Context: an optimization exercise on an open-source flow, tuned for small area. The choices shown serve that exercise and are no tape-out recipe. In this exercise RTL edits were held to simulation tests only and were not proved equivalent to the original. The series may have gaps, and a smaller design here may also do less where the tests do not look. No activity file was given, so power comes from the tool's default toggle rates. The clock port is modelled as an ideal driver; clocking choices that lean on that would not hold on a real chip.

--- flow/design.v: outline only ---
// module lix_and: 13 lines
// module lix_not: 12 lines
// module lix_or: 13 lines
// module lix_reg: 24 lines
// module lix_shr0: 41 lines
// module lix_shr1: 43 lines
// module lix_xor: 13 lines
// module ConvertAB_RCA_n3k32_1: 62 lines
// module Expand1_n1o3k32: 7 lines
// module Expand2_n2o3k32: 7 lines
// module SecRCA_n3k32_1: 593 lines
// module SecRCA_1b_n3k32_0: 105 lines
// module SecRCA_1b_n3k32_1: 105 lines
// module SecRCA_1b_n3k32_2: 105 lines
// module SecRCA_1b_n3k32_3: 105 lines
// module SecRCA_1b_n3k32_4: 105 lines
// module SecRCA_1b_n3k32_5: 105 lines
// module SecRCA_1b_n3k32_6: 105 lines
// module SecRCA_1b_n3k32_7: 105 lines
// module SecRCA_1b_n3k32_8: 105 lines
// module SecRCA_1b_n3k32_9: 105 lines
// module SecRCA_1b_n3k32_10: 105 lines
// module SecRCA_1b_n3k32_11: 105 lines
// module SecRCA_1b_n3k32_12: 105 lines
// module SecRCA_1b_n3k32_13: 105 lines
// module SecRCA_1b_n3k32_14: 105 lines
// module SecRCA_1b_n3k32_15: 105 lines
// module SecRCA_1b_n3k32_16: 105 lines
// module SecRCA_1b_n3k32_17: 105 lines
// module SecRCA_1b_n3k32_18: 105 lines
// module SecRCA_1b_n3k32_19: 105 lines
// module SecRCA_1b_n3k32_20: 105 lines
// module SecRCA_1b_n3k32_21: 105 lines
// module SecRCA_1b_n3k32_22: 105 lines
// module SecRCA_1b_n3k32_23: 105 lines
// module SecRCA_1b_n3k32_24: 105 lines
// module SecRCA_1b_n3k32_25: 105 lines
// module SecRCA_1b_n3k32_26: 105 lines
// module SecRCA_1b_n3k32_27: 105 lines
// module SecRCA_1b_n3k32_28: 105 lines
// module SecRCA_1b_n3k32_29: 105 lines
// module SecRCA_1b_n3k32_30: 105 lines
// module SecAnd_PINI1_n3k1_1: 611 lines
// module ConvertAB_RCA_n2k32_1: 43 lines
// module Expand1_n1o2k32: 6 lines
// module Expand2_n1o2k32: 6 lines
// module SecRCA_n2k32_1: 592 lines
// module SecRCA_1b_n2k32_0: 100 lines
// module SecRCA_1b_n2k32_1: 100 lines
// module SecRCA_1b_n2k32_2: 100 lines
// module SecRCA_1b_n2k32_3: 100 lines
// module SecRCA_1b_n2k32_4: 100 lines
// module SecRCA_1b_n2k32_5: 100 lines
// module SecRCA_1b_n2k32_6: 100 lines
// module SecRCA_1b_n2k32_7: 100 lines
// module SecRCA_1b_n2k32_8: 100 lines
// module SecRCA_1b_n2k32_9: 100 lines
// module SecRCA_1b_n2k32_10: 100 lines
// module SecRCA_1b_n2k32_11: 100 lines
// module SecRCA_1b_n2k32_12: 100 lines
// ... 19 more modules
module ConvertAB_RCA_n3k32_1(
    input  wire         clk_i,
    input  wire         rst_ni,
    input  wire         i_dvld,
    input  wire         i_rvld,
    input  wire [123:0] i_n,
    input  wire  [95:0] i_a,
    output wire  [95:0] o_z,
    output wire         o_dvld);
  // ...
==> flow/run.sh <==
#!/bin/bash
# synth_recipe.tcl (not shown) runs the flow's synth.tcl, then flattens the netlist and writes it again
# the make line also repeats each setting of config.mk as NAME=value (left out here)
make -C /OpenROAD-flow-scripts/flow DESIGN_CONFIG=/design/flow/config.mk WORK_HOME=/design/flow/orfs CLKGATE_MAP_FILE= SYNTH_SCRIPT=/design/flow/synth_recipe.tcl finish
==> flow/config.mk <==
export PLATFORM = sky130hd
export DESIGN_NAME = ConvertAB_RCA_n3k32_1
export DESIGN_NICKNAME = ConvertAB_RCA_n3k32_1
export VERILOG_FILES = /design/flow/design.v
export SDC_FILE = /design/flow/constraint.sdc
export NUM_CORES = 8
export LEC_CHECK = 0
export CAP_MARGIN = 20
export CORE_MARGIN = 2
export CORE_UTILIZATION = 40
export PLACE_DENSITY = 0.6
export SETUP_SLACK_MARGIN = 0.3
export SLEW_MARGIN = 20
==> flow/constraint.sdc <==
create_clock -name core_clock -period 5.0 [get_ports {clk_i}]
set_input_delay 1.0000 -clock core_clock [delete_from_list [all_inputs] [get_ports {clk_i}]]
set_output_delay 1.0000 -clock core_clock [all_outputs]
set_load 0.01 [all_outputs]
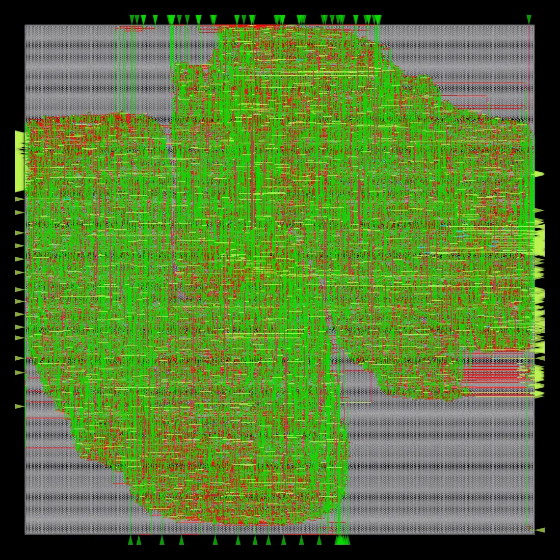
Run 1: the routed nets
met2 WL: 660200 µm
top routing layer used: met5
via count: 319955
DRT Wirelength: 1310000 µm

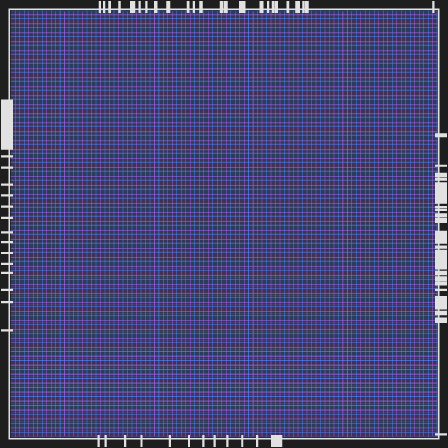
Run 1: supply network
Pins as bars on the die edge.
blue -> VSS
purple -> VDD
met4 straps = 95
met5 straps = 94
signal pins = 321

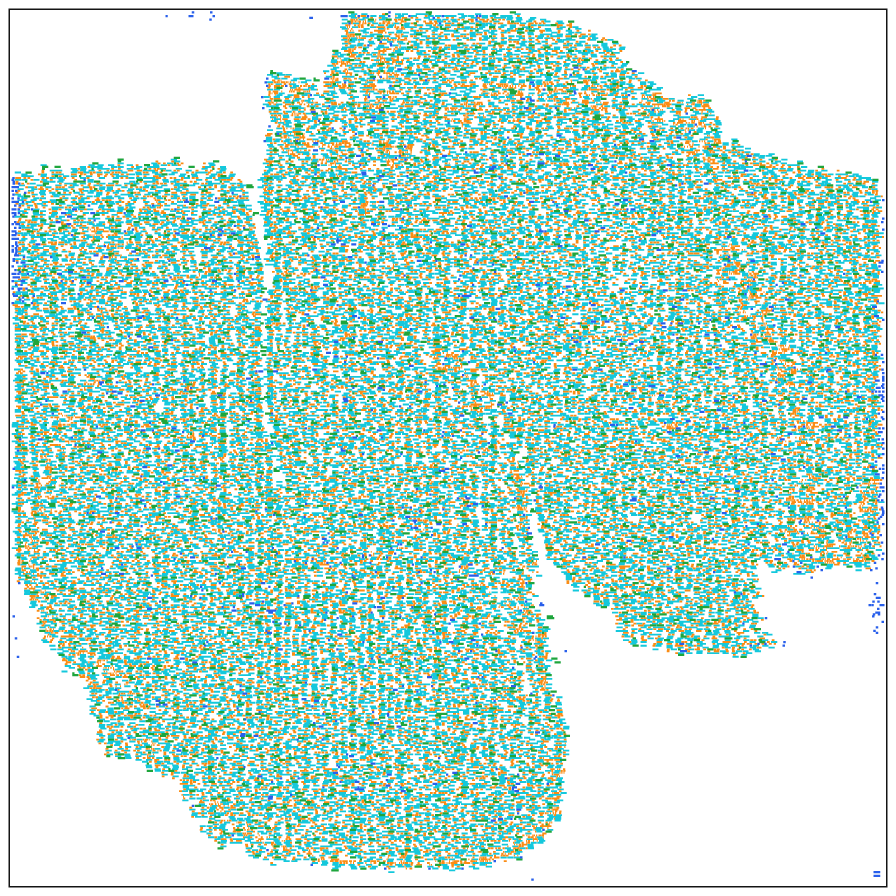
Run 1: placement by cell class
blue -> other buffers and delay cells  # cells 1129, share of their area 1.8%
orange -> combinational and other logic  # cells 20707, share of their area 29%
green -> clock drivers and dummy loads  # cells 3245, share of their area 8.3%
cyan -> flops  # cells 17745, share of their area 61%

==> impl_metrics.yaml, run 1 <==
sta:
  setup_ws_ns: 0.7644
  drv_slew: 0
  period_share: 0.8471
  rsz0062_at_grt: "false"
  slew_headroom: 0.2307
  finalSetupTns_ns: 0
yosys:
  synth-main-ff-cell: "dfrtp_1"
  synth_compound_area_frac: 0.009450
  yosysUniqueCellTypes: 16
  synth_cells: 40499
  synth_top_family_by_area: "multiplexers"
  ys_ff_latch: 17745
  synth_seq_area_share: 0.6670
  avgSynthCellArea_um2: 16.44
worst_setup_path:
  path_delay_family: "XOR/XNOR gates"
  cpMaxStageDelayCell: "xor2_1"
  rr_worst_depth: 3
  critPathKind: "register to primary output"
  crit_chain: "xor2_1 > clkdlybuf4s50_1"
floorplan:
  start_util: 0.4005
  ioPinCount: 321
  die-area_um2: 1675000
  fp.dieW_um: 1294
placement:
  pre_cts_ws_ns: 1.089
  place_area_um2: 696900
  place.gp.congestion: 0.7635
  dp.cells: 61711
pwr:
  power-top-group: "sequential cells"
  seqPwrFrac: 0.496
  switchingPower_mw: 77.03
  p_clk_mw: 135
  power_mw: 327.3
  p_per_area_nw_per_um2: 432.2
cells_and_area:
  multi_input_cells: 20583
  syn2layout_area_growth_pct: 13.76
  nFillCells: 143401
  multi_input_area_share: 0.2793
  n_all_inverters: 124
run_status:
  status: "timing/DRC/antenna clean"
global_route:
  gr-total-overflow: 0
  met1_usage: 0.2093
clock_tree:
  cts_setup_buffers: 0
  insertion_delay_ns: 1.37
flow_run:
  drv_cap: 0
route:
  drtIter0Drc: 14380
  antenna_left: 0
==> inputs of run 2 (changes only) <==
--- a/flow/design.v
+++ b/flow/design.v
@@ -45,7 +45,8 @@
 `default_nettype none
 `timescale 1ns/1ps
 module lix_reg #(
-    parameter  W = 32
+    parameter  W = 32,
+    parameter  VR = 0
   )(
     input  wire          clk_i,
     input  wire          rst_ni,
@@ -56,6 +57,7 @@
   reg [W-1:0] data;
   genvar i;
   generate
+  if (VR) begin: GVR
   for (i = 0 ; i < W ; i = i + 1)begin: GREG
     always@(negedge rst_ni or posedge clk_i) begin
       if (~rst_ni)begin
@@ -66,6 +68,16 @@
     end
     assign o_z[i] = data[i];
   end
+  end else begin: GDR
+  for (i = 0 ; i < W ; i = i + 1)begin: GREG
+    always@(posedge clk_i) begin
+      if (i_en) begin
+        data[i] <= i_x[i];
+      end
+    end
+    assign o_z[i] = data[i];
+  end
+  end
   endgenerate
 endmodule
 `default_nettype none
@@ -86,7 +98,7 @@
   assign valid[0] = i_vld;
   generate
     for (i = 0 ; i < N -1; i = i +1)begin: GVLD
-      lix_reg #(.W(1))
+      lix_reg #(.W(1), .VR(1))
       u_reg_vld(
         .clk_i   (clk_i),
         .rst_ni  (rst_ni),
@@ -130,7 +142,7 @@
   assign valid[0] = i_vld;
   generate
     for (i = 0 ; i < N ; i = i +1)begin: GVLD
-      lix_reg #(.W(1))
+      lix_reg #(.W(1), .VR(1))
       u_reg_vld(
         .clk_i   (clk_i),
         .rst_ni  (rst_ni),
@@ -4213,7 +4225,8 @@
 (*DONT_TOUCH="YES"*)(*KEEP="TRUE"*)wire [0:0] zxz_1; 
 (*DONT_TOUCH="YES"*)(*KEEP="TRUE"*)wire [0:0] zxz_2; 
 lix_reg
-  #(.W (1))
+  #(.W (1),
+    .VR (1))
   u0_lix_reg
    (.clk_i  (clk_i),
     .rst_ni (rst_ni),
@@ -4420,7 +4433,8 @@
     .i_x    (yxn_5),
     .o_z    (v_5));
 lix_reg
-  #(.W (1))
+  #(.W (1),
+    .VR (1))
   u25_lix_reg
    (.clk_i  (clk_i),
     .rst_ni (rst_ni),
@@ -8564,7 +8578,8 @@
 (*DONT_TOUCH="YES"*)(*KEEP="TRUE"*)wire [0:0] z_0; 
 (*DONT_TOUCH="YES"*)(*KEEP="TRUE"*)wire [0:0] z_1; 
 lix_reg
-  #(.W (1))
+  #(.W (1),
+    .VR (1))
   u0_lix_reg
    (.clk_i  (clk_i),
     .rst_ni (rst_ni),
@@ -8657,7 +8672,8 @@
     .i_x    (yxn_1),
     .o_z    (v_1));
 lix_reg
-  #(.W (1))
+  #(.W (1),
+    .VR (1))
   u11_lix_reg
    (.clk_i  (clk_i),
     .rst_ni (rst_ni),
==> flow/flow/run.sh (new file) <==
#!/bin/bash
# Layout flow: the standard layout (standard.sh, ORFS from synthesis to
# the final layout) unchanged, except that the buffer that global placement
# puts on every input and output port is the smallest buffer cell,
# sky130_fd_sc_hd__buf_1, instead of the cell buffer_ports picks by default.
# make's output goes to flow_make.log; each ORFS step logs to orfs/logs/.
set -euo pipefail
export BUFFER_PORTS_ARGS="-buffer_cell sky130_fd_sc_hd__buf_1"
bash standard.sh finish > flow_make.log 2>&1
==> flow/standard.sh (new file) <==
#!/bin/bash
# synth_recipe.tcl (not shown) runs the flow's synth.tcl, then flattens the netlist and writes it again
# the make line also repeats each setting of config.mk as NAME=value (left out here)
make -C /OpenROAD-flow-scripts/flow DESIGN_CONFIG=/design/flow/config.mk WORK_HOME=/design/flow/orfs CLKGATE_MAP_FILE= SYNTH_SCRIPT=/design/flow/synth_recipe.tcl "${@:-finish}"
--- a/flow/config.mk
+++ b/flow/config.mk
@@ -7,7 +7,7 @@
 export LEC_CHECK = 0
 export CAP_MARGIN = 20
 export CORE_MARGIN = 2
-export CORE_UTILIZATION = 40
-export PLACE_DENSITY = 0.6
+export CORE_UTILIZATION = 72
+export PLACE_DENSITY = 0.8
 export SETUP_SLACK_MARGIN = 0.3
 export SLEW_MARGIN = 20
removed: flow/run.sh
==> run 2 against run 1 <==
Synthesized cell count shrank 52%. Area after synthesis shrank 18%. The run now fails in 4_1_cts.
==> impl_metrics.yaml, run 2 <==
run_status:
  status: "stopped before the end"
  lastStage: "4_1_cts"
  stop_error: "[ERROR DPL-0033] detailed placement checks failed during check placement."
yosys:
  synth_top_family_by_area: "XOR/XNOR gates"
  yosys.area_share.simple: 0.007251
  synthMuxAreaShare: 0.002955
  synth_most_common_cell: "edfxtp_1"
  yosysUniqueCellTypes: 12
  synth_compound_area_frac: 0
  yosys_warnings: 112
  synth_seq_area_share: 0.9700
  ys_ff_latch: 17745
  yosysTopAreaCellShare: 0.9643
  synth_area_um2: 548700
  ys_async_sr_fraction: 0.006988
  yosys.area.top_type: "edfxtp_1"
  synth-main-ff-cell: "edfxtp_1"
  syn_nets: 19687
  avgSynthCellArea_um2: 28.19
  synth_xor_area_frac: 0.01954
  synth_common_cells: "edfxtp_1 (17621), xor2_1 (487), and2_1 (393)"
  synth_cells: 19463
  synth-edff-count: 17621
  synth-adder-area-share: 0
floorplan:
  ioPinCount: 321
  rows: 320
  fp.dieW_um: 877.0
  start_util: 0.7224
clock_tree:
  cts_resized: 0
  root_buffer: "clkbuf_16"
  cts_max_level: 7
  clk_path_buf_depth: 5
  cts_setup_buffers: 0
  cts_hold_buf: 218
  cts_made_buffers: 1629
placement:
  dp.cells: 30339
  place.gp.congestion: 0.7170
  dp_hpwl_um: 334300
  place_area_um2: 567900
  pre_cts_ws_ns: 1.388
==> inputs of run 3 (changes only) <==
--- a/flow/config.mk
+++ b/flow/config.mk
@@ -7,7 +7,7 @@
 export LEC_CHECK = 0
 export CAP_MARGIN = 20
 export CORE_MARGIN = 2
-export CORE_UTILIZATION = 72
-export PLACE_DENSITY = 0.8
+export CORE_UTILIZATION = 55
+export PLACE_DENSITY = 0.7
 export SETUP_SLACK_MARGIN = 0.3
 export SLEW_MARGIN = 20
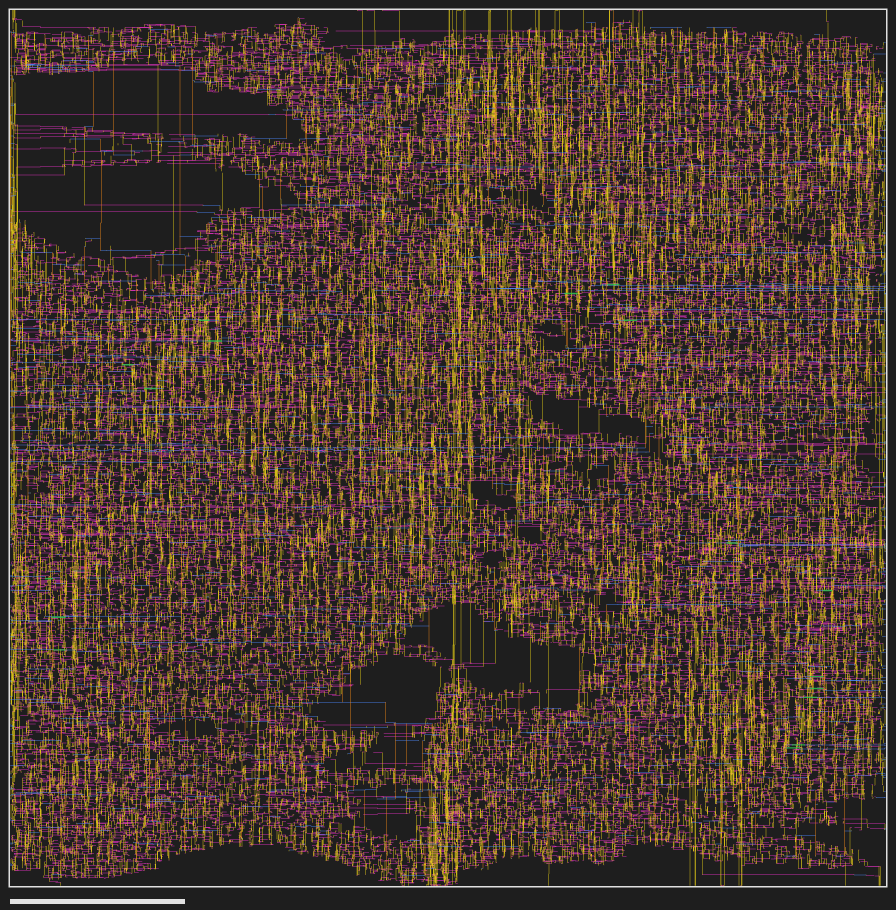
Run 3: wiring by layer
The bar under the picture is 200 µm long.
orange -> metal 4  # wire length 19300 µm
yellow -> metal 2  # wire length 286 mm
magenta -> metal 1  # wire length 265 mm
green -> metal 5  # wire length 211 µm
blue -> metal 3  # wire length 26.9 mm

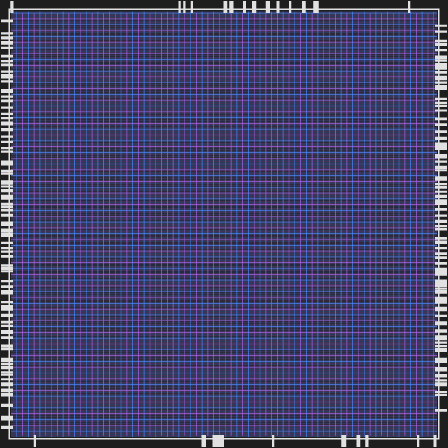
Run 3: supply network
Pins as bars on the die edge.
purple -> VDD
blue -> VSS
met5 straps = 73
signal pins = 321

==> run 3 against run 2 <==
Now clean on timing, DRC and antenna. Area after synthesis is the same. Synthesized cell count is the same.
==> impl_metrics.yaml, run 3 <==
yosys:
  synth_common_cells: "edfxtp_1 (17621), xor2_1 (487), and2_1 (393)"
  synth_xor_area_frac: 0.01954
  synth-adder-area-share: 0
  ys_async_sr_fraction: 0.006988
  synth_most_common_cell: "edfxtp_1"
  synth_top_family_by_area: "XOR/XNOR gates"
  syn_nets: 19687
  synthMuxAreaShare: 0.002955
  ys_ff_latch: 17745
  avgSynthCellArea_um2: 28.19
  synth-main-ff-cell: "edfxtp_1"
  yosys_warnings: 112
  synth-edff-count: 17621
  synth_cells: 19463
  yosysUniqueCellTypes: 12
  synth_compound_area_frac: 0
  synth_seq_area_share: 0.9700
  yosys.area.top_type: "edfxtp_1"
  yosys.area_share.simple: 0.007251
  yosysTopAreaCellShare: 0.9643
  synth_area_um2: 548700
floorplan:
  fp.dieW_um: 1003
  die-area_um2: 1006000
  start_util: 0.5522
  ioPinCount: 321
  die_h_um: 1003
  rows: 366
clock_tree:
  root_buffer: "clkbuf_16"
  cts_made_buffers: 1666
  cts_setup_buffers: 0
  cts_resized: 0
  clk_path_buf_depth: 5
  cts_hold_buf: 72
  cts_max_level: 7
placement:
  io_buffers: 320
  dp.cells: 33350
  dp_hpwl_um: 294200
  place.gp.congestion: 0.6857
  pre_cts_ws_ns: 1.381
  place_area_um2: 570300
route:
  routed_wl_um: 597900
cells_and_area:
  multi_input_area_um2: 16320
  nFlopsAndLatches: 17745
  nFillCells: 63483
  n_all_inverters: 0
pwr:
  power_mw: 306.9
  seqPwrFrac: 0.582
  ir_drop_mv: 0.3676
sta:
  setup_viol: 0
run_status:
  status: "timing/DRC/antenna clean"
global_route:
  met2_usage: 0.1829
--- run 4 (changed files replaced; the others as in run 3) ---
removed: flow/flow/run.sh
removed: flow/standard.sh
==> flow/design.v <==
`default_nettype none
`timescale 1ns/1ps
module lix_and  #(
    parameter  W = 32
  )(
    input  wire [W-1:0] i_x,
    input  wire [W-1:0] i_y,
    output wire [W-1:0] o_z);
  genvar i;
  generate
  for (i = 0 ; i < W ; i = i + 1)begin: GAND
    assign o_z[i] = i_x[i] & i_y[i];
  end
  endgenerate
endmodule
`default_nettype none
`timescale 1ns/1ps
module lix_not #(
    parameter  W = 32
  )(
    input  wire  [W-1:0] i_x,
    output wire  [W-1:0] o_z);
  genvar i;
  generate
  for (i = 0 ; i < W ; i = i + 1)begin: GNOT
    assign o_z[i] = ~ i_x[i];
  end
  endgenerate
endmodule
`default_nettype none
`timescale 1ns/1ps
module lix_or  #(
    parameter  W = 32
  )(
    input  wire [W-1:0] i_x,
    input  wire [W-1:0] i_y,
    output wire [W-1:0] o_z);
  genvar i;
  generate
  for (i = 0 ; i < W ; i = i + 1)begin: GOR
    assign o_z[i] = i_x[i] | i_y[i];
  end
  endgenerate
endmodule
`default_nettype none
`timescale 1ns/1ps
module lix_reg #(
    parameter  W = 32
  )(
    input  wire          clk_i,
    input  wire          i_en,
    input  wire  [W-1:0] i_x,
    output wire  [W-1:0] o_z);
  reg [W-1:0] data;
  always @(posedge clk_i) begin
    if (i_en) begin
      data <= i_x;
    end
  end
  assign o_z = data;
endmodule
`default_nettype none
`timescale 1ns/1ps
module lix_shr0 #(
    parameter  W = 32   ,
    parameter  N = 2
  )(
    input  wire          clk_i,
    input  wire          i_en,
    input  wire  [W-1:0] i_x,
    output wire  [W-1:0] o_z);
  genvar i;
  wire [W-1:0] data [N:0];
  assign data[0] = i_x;
  generate
    for (i = 0 ; i < N ; i = i + 1) begin: GDAT
      lix_reg #(.W(W))
      u_reg_dat(
        .clk_i   (clk_i),
        .i_en    (i_en),
        .i_x     (data[i]),
        .o_z     (data[i+1]));
    end
  endgenerate
  assign o_z = data[N];
endmodule
`default_nettype none
`timescale 1ns/1ps
module lix_shr1 #(
    parameter  N = 2
  )(
    input  wire          clk_i,
    input  wire          rst_ni,
    input  wire          i_vld,
    input  wire          i_en,
    output wire          o_vld);
  reg [N-1:0] valid;
  always @(negedge rst_ni or posedge clk_i) begin
    if (~rst_ni) begin
      valid <= {N{1'b0}};
    end else if (i_en) begin
      valid <= {valid[N-2:0], i_vld};
    end
  end
  assign o_vld = valid[N-1];
endmodule
`default_nettype none
`timescale 1ns/1ps
module lix_xor  #(
    parameter  W = 32
  )(
    input  wire [W-1:0] i_x,
    input  wire [W-1:0] i_y,
    output wire [W-1:0] o_z);
  genvar i;
  generate
  for (i = 0 ; i < W ; i = i + 1)begin: GXOR
    assign o_z[i] = i_x[i] ^ i_y[i];
  end
  endgenerate
endmodule
`timescale 1ns/1ps
module ConvertAB_RCA_n3k32_1(
    input  wire         clk_i,
    input  wire         rst_ni,
    input  wire         i_dvld,
    input  wire         i_rvld,
    input  wire [123:0] i_n,
    input  wire  [95:0] i_a,
    output wire  [95:0] o_z,
    output wire         o_dvld);
wire     [31:0] xd;
wire     [63:0] y;
lix_shr1
  #(.N (124))
  u0_lix_shr1
   (.clk_i  (clk_i),
    .rst_ni (rst_ni),
    .i_vld  (i_dvld),
    .i_en   (i_rvld),
    .o_vld  (o_dvld));
lix_shr0
  #(.W (32),
    .N (62))
  u1_lix_shr0
   (.clk_i  (clk_i),
    .i_en   (i_rvld),
    .i_x    (i_a[0+:32]),
    .o_z    (xd));
ConvertAB_RCA_n2k32_1
  u2_ConvertAB_RCA_n2k32_1
   (.clk_i  (clk_i),
    .i_rvld (i_rvld),
    .i_n    (i_n[0+:31]),
    .i_a    (i_a[32+:64]),
    .o_z    (y));
SecRCA_n3k32_1
  u4_SecRCA_n3k32_1
   (.clk_i  (clk_i),
    .i_rvld (i_rvld),
    .i_n    (i_n[31+:93]),
    .i_x0   (xd),
    .i_y    (y),
    .o_z    (o_z));
endmodule
`timescale 1ns/1ps
module SecRCA_n3k32_1(
    input  wire        clk_i,
    input  wire        i_rvld,
    input  wire [92:0] i_n,
    input  wire [31:0] i_x0,
    input  wire [63:0] i_y,
    output wire [95:0] o_z);
wire [95:0] a [0:31];
wire  [2:0] c [0:31];
assign a[0] = {i_y, i_x0};
assign c[0] = 3'd0;
genvar j;
generate
  for (j = 0; j < 31; j = j + 1) begin: GBIT
    SecRCA_1b_n3k32
      #(.J (j))
      u_SecRCA_1b_n3k32
       (.clk_i  (clk_i),
        .i_rvld (i_rvld),
        .i_n    (i_n[3*j +: 3]),
        .i_a    (a[j]),
        .i_c    (c[j]),
        .o_a    (a[j+1]),
        .o_c    (c[j+1]));
  end
endgenerate
assign o_z[ 0+:31] = a[31][ 0+:31];
assign o_z[32+:31] = a[31][32+:31];
assign o_z[64+:31] = a[31][64+:31];
assign o_z[31]     = a[31][31] ^ c[31][0];
assign o_z[63]     = a[31][63] ^ c[31][1];
assign o_z[95]     = a[31][95] ^ c[31][2];
endmodule
`timescale 1ns/1ps
module SecRCA_1b_n3k32 #(
    parameter J = 0
  )(
    input  wire        clk_i,
    input  wire        i_rvld,
    input  wire  [2:0] i_n,
    input  wire [95:0] i_a,
    input  wire  [2:0] i_c,
    output wire [95:0] o_a,
    output wire  [2:0] o_c);
wire      [2:0] aj;
wire      [2:0] xj;
wire      [2:0] b;
wire      [2:0] xd;
wire      [2:0] tmp;
wire     [95:0] ad;
wire     [95:0] zd;
wire            xjd;
assign aj = {i_a[64+J], i_a[32+J], i_a[J]};
assign xj = {2'd0, i_a[J]};
lix_xor #(.W (3)) u0_lix_xor (.i_x (xj), .i_y (i_c), .o_z (b));
SecAnd_PINI1_n3k1_1
  u1_SecAnd_PINI1_n3k1_1
   (.clk_i  (clk_i),
    .i_rvld (i_rvld),
    .i_n    (i_n),
    .i_x    (b),
    .i_y    (aj),
    .o_xd   (xd),
    .o_c    (tmp));
lix_reg #(.W (96)) u2_lix_reg (.clk_i (clk_i), .i_en (i_rvld), .i_x (i_a), .o_z (ad));
genvar s;
generate
  for (s = 0; s < 3; s = s + 1) begin: GSUM
    if (J > 0) begin: GLO
      assign zd[32*s +: J] = ad[32*s +: J];
    end
    if (s == 0) begin: GS0
      assign zd[32*s + J] = xd[0];
    end else begin: GSN
      assign zd[32*s + J] = ad[32*s + J] ^ xd[s];
    end
    if (J < 31) begin: GHI
      assign zd[32*s + J + 1 +: 31 - J] = ad[32*s + J + 1 +: 31 - J];
    end
  end
endgenerate
lix_reg #(.W (96)) u3_lix_reg (.clk_i (clk_i), .i_en (i_rvld), .i_x (zd), .o_z (o_a));
lix_reg #(.W (1)) u4_lix_reg (.clk_i (clk_i), .i_en (i_rvld), .i_x (ad[J]), .o_z (xjd));
assign o_c = tmp ^ {2'd0, xjd};
endmodule
`timescale 1ns/1ps
module SecAnd_PINI1_n3k1_1(
    input  wire       clk_i,
    input  wire       i_rvld,
    input  wire [2:0] i_n,
    input  wire [2:0] i_x,
    input  wire [2:0] i_y,
    output wire [2:0] o_xd,
    output wire [2:0] o_c);
wire [2:0] xd;
wire [2:0] yd;
wire [5:0] r;
wire [5:0] yxn;
wire [5:0] v;
wire [2:0] xdn;
wire [5:0] xar;
wire [5:0] u;
wire [2:0] xay;
wire [2:0] k;
wire [5:0] xav;
wire [5:0] t;
wire [5:0] z;
wire [2:0] zxz;
lix_reg #(.W (3))  u0_lix_reg (.clk_i (clk_i), .i_en (i_rvld), .i_x (i_x), .o_z (xd));
lix_reg #(.W (3))  u1_lix_reg (.clk_i (clk_i), .i_en (i_rvld), .i_x (i_y), .o_z (yd));
lix_reg #(.W (6))  u2_lix_reg (.clk_i (clk_i), .i_en (i_rvld),
                               .i_x ({i_n[2], i_n[1], i_n[2], i_n[0], i_n[1], i_n[0]}),
                               .o_z (r));
lix_xor #(.W (6))  u3_lix_xor (.i_x ({i_y[1], i_y[0], i_y[2], i_y[0], i_y[2], i_y[1]}),
                               .i_y ({i_n[2], i_n[1], i_n[2], i_n[0], i_n[1], i_n[0]}),
                               .o_z (yxn));
lix_reg #(.W (6))  u4_lix_reg (.clk_i (clk_i), .i_en (i_rvld), .i_x (yxn), .o_z (v));
lix_not #(.W (3))  u5_lix_not (.i_x (xd), .o_z (xdn));
lix_and #(.W (6))  u6_lix_and (.i_x ({xdn[2], xdn[2], xdn[1], xdn[1], xdn[0], xdn[0]}),
                               .i_y (r), .o_z (xar));
lix_reg #(.W (6))  u7_lix_reg (.clk_i (clk_i), .i_en (i_rvld), .i_x (xar), .o_z (u));
lix_and #(.W (3))  u8_lix_and (.i_x (xd), .i_y (yd), .o_z (xay));
lix_reg #(.W (3))  u9_lix_reg (.clk_i (clk_i), .i_en (i_rvld), .i_x (xay), .o_z (k));
lix_and #(.W (6))  u10_lix_and (.i_x ({xd[2], xd[2], xd[1], xd[1], xd[0], xd[0]}),
                                .i_y (v), .o_z (xav));
lix_reg #(.W (6))  u11_lix_reg (.clk_i (clk_i), .i_en (i_rvld), .i_x (xav), .o_z (t));
lix_xor #(.W (6))  u12_lix_xor (.i_x (u), .i_y (t), .o_z (z));
lix_xor #(.W (3))  u13_lix_xor (.i_x ({z[4], z[2], z[0]}), .i_y ({z[5], z[3], z[1]}), .o_z (zxz));
lix_xor #(.W (3))  u14_lix_xor (.i_x (k), .i_y (zxz), .o_z (o_c));
assign o_xd = xd;
endmodule
`timescale 1ns/1ps
module ConvertAB_RCA_n2k32_1(
    input  wire        clk_i,
    input  wire        i_rvld,
    input  wire [30:0] i_n,
    input  wire [63:0] i_a,
    output wire [63:0] o_z);
SecRCA_n2k32_1
  u2_SecRCA_n2k32_1
   (.clk_i  (clk_i),
    .i_rvld (i_rvld),
    .i_n    (i_n),
    .i_x0   (i_a[ 0+:32]),
    .i_y1   (i_a[32+:32]),
    .o_z    (o_z));
endmodule
`timescale 1ns/1ps
module SecRCA_n2k32_1(
    input  wire        clk_i,
    input  wire        i_rvld,
    input  wire [30:0] i_n,
    input  wire [31:0] i_x0,
    input  wire [31:0] i_y1,
    output wire [63:0] o_z);
wire [63:0] a [0:31];
wire  [1:0] c [0:31];
assign a[0] = {i_y1, i_x0};
assign c[0] = 2'd0;
genvar j;
generate
  for (j = 0; j < 31; j = j + 1) begin: GBIT
    SecRCA_1b_n2k32
      #(.J (j))
      u_SecRCA_1b_n2k32
       (.clk_i  (clk_i),
        .i_rvld (i_rvld),
        .i_n    (i_n[j]),
        .i_a    (a[j]),
        .i_c    (c[j]),
        .o_a    (a[j+1]),
        .o_c    (c[j+1]));
  end
endgenerate
assign o_z[ 0+:31] = a[31][ 0+:31];
assign o_z[32+:31] = a[31][32+:31];
assign o_z[31]     = a[31][31] ^ c[31][0];
assign o_z[63]     = a[31][63] ^ c[31][1];
endmodule
`timescale 1ns/1ps
module SecRCA_1b_n2k32 #(
    parameter J = 0
  )(
    input  wire        clk_i,
    input  wire        i_rvld,
    input  wire  [0:0] i_n,
    input  wire [63:0] i_a,
    input  wire  [1:0] i_c,
    output wire [63:0] o_a,
    output wire  [1:0] o_c);
wire      [1:0] aj;
wire      [1:0] xj;
wire      [1:0] b;
wire      [1:0] xd;
wire      [1:0] tmp;
wire     [63:0] ad;
wire     [63:0] zd;
wire            xjd;
assign aj = {i_a[32+J], i_a[J]};
assign xj = {1'd0, i_a[J]};
lix_xor #(.W (2)) u0_lix_xor (.i_x (xj), .i_y (i_c), .o_z (b));
SecAnd_PINI1_n2k1_1
  u1_SecAnd_PINI1_n2k1_1
   (.clk_i  (clk_i),
    .i_rvld (i_rvld),
    .i_n    (i_n),
    .i_x    (b),
    .i_y    (aj),
    .o_xd   (xd),
    .o_c    (tmp));
lix_reg #(.W (64)) u2_lix_reg (.clk_i (clk_i), .i_en (i_rvld), .i_x (i_a), .o_z (ad));
genvar s;
generate
  for (s = 0; s < 2; s = s + 1) begin: GSUM
    if (J > 0) begin: GLO
      assign zd[32*s +: J] = ad[32*s +: J];
    end
    if (s == 0) begin: GS0
      assign zd[32*s + J] = xd[0];
    end else begin: GSN
      assign zd[32*s + J] = ad[32*s + J] ^ xd[s];
    end
    if (J < 31) begin: GHI
      assign zd[32*s + J + 1 +: 31 - J] = ad[32*s + J + 1 +: 31 - J];
    end
  end
endgenerate
lix_reg #(.W (64)) u3_lix_reg (.clk_i (clk_i), .i_en (i_rvld), .i_x (zd), .o_z (o_a));
lix_reg #(.W (1)) u4_lix_reg (.clk_i (clk_i), .i_en (i_rvld), .i_x (ad[J]), .o_z (xjd));
assign o_c = tmp ^ {1'd0, xjd};
endmodule
`timescale 1ns/1ps
module SecAnd_PINI1_n2k1_1(
    input  wire       clk_i,
    input  wire       i_rvld,
    input  wire [0:0] i_n,
    input  wire [1:0] i_x,
    input  wire [1:0] i_y,
    output wire [1:0] o_xd,
    output wire [1:0] o_c);
wire [1:0] xd;
wire [1:0] yd;
wire [1:0] r;
wire [1:0] yxn;
wire [1:0] v;
wire [1:0] xdn;
wire [1:0] xar;
wire [1:0] u;
wire [1:0] xay;
wire [1:0] k;
wire [1:0] xav;
wire [1:0] t;
wire [1:0] z;
lix_reg #(.W (2))  u0_lix_reg (.clk_i (clk_i), .i_en (i_rvld), .i_x (i_x), .o_z (xd));
lix_reg #(.W (2))  u1_lix_reg (.clk_i (clk_i), .i_en (i_rvld), .i_x (i_y), .o_z (yd));
lix_reg #(.W (2))  u2_lix_reg (.clk_i (clk_i), .i_en (i_rvld), .i_x ({i_n[0], i_n[0]}), .o_z (r));
lix_xor #(.W (2))  u3_lix_xor (.i_x ({i_y[0], i_y[1]}), .i_y ({i_n[0], i_n[0]}), .o_z (yxn));
lix_reg #(.W (2))  u4_lix_reg (.clk_i (clk_i), .i_en (i_rvld), .i_x (yxn), .o_z (v));
lix_not #(.W (2))  u5_lix_not (.i_x (xd), .o_z (xdn));
lix_and #(.W (2))  u6_lix_and (.i_x (xdn), .i_y (r), .o_z (xar));
lix_reg #(.W (2))  u7_lix_reg (.clk_i (clk_i), .i_en (i_rvld), .i_x (xar), .o_z (u));
lix_and #(.W (2))  u8_lix_and (.i_x (xd), .i_y (yd), .o_z (xay));
lix_reg #(.W (2))  u9_lix_reg (.clk_i (clk_i), .i_en (i_rvld), .i_x (xay), .o_z (k));
lix_and #(.W (2))  u10_lix_and (.i_x (xd), .i_y (v), .o_z (xav));
lix_reg #(.W (2))  u11_lix_reg (.clk_i (clk_i), .i_en (i_rvld), .i_x (xav), .o_z (t));
lix_xor #(.W (2))  u12_lix_xor (.i_x (u), .i_y (t), .o_z (z));
lix_xor #(.W (2))  u13_lix_xor (.i_x (k), .i_y (z), .o_z (o_c));
assign o_xd = xd;
endmodule
==> flow/run.sh <==
#!/bin/bash
# synth_recipe.tcl (not shown) runs the flow's synth.tcl, then flattens the netlist and writes it again
# the make line also repeats each setting of config.mk as NAME=value (left out here)
make -C /OpenROAD-flow-scripts/flow DESIGN_CONFIG=/design/flow/config.mk WORK_HOME=/design/flow/orfs CLKGATE_MAP_FILE= SYNTH_SCRIPT=/design/flow/synth_recipe.tcl finish
==> flow/config.mk <==
export PLATFORM = sky130hd
export DESIGN_NAME = ConvertAB_RCA_n3k32_1
export DESIGN_NICKNAME = ConvertAB_RCA_n3k32_1
export VERILOG_FILES = /design/flow/design.v
export SDC_FILE = /design/flow/constraint.sdc
export NUM_CORES = 8
export LEC_CHECK = 0
export CAP_MARGIN = 20
export CORE_MARGIN = 2
export CORE_UTILIZATION = 40
export PLACE_DENSITY = 0.6
export SETUP_SLACK_MARGIN = 0.3
export SLEW_MARGIN = 20
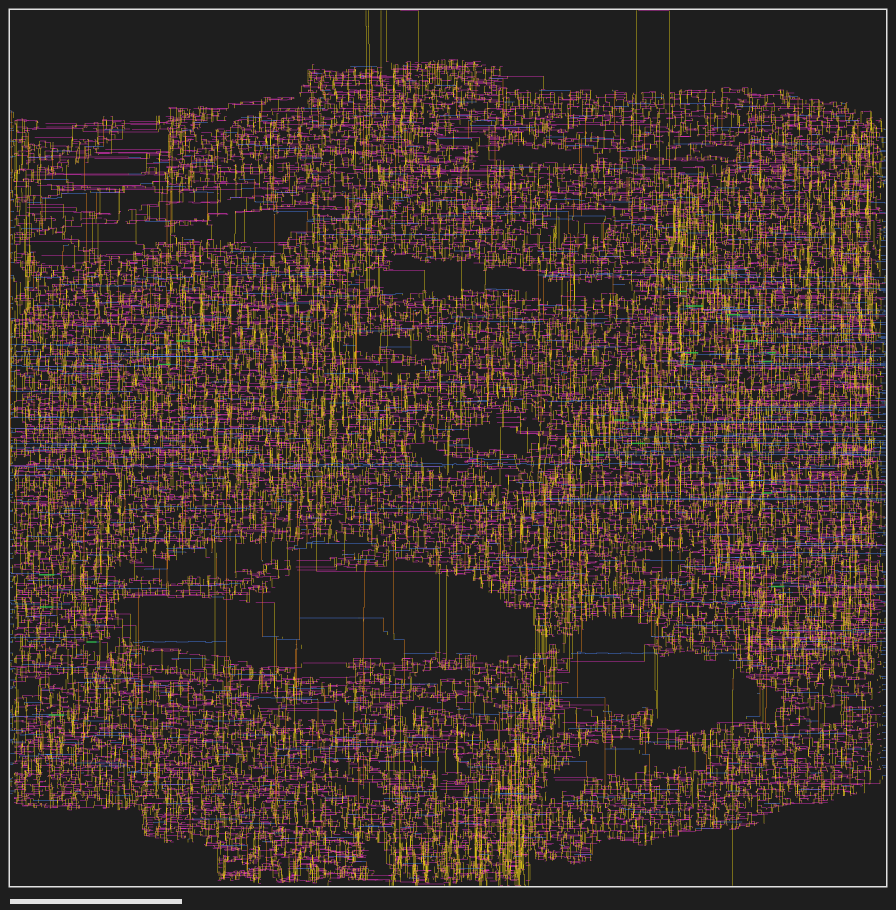
Run 4: wiring by layer
The bar under the picture is 200 µm long.
orange -> metal 4  # wire length 17200 µm
blue -> metal 3  # wire length 28.4 mm
magenta -> metal 1  # wire length 210 mm
yellow -> metal 2  # wire length 205 mm
green -> metal 5  # wire length 340 µm

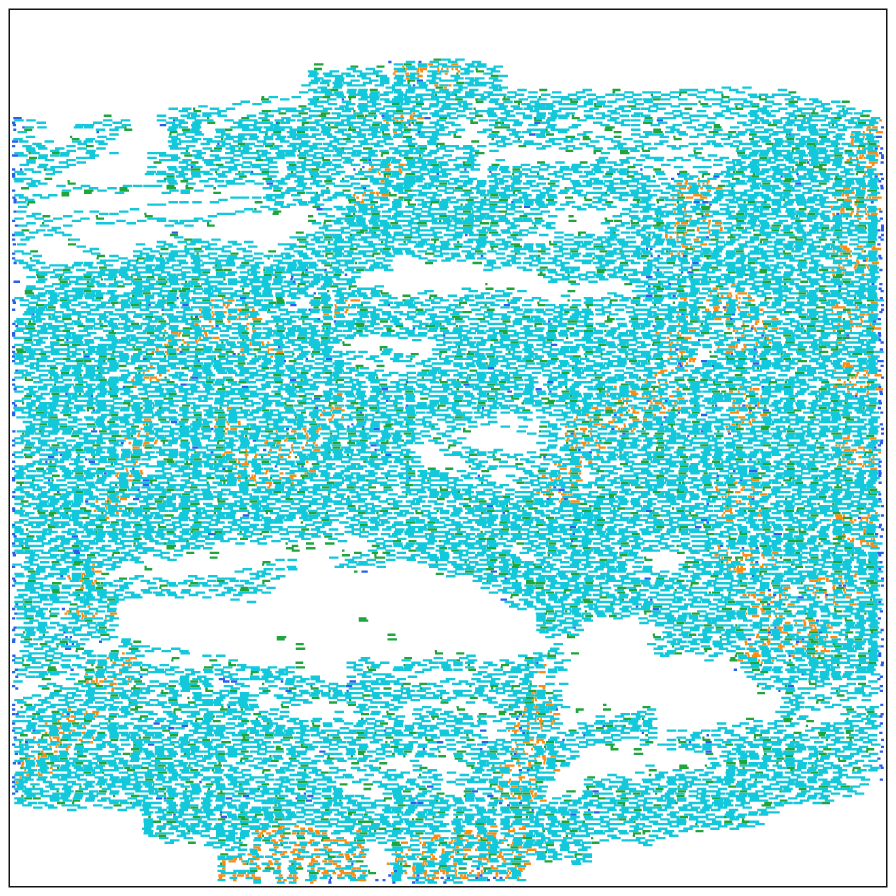
Run 4: placement by cell class
blue -> other buffers and delay cells  # cells 573, share of their area 1.4%
green -> clock drivers and dummy loads  # cells 2396, share of their area 9.2%
cyan -> flops  # cells 13245, share of their area 86%
orange -> combinational and other logic  # cells 1463, share of their area 3.1%

==> run 4 against run 3 <==
Still clean on timing, DRC and antenna. First-iteration DRC count is 24% lower. Critical path depth up 1. Maximum frequency fell by 8.5%. Critical path type unchanged. Largest power group unchanged.
==> impl_metrics.yaml, run 4 <==
run_status:
  status: "timing/DRC/antenna clean"
sta:
  setup_viol: 0
cells_and_area:
  n_all_inverters: 0
  multi_input_area_um2: 14400
  nFlopsAndLatches: 13245
  nFillCells: 83234
yosys:
  synthMuxAreaShare: 0.003933
  synth_cells: 14815
  synth_most_common_cell: "edfxtp_1"
  synth-edff-count: 13121
  yosysTopAreaCellShare: 0.9556
  synth_xor_area_frac: 0.01997
  synth-main-ff-cell: "edfxtp_1"
  avgSynthCellArea_um2: 27.83
  synth_compound_area_frac: 0
  ys_async_sr_fraction: 0.009362
  ys_ff_latch: 13245
  synth_area_um2: 412300
  yosys_warnings: 11
  synth_seq_area_share: 0.9631
  yosys.area.top_type: "edfxtp_1"
  synth-adder-area-share: 0.002731
clock_tree:
  cts_resized: 0
  cts_hold_buf: 1
  cts_max_level: 7
  cts_setup_buffers: 0
  cts_made_buffers: 1322
floorplan:
  die-area_um2: 1039000
  die_h_um: 1019
  ioPinCount: 321
  rows: 373
route:
  routed_wl_um: 461900
placement:
  dp.cells: 28967
  place.gp.congestion: 0.6743
  place_area_um2: 435000
pwr:
  power_mw: 234.0
global_route:
  met2_usage: 0.1263
==> inputs of run 5 (changes only) <==
--- a/flow/config.mk
+++ b/flow/config.mk
@@ -8,6 +8,8 @@
 export CAP_MARGIN = 20
 export CORE_MARGIN = 2
 export CORE_UTILIZATION = 40
+export CTS_CLUSTER_DIAMETER = 100
+export CTS_CLUSTER_SIZE = 30
 export PLACE_DENSITY = 0.6
 export SETUP_SLACK_MARGIN = 0.3
 export SLEW_MARGIN = 20
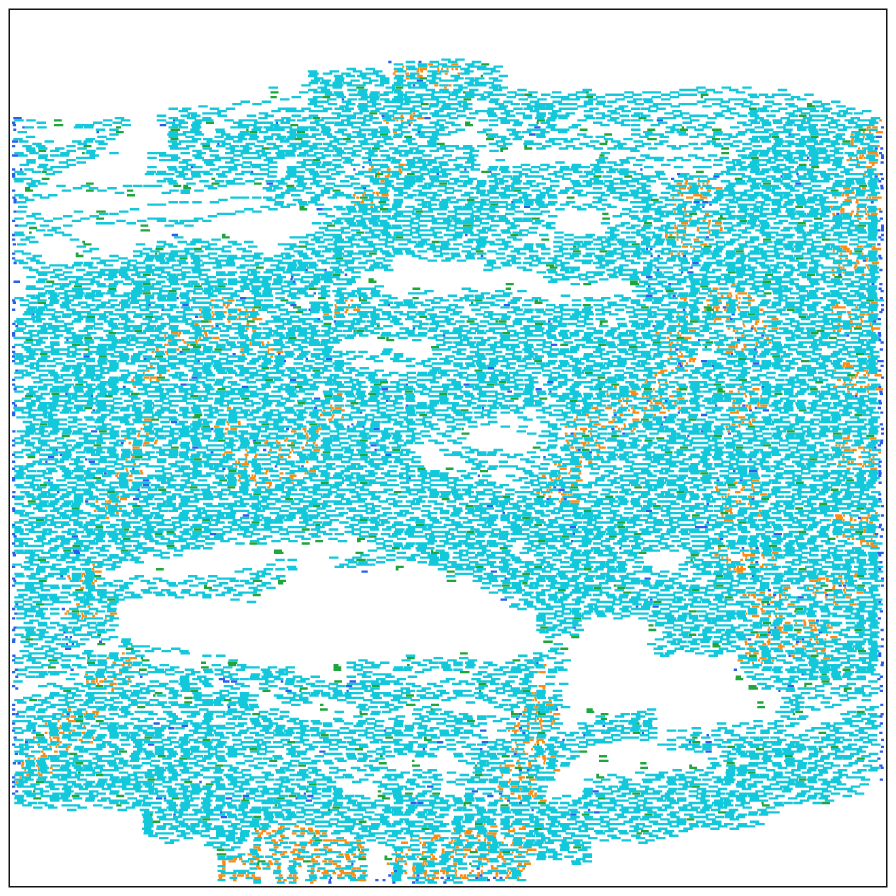
Run 5: placement by cell class
green -> clock drivers and dummy loads  # cells 704, share of their area 3.7%
orange -> combinational and other logic  # cells 1463, share of their area 3.3%
blue -> other buffers and delay cells  # cells 573, share of their area 1.5%
cyan -> flops  # cells 13245, share of their area 92%

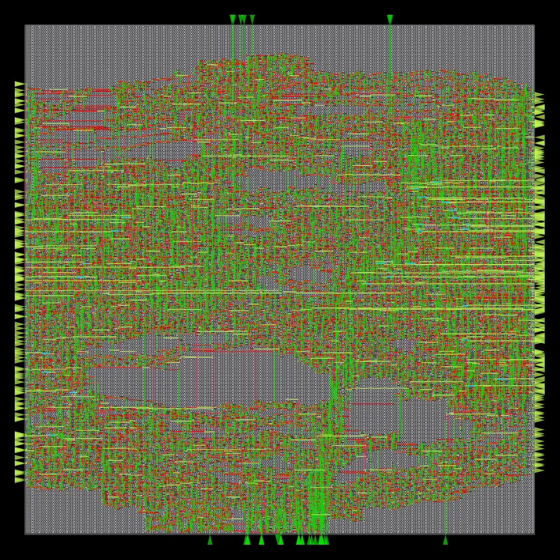
Run 5: the routed nets
via count: 128730
met2 WL: 199600 µm
All-Layer GR Usage: 0.08064

==> run 5 against run 4 <==
Still clean on timing, DRC and antenna. Sequential share of layout area up 4.8 points. Setup slack better by 0.17 ns. Clock skew up 0.017 ns. Register-to-register slack about the same. Flip-flop and latch count unchanged. Clock power down 44%. Total power down 18%. Critical path depth unchanged. Combinational power about the same. Largest cell class unchanged.
==> impl_metrics.yaml, run 5 <==
worst_setup_path:
  critPathKind: "register to primary output"
  rrSetupSlack_ns: 3.50
yosys:
  synth_xor_area_frac: 0.01997
  yosys.area.top_type: "edfxtp_1"
  yosys_warnings: 11
  ys_top_cells_by_area: "edfxtp_1 (96%), xnor3_1 (0.82%), dfrtp_1 (0.75%), xor2_1 (0.71%), xnor2_1 (0.46%)"
  synthMuxAreaShare: 0.003933
  synth-adder-area-share: 0.002731
  synth_seq_area_share: 0.9631
  avgSynthCellArea_um2: 27.83
  synth_compound_area_frac: 0
  yosysTopAreaCellShare: 0.9556
  ys_async_sr_fraction: 0.009362
  synth_most_common_cell: "edfxtp_1"
  ys_ff_latch: 13245
  synth-main-ff-cell: "edfxtp_1"
  synth_area_um2: 412300
  synth-edff-count: 13121
cells_and_area:
  multi_input_area_um2: 14400
  fin_nets: 16153
  n_all_inverters: 0
  final_cells: 29696
  nFillCells: 85370
  seqCellArea_um2: 397100
  nFlopsAndLatches: 13245
  multi_input_cells: 1463
global_route:
  gr-total-overflow: 0
  grt_pass1_vias: 126565
  grt_antenna_before_repair: 80
  met2_usage: 0.1237
placement:
  dp.cells: 28967
  place.gp.congestion: 0.6743
  place_area_um2: 435000
clock_tree:
  cts_made_buffers: 556
  cts_max_level: 6
  cts_hold_buf: 1
  cts_setup_buffers: 0
  clk_path_buf_depth: 5
  cts_resized: 0
floorplan:
  ioPinCount: 321
  tap_cells: 13687
  die-area_um2: 1039000
  rows: 373
  die_h_um: 1019
sta:
  max_freq_ghz: 0.2826
  tightest_slew_ns: 1.045
  period_share: 0.7078
  finalSetupTns_ns: 0
  setup_viol: 0
worst_hold_path:
  hp-class: "input pin to asynchronous set/reset pin"
route:
  viasPerCell: 4.335
  route.met3.wl_um: 22390
  routed_wl_um: 443300
run_status:
  status: "timing/DRC/antenna clean"
pwr:
  p_per_area_nw_per_um2: 426.5
  clockPowerShare: 0.277
  power_mw: 192.4
  ir_drop_mv: 0.2437
flow_run:
  drv_cap: 0
## Run 6: files that changed since run 5, shown whole
==> flow/design.v <==
`default_nettype none
`timescale 1ns/1ps
module lix_and  #(
    parameter  W = 32
  )(
    input  wire [W-1:0] i_x,
    input  wire [W-1:0] i_y,
    output wire [W-1:0] o_z);
  genvar i;
  generate
  for (i = 0 ; i < W ; i = i + 1)begin: GAND
    assign o_z[i] = i_x[i] & i_y[i];
  end
  endgenerate
endmodule
`default_nettype none
`timescale 1ns/1ps
module lix_not #(
    parameter  W = 32
  )(
    input  wire  [W-1:0] i_x,
    output wire  [W-1:0] o_z);
  genvar i;
  generate
  for (i = 0 ; i < W ; i = i + 1)begin: GNOT
    assign o_z[i] = ~ i_x[i];
  end
  endgenerate
endmodule
`default_nettype none
`timescale 1ns/1ps
module lix_or  #(
    parameter  W = 32
  )(
    input  wire [W-1:0] i_x,
    input  wire [W-1:0] i_y,
    output wire [W-1:0] o_z);
  genvar i;
  generate
  for (i = 0 ; i < W ; i = i + 1)begin: GOR
    assign o_z[i] = i_x[i] | i_y[i];
  end
  endgenerate
endmodule
`default_nettype none
`timescale 1ns/1ps
module lix_reg #(
    parameter  W = 32
  )(
    input  wire          clk_i,
    input  wire          i_en,
    input  wire          i_en_n,
    input  wire  [W-1:0] i_x,
    output wire  [W-1:0] o_z);
  reg [W-1:0] data;
  always @(posedge clk_i) begin
    data <= (i_x & {W{i_en}}) | (data & {W{i_en_n}});
  end
  assign o_z = data;
endmodule
`default_nettype none
`timescale 1ns/1ps
module lix_shr0 #(
    parameter  W = 32   ,
    parameter  N = 2
  )(
    input  wire          clk_i,
    input  wire          i_en,
    input  wire          i_en_n,
    input  wire  [W-1:0] i_x,
    output wire  [W-1:0] o_z);
  genvar i;
  wire [W-1:0] data [N:0];
  assign data[0] = i_x;
  generate
    for (i = 0 ; i < N ; i = i + 1) begin: GDAT
      lix_reg #(.W(W))
      u_reg_dat(
        .clk_i   (clk_i),
        .i_en    (i_en),
        .i_en_n  (i_en_n),
        .i_x     (data[i]),
        .o_z     (data[i+1]));
    end
  endgenerate
  assign o_z = data[N];
endmodule
`default_nettype none
`timescale 1ns/1ps
module lix_shr1 #(
    parameter  N = 2
  )(
    input  wire          clk_i,
    input  wire          rst_ni,
    input  wire          i_vld,
    input  wire          i_en,
    input  wire          i_en_n,
    output wire          o_vld);
  reg [N-1:0] valid;
  always @(negedge rst_ni or posedge clk_i) begin
    if (~rst_ni) begin
      valid <= {N{1'b0}};
    end else begin
      valid <= ({valid[N-2:0], i_vld} & {N{i_en}}) | (valid & {N{i_en_n}});
    end
  end
  assign o_vld = valid[N-1];
endmodule
`default_nettype none
`timescale 1ns/1ps
module lix_xor  #(
    parameter  W = 32
  )(
    input  wire [W-1:0] i_x,
    input  wire [W-1:0] i_y,
    output wire [W-1:0] o_z);
  genvar i;
  generate
  for (i = 0 ; i < W ; i = i + 1)begin: GXOR
    assign o_z[i] = i_x[i] ^ i_y[i];
  end
  endgenerate
endmodule
`timescale 1ns/1ps
module ConvertAB_RCA_n3k32_1_core(
    input  wire         clk_i,
    input  wire         rst_ni,
    input  wire         i_dvld,
    input  wire         i_rvld,
    input  wire         i_rvld_n,
    input  wire [123:0] i_n,
    input  wire  [95:0] i_a,
    output wire  [95:0] o_z,
    output wire         o_dvld);
wire     [31:0] xd;
wire     [63:0] y;
lix_shr1
  #(.N (124))
  u0_lix_shr1
   (.clk_i  (clk_i),
    .rst_ni (rst_ni),
    .i_vld  (i_dvld),
    .i_en   (i_rvld),
    .i_en_n (i_rvld_n),
    .o_vld  (o_dvld));
lix_shr0
  #(.W (32),
    .N (62))
  u1_lix_shr0
   (.clk_i  (clk_i),
    .i_en   (i_rvld),
    .i_en_n (i_rvld_n),
    .i_x    (i_a[0+:32]),
    .o_z    (xd));
ConvertAB_RCA_n2k32_1
  u2_ConvertAB_RCA_n2k32_1
   (.clk_i  (clk_i),
    .i_rvld (i_rvld),
    .i_rvld_n (i_rvld_n),
    .i_n    (i_n[0+:31]),
    .i_a    (i_a[32+:64]),
    .o_z    (y));
SecRCA_n3k32_1
  u4_SecRCA_n3k32_1
   (.clk_i  (clk_i),
    .i_rvld (i_rvld),
    .i_rvld_n (i_rvld_n),
    .i_n    (i_n[31+:93]),
    .i_x0   (xd),
    .i_y    (y),
    .o_z    (o_z));
endmodule
`timescale 1ns/1ps
module ConvertAB_RCA_n3k32_1(
    input  wire         clk_i,
    input  wire         rst_ni,
    input  wire         i_dvld,
    input  wire         i_rvld,
    input  wire [123:0] i_n,
    input  wire  [95:0] i_a,
    output wire  [95:0] o_z,
    output wire         o_dvld);
wire rvld_n;
assign rvld_n = ~i_rvld;
ConvertAB_RCA_n3k32_1_core
  u_core
   (.clk_i    (clk_i),
    .rst_ni   (rst_ni),
    .i_dvld   (i_dvld),
    .i_rvld   (i_rvld),
    .i_rvld_n (rvld_n),
    .i_n      (i_n),
    .i_a      (i_a),
    .o_z      (o_z),
    .o_dvld   (o_dvld));
endmodule
`timescale 1ns/1ps
module SecRCA_n3k32_1(
    input  wire        clk_i,
    input  wire        i_rvld,
    input  wire        i_rvld_n,
    input  wire [92:0] i_n,
    input  wire [31:0] i_x0,
    input  wire [63:0] i_y,
    output wire [95:0] o_z);
wire [95:0] a [0:31];
wire  [2:0] c [0:31];
assign a[0] = {i_y, i_x0};
assign c[0] = 3'd0;
genvar j;
generate
  for (j = 0; j < 31; j = j + 1) begin: GBIT
    SecRCA_1b_n3k32
      #(.J (j))
      u_SecRCA_1b_n3k32
       (.clk_i  (clk_i),
        .i_rvld (i_rvld),
        .i_rvld_n (i_rvld_n),
        .i_n    (i_n[3*j +: 3]),
        .i_a    (a[j]),
        .i_c    (c[j]),
        .o_a    (a[j+1]),
        .o_c    (c[j+1]));
  end
endgenerate
assign o_z[ 0+:31] = a[31][ 0+:31];
assign o_z[32+:31] = a[31][32+:31];
assign o_z[64+:31] = a[31][64+:31];
assign o_z[31]     = a[31][31] ^ c[31][0];
assign o_z[63]     = a[31][63] ^ c[31][1];
assign o_z[95]     = a[31][95] ^ c[31][2];
endmodule
`timescale 1ns/1ps
module SecRCA_1b_n3k32 #(
    parameter J = 0
  )(
    input  wire        clk_i,
    input  wire        i_rvld,
    input  wire        i_rvld_n,
    input  wire  [2:0] i_n,
    input  wire [95:0] i_a,
    input  wire  [2:0] i_c,
    output wire [95:0] o_a,
    output wire  [2:0] o_c);
wire      [2:0] aj;
wire      [2:0] xj;
wire      [2:0] b;
wire      [2:0] xd;
wire      [2:0] tmp;
wire     [95:0] ad;
wire     [95:0] zd;
wire            xjd;
assign aj = {i_a[64+J], i_a[32+J], i_a[J]};
assign xj = {2'd0, i_a[J]};
lix_xor #(.W (3)) u0_lix_xor (.i_x (xj), .i_y (i_c), .o_z (b));
SecAnd_PINI1_n3k1_1
  u1_SecAnd_PINI1_n3k1_1
   (.clk_i  (clk_i),
    .i_rvld (i_rvld),
    .i_rvld_n (i_rvld_n),
    .i_n    (i_n),
    .i_x    (b),
    .i_y    (aj),
    .i_yd   ({ad[64+J], ad[32+J], ad[J]}),
    .o_xd   (xd),
    .o_c    (tmp));
lix_reg #(.W (96)) u2_lix_reg (.clk_i (clk_i), .i_en (i_rvld), .i_en_n (i_rvld_n), .i_x (i_a), .o_z (ad));
genvar s;
generate
  for (s = 0; s < 3; s = s + 1) begin: GSUM
    if (J > 0) begin: GLO
      assign zd[32*s +: J] = ad[32*s +: J];
    end
    if (s == 0) begin: GS0
      assign zd[32*s + J] = xd[0];
    end else begin: GSN
      assign zd[32*s + J] = ad[32*s + J] ^ xd[s];
    end
    if (J < 31) begin: GHI
      assign zd[32*s + J + 1 +: 31 - J] = ad[32*s + J + 1 +: 31 - J];
    end
  end
endgenerate
lix_reg #(.W (96)) u3_lix_reg (.clk_i (clk_i), .i_en (i_rvld), .i_en_n (i_rvld_n), .i_x (zd), .o_z (o_a));
lix_reg #(.W (1)) u4_lix_reg (.clk_i (clk_i), .i_en (i_rvld), .i_en_n (i_rvld_n), .i_x (ad[J]), .o_z (xjd));
assign o_c = tmp ^ {2'd0, xjd};
endmodule
`timescale 1ns/1ps
module SecAnd_PINI1_n3k1_1(
    input  wire       clk_i,
    input  wire       i_rvld,
    input  wire       i_rvld_n,
    input  wire [2:0] i_n,
    input  wire [2:0] i_x,
    input  wire [2:0] i_y,
    input  wire [2:0] i_yd,
    output wire [2:0] o_xd,
    output wire [2:0] o_c);
wire [2:0] xd;
wire [2:0] yd;
wire [2:0] rn;
wire [5:0] r;
wire [5:0] yxn;
wire [5:0] v;
wire [2:0] xdn;
wire [5:0] xar;
wire [5:0] u;
wire [2:0] xay;
wire [2:0] k;
wire [5:0] xav;
wire [5:0] t;
wire [5:0] z;
wire [2:0] zxz;
lix_reg #(.W (3))  u0_lix_reg (.clk_i (clk_i), .i_en (i_rvld), .i_en_n (i_rvld_n), .i_x (i_x), .o_z (xd));
assign yd = i_yd;
lix_reg #(.W (3))  u2_lix_reg (.clk_i (clk_i), .i_en (i_rvld), .i_en_n (i_rvld_n), .i_x (i_n), .o_z (rn));
assign r = {rn[2], rn[1], rn[2], rn[0], rn[1], rn[0]};
lix_xor #(.W (6))  u3_lix_xor (.i_x ({i_y[1], i_y[0], i_y[2], i_y[0], i_y[2], i_y[1]}),
                               .i_y ({i_n[2], i_n[1], i_n[2], i_n[0], i_n[1], i_n[0]}),
                               .o_z (yxn));
lix_reg #(.W (6))  u4_lix_reg (.clk_i (clk_i), .i_en (i_rvld), .i_en_n (i_rvld_n), .i_x (yxn), .o_z (v));
lix_not #(.W (3))  u5_lix_not (.i_x (xd), .o_z (xdn));
lix_and #(.W (6))  u6_lix_and (.i_x ({xdn[2], xdn[2], xdn[1], xdn[1], xdn[0], xdn[0]}),
                               .i_y (r), .o_z (xar));
lix_reg #(.W (6))  u7_lix_reg (.clk_i (clk_i), .i_en (i_rvld), .i_en_n (i_rvld_n), .i_x (xar), .o_z (u));
lix_and #(.W (3))  u8_lix_and (.i_x (xd), .i_y (yd), .o_z (xay));
lix_reg #(.W (3))  u9_lix_reg (.clk_i (clk_i), .i_en (i_rvld), .i_en_n (i_rvld_n), .i_x (xay), .o_z (k));
lix_and #(.W (6))  u10_lix_and (.i_x ({xd[2], xd[2], xd[1], xd[1], xd[0], xd[0]}),
                                .i_y (v), .o_z (xav));
lix_reg #(.W (6))  u11_lix_reg (.clk_i (clk_i), .i_en (i_rvld), .i_en_n (i_rvld_n), .i_x (xav), .o_z (t));
lix_xor #(.W (6))  u12_lix_xor (.i_x (u), .i_y (t), .o_z (z));
lix_xor #(.W (3))  u13_lix_xor (.i_x ({z[4], z[2], z[0]}), .i_y ({z[5], z[3], z[1]}), .o_z (zxz));
lix_xor #(.W (3))  u14_lix_xor (.i_x (k), .i_y (zxz), .o_z (o_c));
assign o_xd = xd;
endmodule
`timescale 1ns/1ps
module ConvertAB_RCA_n2k32_1(
    input  wire        clk_i,
    input  wire        i_rvld,
    input  wire        i_rvld_n,
    input  wire [30:0] i_n,
    input  wire [63:0] i_a,
    output wire [63:0] o_z);
SecRCA_n2k32_1
  u2_SecRCA_n2k32_1
   (.clk_i  (clk_i),
    .i_rvld (i_rvld),
    .i_rvld_n (i_rvld_n),
    .i_n    (i_n),
    .i_x0   (i_a[ 0+:32]),
    .i_y1   (i_a[32+:32]),
    .o_z    (o_z));
endmodule
`timescale 1ns/1ps
module SecRCA_n2k32_1(
    input  wire        clk_i,
    input  wire        i_rvld,
    input  wire        i_rvld_n,
    input  wire [30:0] i_n,
    input  wire [31:0] i_x0,
    input  wire [31:0] i_y1,
    output wire [63:0] o_z);
wire [63:0] a [0:31];
wire  [1:0] c [0:31];
assign a[0] = {i_y1, i_x0};
assign c[0] = 2'd0;
genvar j;
generate
  for (j = 0; j < 31; j = j + 1) begin: GBIT
    SecRCA_1b_n2k32
      #(.J (j))
      u_SecRCA_1b_n2k32
       (.clk_i  (clk_i),
        .i_rvld (i_rvld),
        .i_rvld_n (i_rvld_n),
        .i_n    (i_n[j]),
        .i_a    (a[j]),
        .i_c    (c[j]),
        .o_a    (a[j+1]),
        .o_c    (c[j+1]));
  end
endgenerate
assign o_z[ 0+:31] = a[31][ 0+:31];
assign o_z[32+:31] = a[31][32+:31];
assign o_z[31]     = a[31][31] ^ c[31][0];
assign o_z[63]     = a[31][63] ^ c[31][1];
endmodule
`timescale 1ns/1ps
module SecRCA_1b_n2k32 #(
    parameter J = 0
  )(
    input  wire        clk_i,
    input  wire        i_rvld,
    input  wire        i_rvld_n,
    input  wire  [0:0] i_n,
    input  wire [63:0] i_a,
    input  wire  [1:0] i_c,
    output wire [63:0] o_a,
    output wire  [1:0] o_c);
wire      [1:0] aj;
wire      [1:0] xj;
wire      [1:0] b;
wire      [1:0] xd;
wire      [1:0] tmp;
wire     [63:0] ad;
wire     [63:0] zd;
wire            xjd;
assign aj = {i_a[32+J], i_a[J]};
assign xj = {1'd0, i_a[J]};
lix_xor #(.W (2)) u0_lix_xor (.i_x (xj), .i_y (i_c), .o_z (b));
SecAnd_PINI1_n2k1_1
  u1_SecAnd_PINI1_n2k1_1
   (.clk_i  (clk_i),
    .i_rvld (i_rvld),
    .i_rvld_n (i_rvld_n),
    .i_n    (i_n),
    .i_x    (b),
    .i_y    (aj),
    .i_yd   ({ad[32+J], ad[J]}),
    .o_xd   (xd),
    .o_c    (tmp));
lix_reg #(.W (64)) u2_lix_reg (.clk_i (clk_i), .i_en (i_rvld), .i_en_n (i_rvld_n), .i_x (i_a), .o_z (ad));
genvar s;
generate
  for (s = 0; s < 2; s = s + 1) begin: GSUM
    if (J > 0) begin: GLO
      assign zd[32*s +: J] = ad[32*s +: J];
    end
    if (s == 0) begin: GS0
      assign zd[32*s + J] = xd[0];
    end else begin: GSN
      assign zd[32*s + J] = ad[32*s + J] ^ xd[s];
    end
    if (J < 31) begin: GHI
      assign zd[32*s + J + 1 +: 31 - J] = ad[32*s + J + 1 +: 31 - J];
    end
  end
endgenerate
lix_reg #(.W (64)) u3_lix_reg (.clk_i (clk_i), .i_en (i_rvld), .i_en_n (i_rvld_n), .i_x (zd), .o_z (o_a));
lix_reg #(.W (1)) u4_lix_reg (.clk_i (clk_i), .i_en (i_rvld), .i_en_n (i_rvld_n), .i_x (ad[J]), .o_z (xjd));
assign o_c = tmp ^ {1'd0, xjd};
endmodule
`timescale 1ns/1ps
module SecAnd_PINI1_n2k1_1(
    input  wire       clk_i,
    input  wire       i_rvld,
    input  wire       i_rvld_n,
    input  wire [0:0] i_n,
    input  wire [1:0] i_x,
    input  wire [1:0] i_y,
    input  wire [1:0] i_yd,
    output wire [1:0] o_xd,
    output wire [1:0] o_c);
wire [1:0] xd;
wire [1:0] yd;
wire [0:0] rn;
wire [1:0] r;
wire [1:0] yxn;
wire [1:0] v;
wire [1:0] xdn;
wire [1:0] xar;
wire [1:0] u;
wire [1:0] xay;
wire [1:0] k;
wire [1:0] xav;
wire [1:0] t;
wire [1:0] z;
lix_reg #(.W (2))  u0_lix_reg (.clk_i (clk_i), .i_en (i_rvld), .i_en_n (i_rvld_n), .i_x (i_x), .o_z (xd));
assign yd = i_yd;
lix_reg #(.W (1))  u2_lix_reg (.clk_i (clk_i), .i_en (i_rvld), .i_en_n (i_rvld_n), .i_x (i_n), .o_z (rn));
assign r = {rn, rn};
lix_xor #(.W (2))  u3_lix_xor (.i_x ({i_y[0], i_y[1]}), .i_y ({i_n[0], i_n[0]}), .o_z (yxn));
lix_reg #(.W (2))  u4_lix_reg (.clk_i (clk_i), .i_en (i_rvld), .i_en_n (i_rvld_n), .i_x (yxn), .o_z (v));
lix_not #(.W (2))  u5_lix_not (.i_x (xd), .o_z (xdn));
lix_and #(.W (2))  u6_lix_and (.i_x (xdn), .i_y (r), .o_z (xar));
lix_reg #(.W (2))  u7_lix_reg (.clk_i (clk_i), .i_en (i_rvld), .i_en_n (i_rvld_n), .i_x (xar), .o_z (u));
lix_and #(.W (2))  u8_lix_and (.i_x (xd), .i_y (yd), .o_z (xay));
lix_reg #(.W (2))  u9_lix_reg (.clk_i (clk_i), .i_en (i_rvld), .i_en_n (i_rvld_n), .i_x (xay), .o_z (k));
lix_and #(.W (2))  u10_lix_and (.i_x (xd), .i_y (v), .o_z (xav));
lix_reg #(.W (2))  u11_lix_reg (.clk_i (clk_i), .i_en (i_rvld), .i_en_n (i_rvld_n), .i_x (xav), .o_z (t));
lix_xor #(.W (2))  u12_lix_xor (.i_x (u), .i_y (t), .o_z (z));
lix_xor #(.W (2))  u13_lix_xor (.i_x (k), .i_y (z), .o_z (o_c));
assign o_xd = xd;
endmodule
==> flow/config.mk <==
export PLATFORM = sky130hd
export DESIGN_NAME = ConvertAB_RCA_n3k32_1
export DESIGN_NICKNAME = ConvertAB_RCA_n3k32_1
export VERILOG_FILES = /design/flow/design.v
export SDC_FILE = /design/flow/constraint.sdc
export NUM_CORES = 8
export LEC_CHECK = 0
export CAP_MARGIN = 20
export CORE_MARGIN = 2
export CORE_UTILIZATION = 40
export CTS_CLUSTER_DIAMETER = 100
export CTS_CLUSTER_SIZE = 30
export PLACE_DENSITY = 0.6
export SETUP_SLACK_MARGIN = 0.3
export SLEW_MARGIN = 20
export SYNTH_HIERARCHICAL = 1
export SYNTH_MINIMUM_KEEP_SIZE = 1000
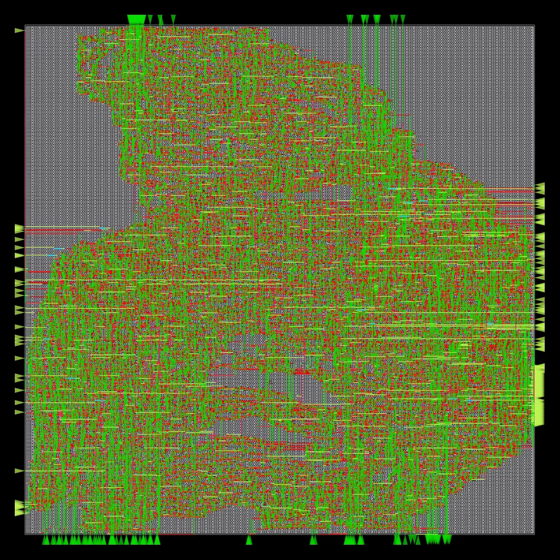
Run 6: the routed nets
Wirelength per Cell: 16.32 µm
WL met3: 21350 µm

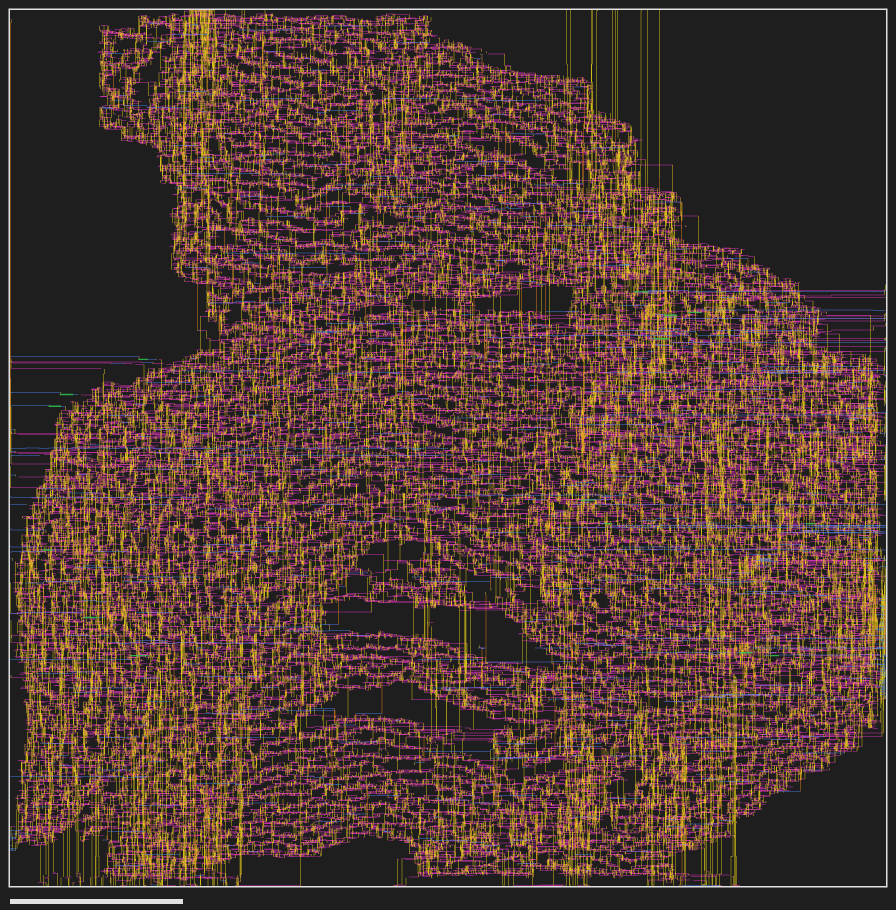
Run 6: wiring by layer
The bar under the picture is 200 µm long.
blue -> metal 3  # wire length 21.3 mm
magenta -> metal 1  # wire length 364 mm
yellow -> metal 2  # wire length 296 mm
orange -> metal 4  # wire length 14500 µm
green -> metal 5  # wire length 190 µm

==> run 6 against run 5 <==
Area after synthesis shrank 0.83%. Highest routed layer unchanged. Still clean on timing, DRC and antenna. Count of clock-buffer cells in the layout shrank 13. Largest power group unchanged. Global-route usage grew 4.6 points. Cell count grew 44%.
==> impl_metrics.yaml, run 6 <==
run_status:
  status: "timing/DRC/antenna clean"
sta:
  finalSetupTns_ns: 0
  max_freq_ghz: 0.2742
  period_share: 0.7295
  tightest_slew_ns: 1.164
worst_setup_path:
  rrSetupSlack_ns: 3.16
  critPathKind: "register to primary output"
clock_tree:
  cts_setup_buffers: 0
  cts_max_level: 6
  cts_hold_buf: 0
  cts_made_buffers: 541
route:
  dr_wl_met2_um: 295800
  dr_total_vias: 229196
  routed_wl_um: 696000
floorplan:
  ioPinCount: 321
  rows: 371
  die-area_um2: 1030000
worst_hold_path:
  hp-class: "register to register"
pwr:
  ir_drop_mv: 0.2507
  clockPowerShare: 0.269
  p_per_area_nw_per_um2: 447.0
flow_run:
  drv_cap: 0
cells_and_area:
  nFlopsAndLatches: 13268
  n_all_inverters: 15
  final_cells: 42645
  multi_input_area_um2: 126800
  seqCellArea_um2: 266200
  nFillCells: 92237
yosys:
  synth_most_common_cell: "dfxtp_1"
  yosysTopAreaCellShare: 0.6435
  ys_top_cells_by_area: "dfxtp_1 (64%), a22o_1 (27%), buf_2 (3.4%), xnor3_1 (0.83%), a32o_1 (0.79%)"
  ys_async_sr_fraction: 0.009346
  synth-main-ff-cell: "dfxtp_1"
  ys_ff_latch: 13268
  synth_seq_area_share: 0.6511
  avgSynthCellArea_um2: 13.32
  yosys_warnings: 17
global_route:
  grt_pass1_vias: 212518
  met2_usage: 0.1903
placement:
  place_area_um2: 419000
==> inputs of run 7 (changes only) <==
--- a/flow/config.mk
+++ b/flow/config.mk
@@ -7,10 +7,10 @@
 export LEC_CHECK = 0
 export CAP_MARGIN = 20
 export CORE_MARGIN = 2
-export CORE_UTILIZATION = 40
+export CORE_UTILIZATION = 65
 export CTS_CLUSTER_DIAMETER = 100
 export CTS_CLUSTER_SIZE = 30
-export PLACE_DENSITY = 0.6
+export PLACE_DENSITY = 0.75
 export SETUP_SLACK_MARGIN = 0.3
 export SLEW_MARGIN = 20
 export SYNTH_HIERARCHICAL = 1
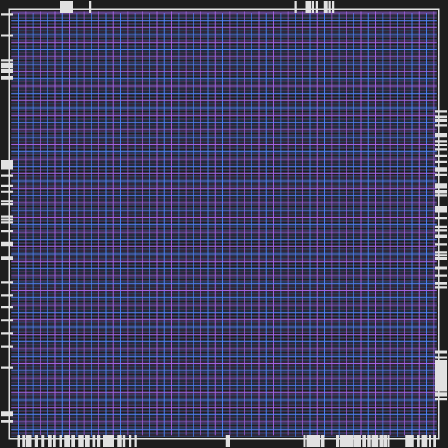
Run 7: supply network
Pins as bars on the die edge.
blue -> VSS
purple -> VDD
rows = 291
met4 straps = 58
met5 straps = 58

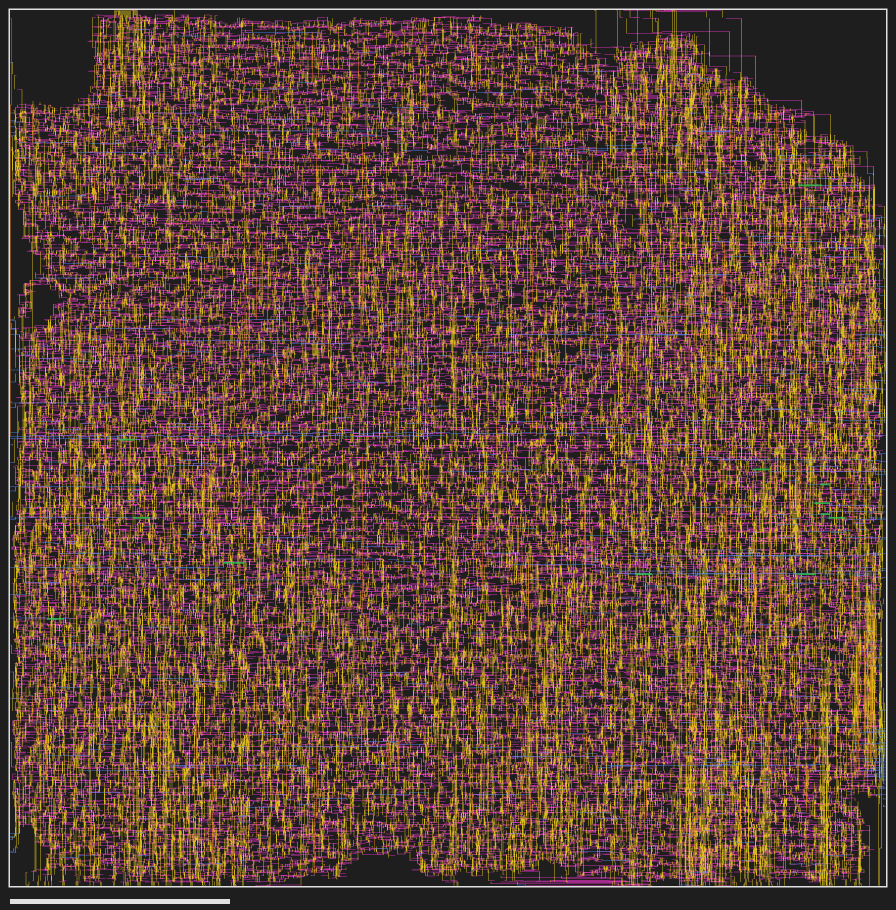
Run 7: wiring by layer
The bar under the picture is 200 µm long.
yellow -> metal 2  # wire length 302 mm
blue -> metal 3  # wire length 15300 µm
orange -> metal 4  # wire length 14400 µm
green -> metal 5  # wire length 161 µm
magenta -> metal 1  # wire length 338 mm

==> run 7 against run 6 <==
Flip-flop and latch count is the same. Critical path depth is the same. Utilization grew 25 points. Critical path type unchanged. Critical endpoint unchanged.
==> impl_metrics.yaml, run 7 <==
yosys:
  ys_async_sr_fraction: 0.009346
  avgSynthCellArea_um2: 13.32
  ys_top_cells_by_area: "dfxtp_1 (64%), a22o_1 (27%), buf_2 (3.4%), xnor3_1 (0.83%), a32o_1 (0.79%)"
  synth_seq_area_share: 0.6511
  synth-main-ff-cell: "dfxtp_1"
  yosys_warnings: 17
  ys_ff_latch: 13268
clock_tree:
  cts_setup_buffers: 0
  clk_pin_slew_ns: 0.11
  cts_hold_buf: 0
  cts_max_level: 5
  cts_made_buffers: 481
cells_and_area:
  nFillCells: 45132
  seqCellArea_um2: 266200
  clock_area_frac: 0.02942
  nFlopsAndLatches: 13268
  n_all_inverters: 15
  multi_input_area_um2: 126800
  final_cells: 37257
route:
  wl_per_cell_um: 17.99
  routed_wl_um: 670300
  dr_wl_met2_um: 302400
  route.met3.wl_um: 15320
  dr_total_vias: 229962
sta:
  finalSetupTns_ns: 0
  period_share: 0.7586
  hold_slack_ns: 0.4537
  max_freq_ghz: 0.2636
global_route:
  top_usage_layer: "met2"
  met2_usage: 0.3162
  grt_use_total: 0.1989
  grt_pass1_vias: 212212
worst_setup_path:
  rrSetupSlack_ns: 3.23
  crit_path_end_kind: "primary output"
  critPathKind: "register to primary output"
pwr:
  power_mw: 189.3
  ir_drop_mv: 0.4409
  clockPowerShare: 0.249
  p_int_mw: 145.4
worst_hold_path:
  hp-class: "register to register"
flow_run:
  drv_cap: 0
floorplan:
  tap_cells: 8350
  rows: 291
  ioPinCount: 321
placement:
  place_area_um2: 412500
run_status:
  status: "timing/DRC/antenna clean"
==> inputs of run 8 (changes only) <==
--- a/flow/design.v
+++ b/flow/design.v
@@ -253,17 +253,33 @@
 assign aj = {i_a[64+J], i_a[32+J], i_a[J]};
 assign xj = {2'd0, i_a[J]};
 lix_xor #(.W (3)) u0_lix_xor (.i_x (xj), .i_y (i_c), .o_z (b));
-SecAnd_PINI1_n3k1_1
-  u1_SecAnd_PINI1_n3k1_1
-   (.clk_i  (clk_i),
-    .i_rvld (i_rvld),
-    .i_rvld_n (i_rvld_n),
-    .i_n    (i_n),
-    .i_x    (b),
-    .i_y    (aj),
-    .i_yd   ({ad[64+J], ad[32+J], ad[J]}),
-    .o_xd   (xd),
-    .o_c    (tmp));
+generate
+  if (J == 0) begin: GX0
+    SecAnd_PINI1_n3k1_1_x0
+      u1_SecAnd_PINI1_n3k1_1
+       (.clk_i  (clk_i),
+        .i_rvld (i_rvld),
+        .i_rvld_n (i_rvld_n),
+        .i_n    (i_n),
+        .i_y    (aj),
+        .i_yd   ({ad[64+J], ad[32+J], ad[J]}),
+        .i_ydd  (o_a[0]),
+        .o_xd   (xd),
+        .o_c    (tmp));
+  end else begin: GXJ
+    SecAnd_PINI1_n3k1_1
+      u1_SecAnd_PINI1_n3k1_1
+       (.clk_i  (clk_i),
+        .i_rvld (i_rvld),
+        .i_rvld_n (i_rvld_n),
+        .i_n    (i_n),
+        .i_x    (b),
+        .i_y    (aj),
+        .i_yd   ({ad[64+J], ad[32+J], ad[J]}),
+        .o_xd   (xd),
+        .o_c    (tmp));
+  end
+endgenerate
 lix_reg #(.W (96)) u2_lix_reg (.clk_i (clk_i), .i_en (i_rvld), .i_en_n (i_rvld_n), .i_x (i_a), .o_z (ad));
 genvar s;
 generate
@@ -282,7 +298,13 @@
   end
 endgenerate
 lix_reg #(.W (96)) u3_lix_reg (.clk_i (clk_i), .i_en (i_rvld), .i_en_n (i_rvld_n), .i_x (zd), .o_z (o_a));
-lix_reg #(.W (1)) u4_lix_reg (.clk_i (clk_i), .i_en (i_rvld), .i_en_n (i_rvld_n), .i_x (ad[J]), .o_z (xjd));
+generate
+  if (J == 0) begin: GXD0
+    assign xjd = o_a[0];
+  end else begin: GXDJ
+    lix_reg #(.W (1)) u4_lix_reg (.clk_i (clk_i), .i_en (i_rvld), .i_en_n (i_rvld_n), .i_x (ad[J]), .o_z (xjd));
+  end
+endgenerate
 assign o_c = tmp ^ {2'd0, xjd};
 endmodule
 `timescale 1ns/1ps
@@ -334,6 +356,50 @@
 assign o_xd = xd;
 endmodule
 `timescale 1ns/1ps
+module SecAnd_PINI1_n3k1_1_x0(
+    input  wire       clk_i,
+    input  wire       i_rvld,
+    input  wire       i_rvld_n,
+    input  wire [2:0] i_n,
+    input  wire [2:0] i_y,
+    input  wire [2:0] i_yd,
+    input  wire       i_ydd,
+    output wire [2:0] o_xd,
+    output wire [2:0] o_c);
+wire [2:0] xd;
+wire [2:0] rn;
+wire [1:0] yxn;
+wire [1:0] v;
+wire       xdn;
+wire [1:0] xar;
+wire [1:0] u01;
+wire [2:0] u234;
+wire [5:0] u;
+wire [2:0] k;
+wire [1:0] xav;
+wire [1:0] t01;
+wire [5:0] t;
+wire [5:0] z;
+wire [2:0] zxz;
+assign xd = {2'd0, i_yd[0]};
+lix_reg #(.W (3))  u2_lix_reg (.clk_i (clk_i), .i_en (i_rvld), .i_en_n (i_rvld_n), .i_x (i_n), .o_z (rn));
+lix_xor #(.W (2))  u3_lix_xor (.i_x ({i_y[2], i_y[1]}), .i_y ({i_n[1], i_n[0]}), .o_z (yxn));
+lix_reg #(.W (2))  u4_lix_reg (.clk_i (clk_i), .i_en (i_rvld), .i_en_n (i_rvld_n), .i_x (yxn), .o_z (v));
+lix_not #(.W (1))  u5_lix_not (.i_x (xd[0]), .o_z (xdn));
+lix_and #(.W (2))  u6_lix_and (.i_x ({xdn, xdn}), .i_y ({rn[1], rn[0]}), .o_z (xar));
+lix_reg #(.W (2))  u7_lix_reg (.clk_i (clk_i), .i_en (i_rvld), .i_en_n (i_rvld_n), .i_x (xar), .o_z (u01));
+lix_reg #(.W (3))  u71_lix_reg (.clk_i (clk_i), .i_en (i_rvld), .i_en_n (i_rvld_n), .i_x ({rn[1], rn[2], rn[0]}), .o_z (u234));
+assign u = {u234[1], u234[2], u234[1], u234[0], u01};
+assign k = {2'd0, i_ydd};
+lix_and #(.W (2))  u10_lix_and (.i_x ({xd[0], xd[0]}), .i_y (v), .o_z (xav));
+lix_reg #(.W (2))  u11_lix_reg (.clk_i (clk_i), .i_en (i_rvld), .i_en_n (i_rvld_n), .i_x (xav), .o_z (t01));
+assign t = {4'd0, t01};
+lix_xor #(.W (6))  u12_lix_xor (.i_x (u), .i_y (t), .o_z (z));
+lix_xor #(.W (3))  u13_lix_xor (.i_x ({z[4], z[2], z[0]}), .i_y ({z[5], z[3], z[1]}), .o_z (zxz));
+lix_xor #(.W (3))  u14_lix_xor (.i_x (k), .i_y (zxz), .o_z (o_c));
+assign o_xd = xd;
+endmodule
+`timescale 1ns/1ps
 module ConvertAB_RCA_n2k32_1(
     input  wire        clk_i,
     input  wire        i_rvld,
@@ -408,17 +474,33 @@
 assign aj = {i_a[32+J], i_a[J]};
 assign xj = {1'd0, i_a[J]};
 lix_xor #(.W (2)) u0_lix_xor (.i_x (xj), .i_y (i_c), .o_z (b));
-SecAnd_PINI1_n2k1_1
-  u1_SecAnd_PINI1_n2k1_1
-   (.clk_i  (clk_i),
-    .i_rvld (i_rvld),
-    .i_rvld_n (i_rvld_n),
-    .i_n    (i_n),
-    .i_x    (b),
-    .i_y    (aj),
-    .i_yd   ({ad[32+J], ad[J]}),
-    .o_xd   (xd),
-    .o_c    (tmp));
+generate
+  if (J == 0) begin: GX0
+    SecAnd_PINI1_n2k1_1_x0
+      u1_SecAnd_PINI1_n2k1_1
+       (.clk_i  (clk_i),
+        .i_rvld (i_rvld),
+        .i_rvld_n (i_rvld_n),
+        .i_n    (i_n),
+        .i_y    (aj),
+        .i_yd   ({ad[32+J], ad[J]}),
+        .i_ydd  (o_a[0]),
+        .o_xd   (xd),
+        .o_c    (tmp));
+  end else begin: GXJ
+    SecAnd_PINI1_n2k1_1
+      u1_SecAnd_PINI1_n2k1_1
+       (.clk_i  (clk_i),
+        .i_rvld (i_rvld),
+        .i_rvld_n (i_rvld_n),
+        .i_n    (i_n),
+        .i_x    (b),
+        .i_y    (aj),
+        .i_yd   ({ad[32+J], ad[J]}),
+        .o_xd   (xd),
+        .o_c    (tmp));
+  end
+endgenerate
 lix_reg #(.W (64)) u2_lix_reg (.clk_i (clk_i), .i_en (i_rvld), .i_en_n (i_rvld_n), .i_x (i_a), .o_z (ad));
 genvar s;
 generate
@@ -437,7 +519,13 @@
   end
 endgenerate
 lix_reg #(.W (64)) u3_lix_reg (.clk_i (clk_i), .i_en (i_rvld), .i_en_n (i_rvld_n), .i_x (zd), .o_z (o_a));
-lix_reg #(.W (1)) u4_lix_reg (.clk_i (clk_i), .i_en (i_rvld), .i_en_n (i_rvld_n), .i_x (ad[J]), .o_z (xjd));
+generate
+  if (J == 0) begin: GXD0
+    assign xjd = o_a[0];
+  end else begin: GXDJ
+    lix_reg #(.W (1)) u4_lix_reg (.clk_i (clk_i), .i_en (i_rvld), .i_en_n (i_rvld_n), .i_x (ad[J]), .o_z (xjd));
+  end
+endgenerate
 assign o_c = tmp ^ {1'd0, xjd};
 endmodule
 `timescale 1ns/1ps
@@ -481,4 +569,42 @@
 lix_xor #(.W (2))  u12_lix_xor (.i_x (u), .i_y (t), .o_z (z));
 lix_xor #(.W (2))  u13_lix_xor (.i_x (k), .i_y (z), .o_z (o_c));
 assign o_xd = xd;
+endmodule
+`timescale 1ns/1ps
+module SecAnd_PINI1_n2k1_1_x0(
+    input  wire       clk_i,
+    input  wire       i_rvld,
+    input  wire       i_rvld_n,
+    input  wire [0:0] i_n,
+    input  wire [1:0] i_y,
+    input  wire [1:0] i_yd,
+    input  wire       i_ydd,
+    output wire [1:0] o_xd,
+    output wire [1:0] o_c);
+wire [1:0] xd;
+wire [0:0] rn;
+wire [0:0] yxn;
+wire [0:0] v;
+wire       xdn;
+wire [0:0] xar;
+wire [1:0] u;
+wire [1:0] k;
+wire [0:0] xav;
+wire [0:0] t0;
+wire [1:0] t;
+wire [1:0] z;
+assign xd = {1'd0, i_yd[0]};
+lix_reg #(.W (1))  u2_lix_reg (.clk_i (clk_i), .i_en (i_rvld), .i_en_n (i_rvld_n), .i_x (i_n), .o_z (rn));
+lix_xor #(.W (1))  u3_lix_xor (.i_x (i_y[1]), .i_y (i_n[0]), .o_z (yxn));
+lix_reg #(.W (1))  u4_lix_reg (.clk_i (clk_i), .i_en (i_rvld), .i_en_n (i_rvld_n), .i_x (yxn), .o_z (v));
+lix_not #(.W (1))  u5_lix_not (.i_x (xd[0]), .o_z (xdn));
+lix_and #(.W (1))  u6_lix_and (.i_x (xdn), .i_y (rn), .o_z (xar));
+lix_reg #(.W (2))  u7_lix_reg (.clk_i (clk_i), .i_en (i_rvld), .i_en_n (i_rvld_n), .i_x ({rn, xar}), .o_z (u));
+assign k = {1'd0, i_ydd};
+lix_and #(.W (1))  u10_lix_and (.i_x (xd[0]), .i_y (v), .o_z (xav));
+lix_reg #(.W (1))  u11_lix_reg (.clk_i (clk_i), .i_en (i_rvld), .i_en_n (i_rvld_n), .i_x (xav), .o_z (t0));
+assign t = {1'd0, t0};
+lix_xor #(.W (2))  u12_lix_xor (.i_x (u), .i_y (t), .o_z (z));
+lix_xor #(.W (2))  u13_lix_xor (.i_x (k), .i_y (z), .o_z (o_c));
+assign o_xd = xd;
 endmodule
==> flow/flow/run.sh (new file) <==
#!/bin/bash
# Layout flow: the standard layout (standard.sh, ORFS from synthesis to
# the final layout) unchanged, except that the buffer that global placement
# puts on every input and output port is the smallest buffer cell,
# sky130_fd_sc_hd__buf_1, instead of the cell buffer_ports picks by default.
# make's output goes to flow_make.log; each ORFS step logs to orfs/logs/.
set -euo pipefail
export BUFFER_PORTS_ARGS="-buffer_cell sky130_fd_sc_hd__buf_1"
bash standard.sh finish > flow_make.log 2>&1
==> flow/standard.sh (new file) <==
#!/bin/bash
# synth_recipe.tcl (not shown) runs the flow's synth.tcl, then flattens the netlist and writes it again
# the make line also repeats each setting of config.mk as NAME=value (left out here)
make -C /OpenROAD-flow-scripts/flow DESIGN_CONFIG=/design/flow/config.mk WORK_HOME=/design/flow/orfs CLKGATE_MAP_FILE= SYNTH_SCRIPT=/design/flow/synth_recipe.tcl "${@:-finish}"
removed: flow/run.sh
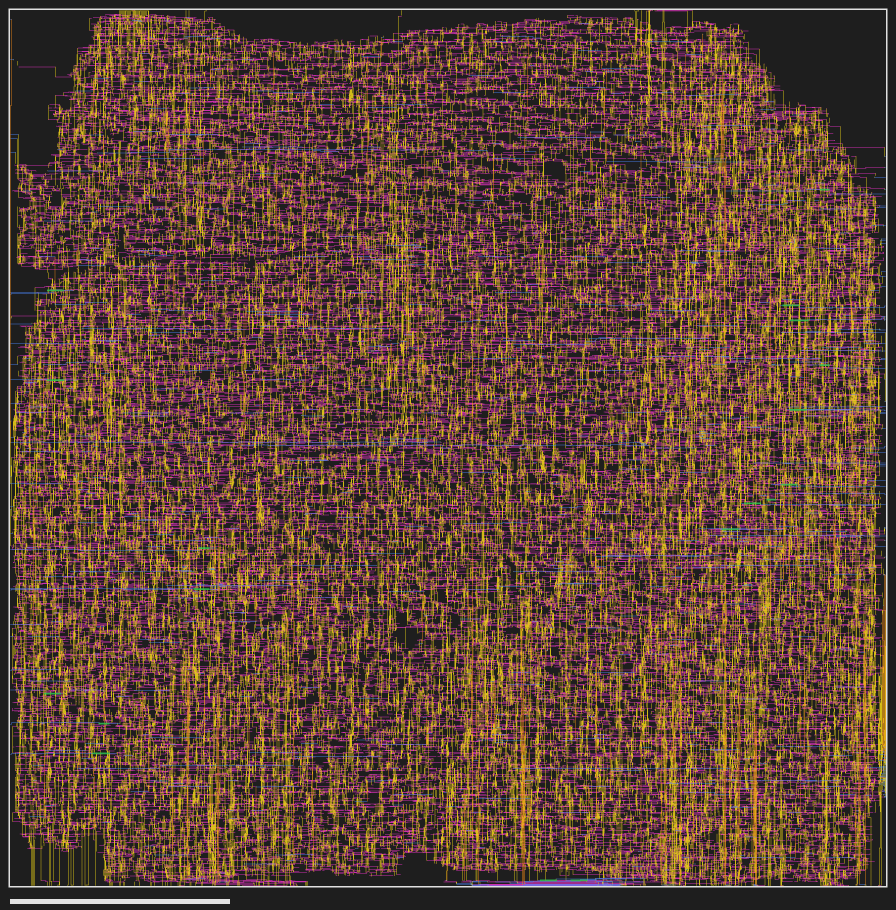
Run 8: wiring by layer
The bar under the picture is 200 µm long.
green -> metal 5  # wire length 218 µm
magenta -> metal 1  # wire length 340 mm
yellow -> metal 2  # wire length 304 mm
blue -> metal 3  # wire length 16200 µm
orange -> metal 4  # wire length 16500 µm

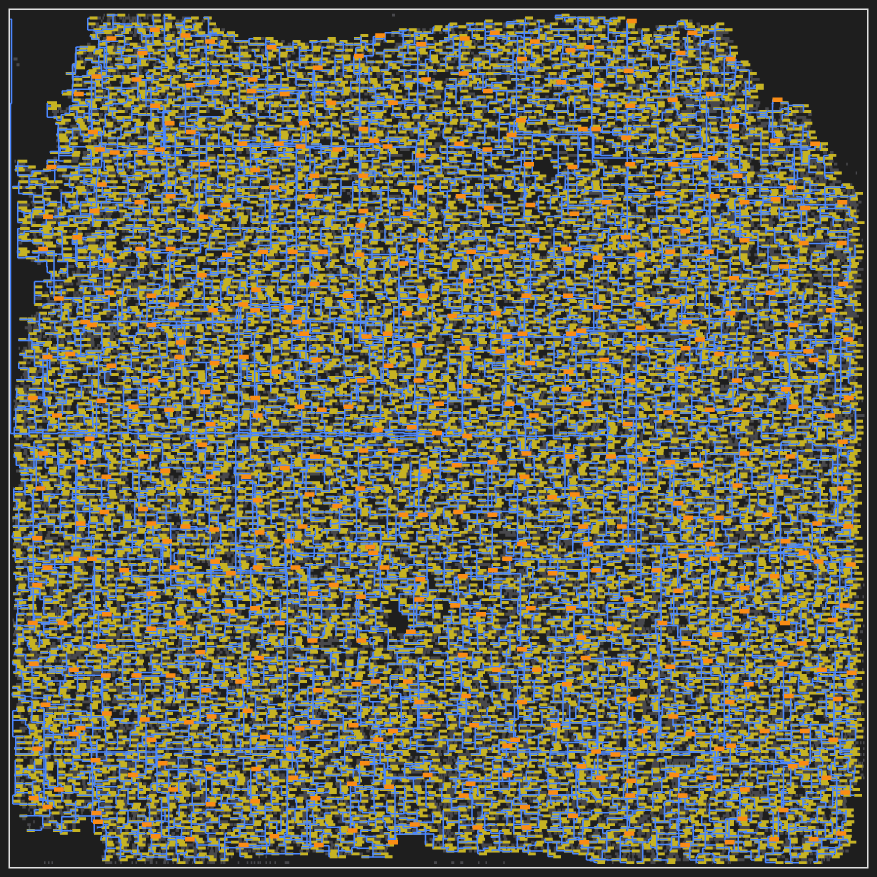
Run 8: clock network drawn from the DEF
orange -> clock drivers  # count 480
blue -> clock wires  # length 114 mm
yellow -> flip-flops  # count 13245
flops lie = spread over the die

==> run 8 against run 7 <==
Total power fell by 0.25%. Worst hold slack got worse by 0.33 ns. Highest routed layer unchanged. Via count barely moved. Die area rose by 0.12%. Flip-flop and latch count fell by 23. Utilization fell by 0.43 points. Final area fell by 0.58%. Sequential power barely moved. Maximum frequency rose by 13%. Critical path depth did not move. Still clean on timing, DRC and antenna. Global-route usage rose by 0.19 points. Clock power barely moved. Critical path type unchanged.
==> impl_metrics.yaml, run 8 <==
run_status:
  status: "timing/DRC/antenna clean"
yosys:
  ys_async_sr_fraction: 0.009362
  ys_top_cells_by_area: "dfxtp_1 (64%), a22o_1 (27%), buf_2 (3.1%), xnor3_1 (0.80%), a32o_1 (0.77%)"
  avgSynthCellArea_um2: 13.36
  synth_seq_area_share: 0.6492
  synth-main-ff-cell: "dfxtp_1"
  yosys_warnings: 17
clock_tree:
  cts_hold_buf: 1
  cts_max_level: 5
  cts_setup_buffers: 0
  cts_resized: 0
  clk_pin_slew_ns: 0.11
  cts_made_buffers: 480
worst_setup_path:
  crit_path_end_kind: "primary output"
  critPathKind: "register to primary output"
  path_delay_family: "XOR/XNOR gates"
  slowest_delay_ns: 0.50
cells_and_area:
  fin_util: 0.6733
  fin_nets: 29159
  final_cells: 37248
  n_clock_buffer: 498
  nFillCells: 45359
  seqCellArea_um2: 265800
  largest_class: "flip-flops and latches"
  nFlopsAndLatches: 13245
  clock_area_frac: 0.02966
pwr:
  p_clk_mw: 47.2
  clockPowerShare: 0.250
  power_mw: 188.8
  ir_drop_mv: 0.3868
  p_int_mw: 144.9
floorplan:
  die-area_um2: 636200
  core_um2: 627700
  tap_cells: 8350
  rows: 291
sta:
  hold_slack_ns: 0.1206
  period_share: 0.6725
route:
  routed_wl_um: 677000
  wl_per_cell_um: 18.17
  dr_total_vias: 229812
  dr_wl_met2_um: 304300
  route.met3.wl_um: 16200
global_route:
  grt_pass1_vias: 212186
  grt_use_total: 0.2008
  met1_usage: 0.3008
  top_usage_layer: "met2"
flow_run:
  drv_cap: 0
==> inputs of run 9 (changes only) <==
--- a/flow/config.mk
+++ b/flow/config.mk
@@ -7,10 +7,10 @@
 export LEC_CHECK = 0
 export CAP_MARGIN = 20
 export CORE_MARGIN = 2
-export CORE_UTILIZATION = 65
+export CORE_UTILIZATION = 72
 export CTS_CLUSTER_DIAMETER = 100
-export CTS_CLUSTER_SIZE = 30
-export PLACE_DENSITY = 0.75
+export CTS_CLUSTER_SIZE = 33
+export PLACE_DENSITY = 0.8
 export SETUP_SLACK_MARGIN = 0.3
 export SLEW_MARGIN = 20
 export SYNTH_HIERARCHICAL = 1
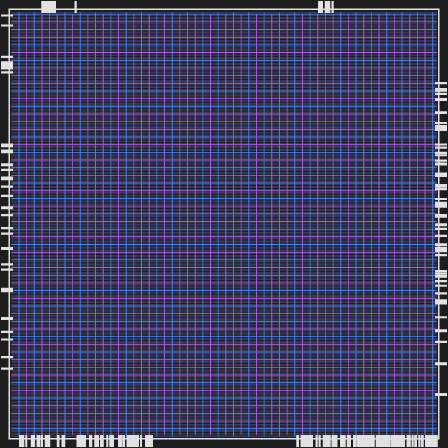
Run 9: supply network
Pins as bars on the die edge.
purple -> VDD
blue -> VSS
met5 straps = 55
met4 straps = 55
signal pins = 321
met1 rails = 277
rows = 276

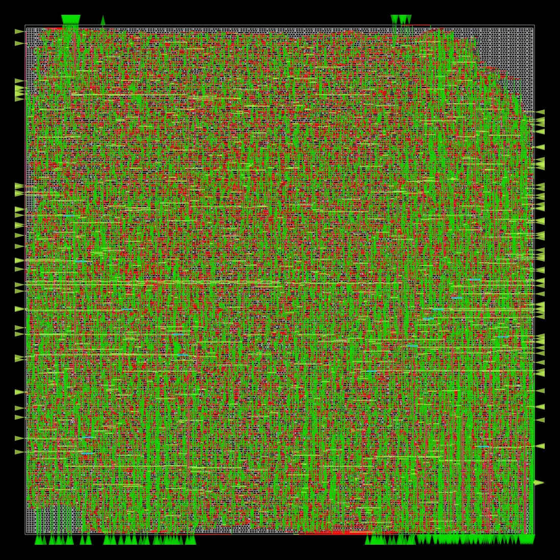
Run 9: the routed nets
DRT Wirelength: 674600 µm
Wirelength per Cell: 18.56 µm
WL met3: 15560 µm
met2 WL: 312100 µm
All-Layer GR Usage: 0.2216

==> run 9 against run 8 <==
Sequential power about the same. Largest cell class unchanged. Count of clock-buffer cells in the layout fell by 35. Largest power group unchanged. Total power down 0.93%. Worst hold slack improved by 0.0080 ns. Clock power decreased by 4%.
==> impl_metrics.yaml, run 9 <==
run_status:
  status: "timing/DRC/antenna clean"
yosys:
  synth-main-ff-cell: "dfxtp_1"
  synth_cells: 30639
  synth_top_family_by_area: "compound AO/OA/AOI/OAI gates"
  ys_async_sr_fraction: 0.009362
  avgSynthCellArea_um2: 13.36
  synth_seq_area_share: 0.6492
  yosys_warnings: 17
  ys_top_cells_by_area: "dfxtp_1 (64%), a22o_1 (27%), buf_2 (3.1%), xnor3_1 (0.80%), a32o_1 (0.77%)"
cells_and_area:
  fin_util: 0.7427
  nFillCells: 37135
  multi_input_cells: 14297
  multi_input_area_share: 0.3006
  fin_nets: 29107
  largest_class: "flip-flops and latches"
  seqCellArea_um2: 265800
  n_clock_buffer: 463
  nFlopsAndLatches: 13245
clock_tree:
  clk_path_buf_depth: 4
  cts_resized: 0
  cts_made_buffers: 440
  cts_max_level: 5
  cts_setup_buffers: 0
  cts_hold_buf: 1
pwr:
  p_int_mw: 143.7
  p_clk_mw: 45.4
  ir_drop_mv: 0.3991
  power_mw: 187.0
  clockPowerShare: 0.243
worst_setup_path:
  critPathKind: "register to primary output"
  path_delay_family: "XOR/XNOR gates"
  slowest_delay_ns: 0.43
  crit_path_end_kind: "primary output"
floorplan:
  die-area_um2: 574700
  tap_cells: 7506
  rows: 276
sta:
  period_share: 0.6419
global_route:
  top_usage_layer: "met2"
  met1_usage: 0.3279
  grt_pass1_vias: 212881
flow_run:
  drv_cap: 0

==> gallery <==
Placement by cell class.
picture 1
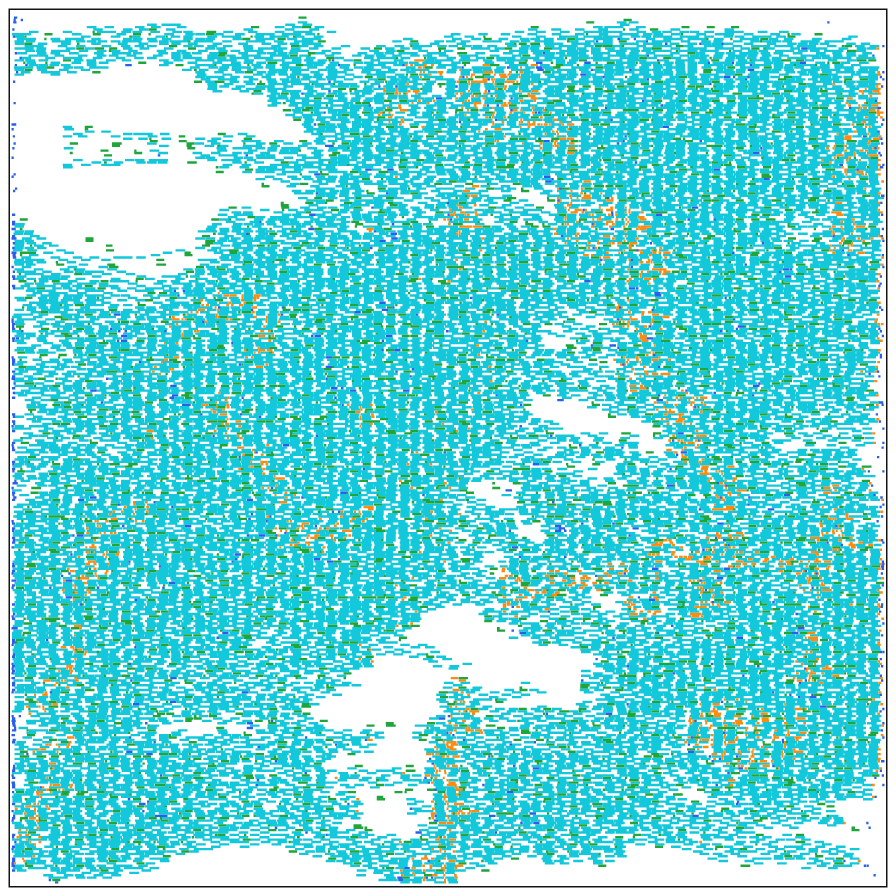
picture 2
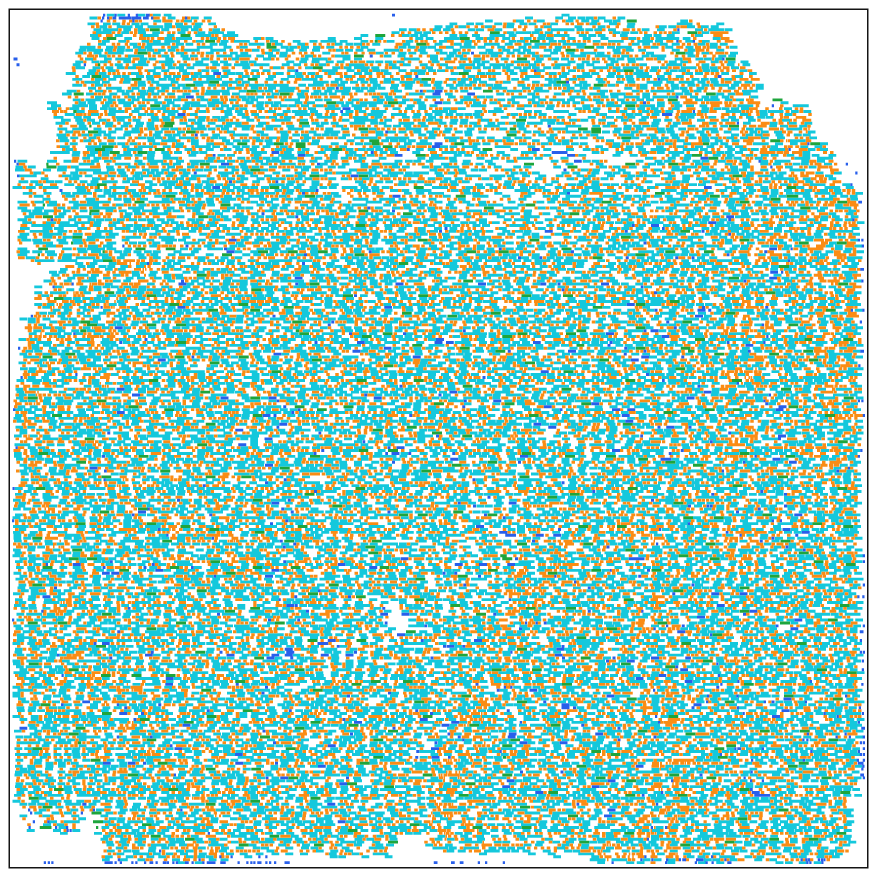
picture 3
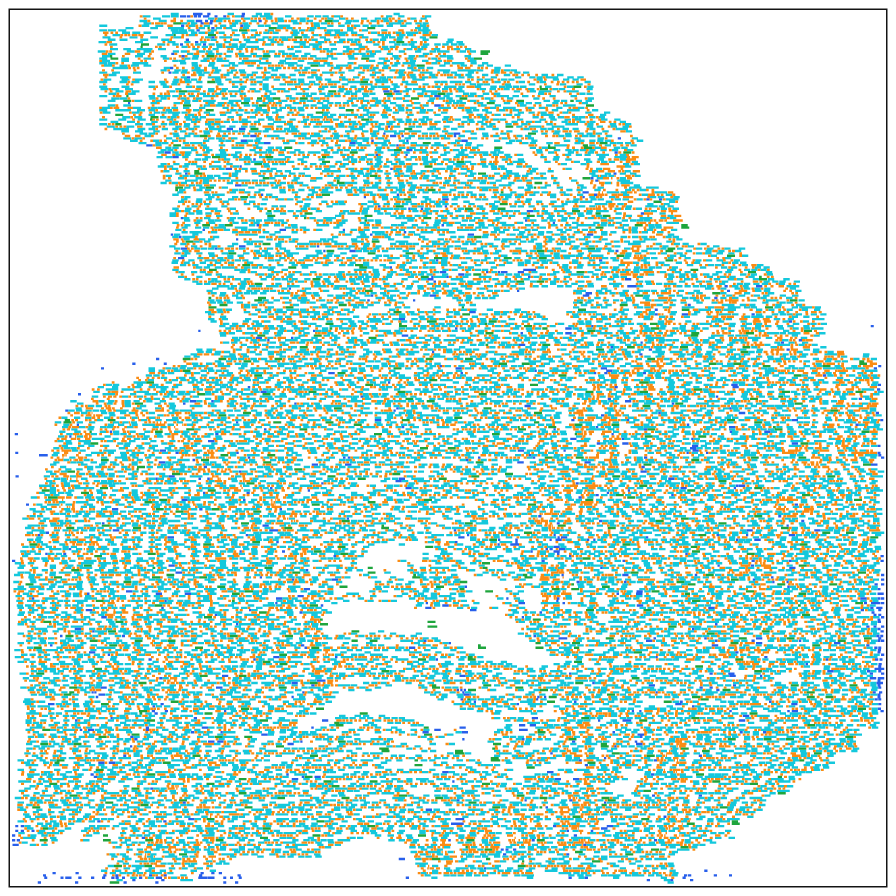
Of these, lowest utilization: picture 3
Of these, most sequential cells: picture 1
- run 8 = picture 2
- run 3 = picture 1
- run 6 = picture 3


==> notes/layouts.md <==
Pictures saved along the way, in no particular order.

Supply network.
Pins as bars on the die edge.
image #1
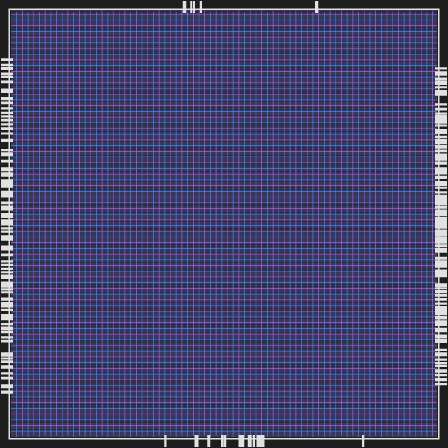
image #2
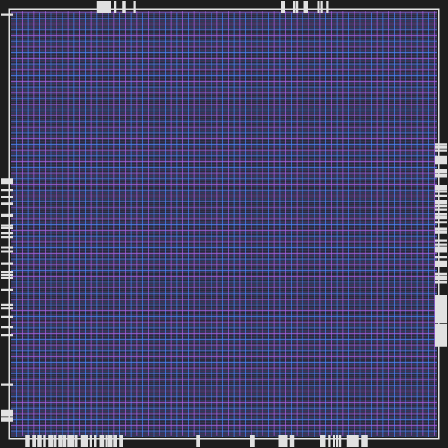
image #3
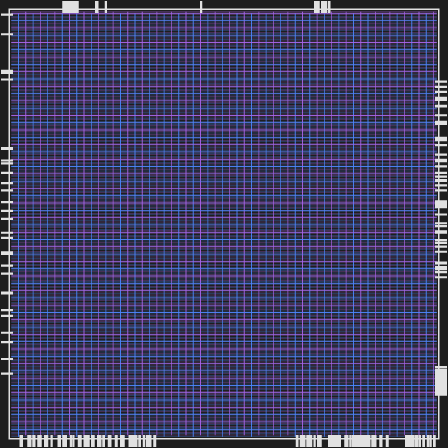
image #3 -> run 8
image #1 -> run 5
image #2 -> run 6
- smallest die: image #3

-- port drivers added, routing unchanged --
The results above use ideal ports. As a check the final layouts listed here were re-extracted and re-timed, cells and wires unchanged. Step 1 sets driving cells, clkbuf_16 on the clock port and buf_2 on the other inputs (assumed; they add their load-dependent delay and slew). Step 2 adds t to the input delays and takes it off the output delays; t is the mean of the earliest and latest rising clock arrival at the registers after step 1. Input paths then give back, and output paths get back, about the clock's delay inside the block. Slacks: no drivers / after step 1 / after step 2; pairs: no drivers / after step 1.
run | t (ns) | setup WS [ns] | worst hold slack (ns) | worst register clock-pin slew, ns | worst slew at a driven data input, ns
run 1 | 1.536 | 0.764 / 0.545 / 0.984 | 0.284 / 0.091 / 0.419 | 0.07 / 0.07 | 0.57
run 3 | 1.253 | 1.606 / 1.452 / 1.457 | 0.125 / -0.005 / 0.333 | 0.07 / 0.07 | 0.42
run 4 | 1.314 | 1.292 / 1.152 / 1.632 | 0.204 / 0.082 / 0.351 | 0.06 / 0.06 | 0.41
run 5 | 1.170 | 1.461 / 1.321 / 1.583 | 0.347 / 0.226 / 0.358 | 0.12 / 0.12 | 0.35
run 6 | 1.185 | 1.352 / 1.206 / 1.372 | 0.410 / 0.373 / 0.410 | 0.12 / 0.12 | 0.36
run 7 | 1.191 | 1.207 / 1.080 / 1.290 | 0.454 / 0.407 / 0.454 | 0.11 / 0.11 | 0.24
run 8 | 1.182 | 1.637 / 1.514 / 1.686 | 0.121 / 0.023 / 0.447 | 0.12 / 0.12 | 0.37
run 9 | 1.181 | 1.791 / 1.662 / 1.318 | 0.129 / 0.032 / 0.446 | 0.12 / 0.12 | 0.24
After both steps setup and hold are still met in every run listed. For run 9, which loses most, drivers alone change the setup slack by -0.129 ns; drivers and shift together by -0.473 ns.
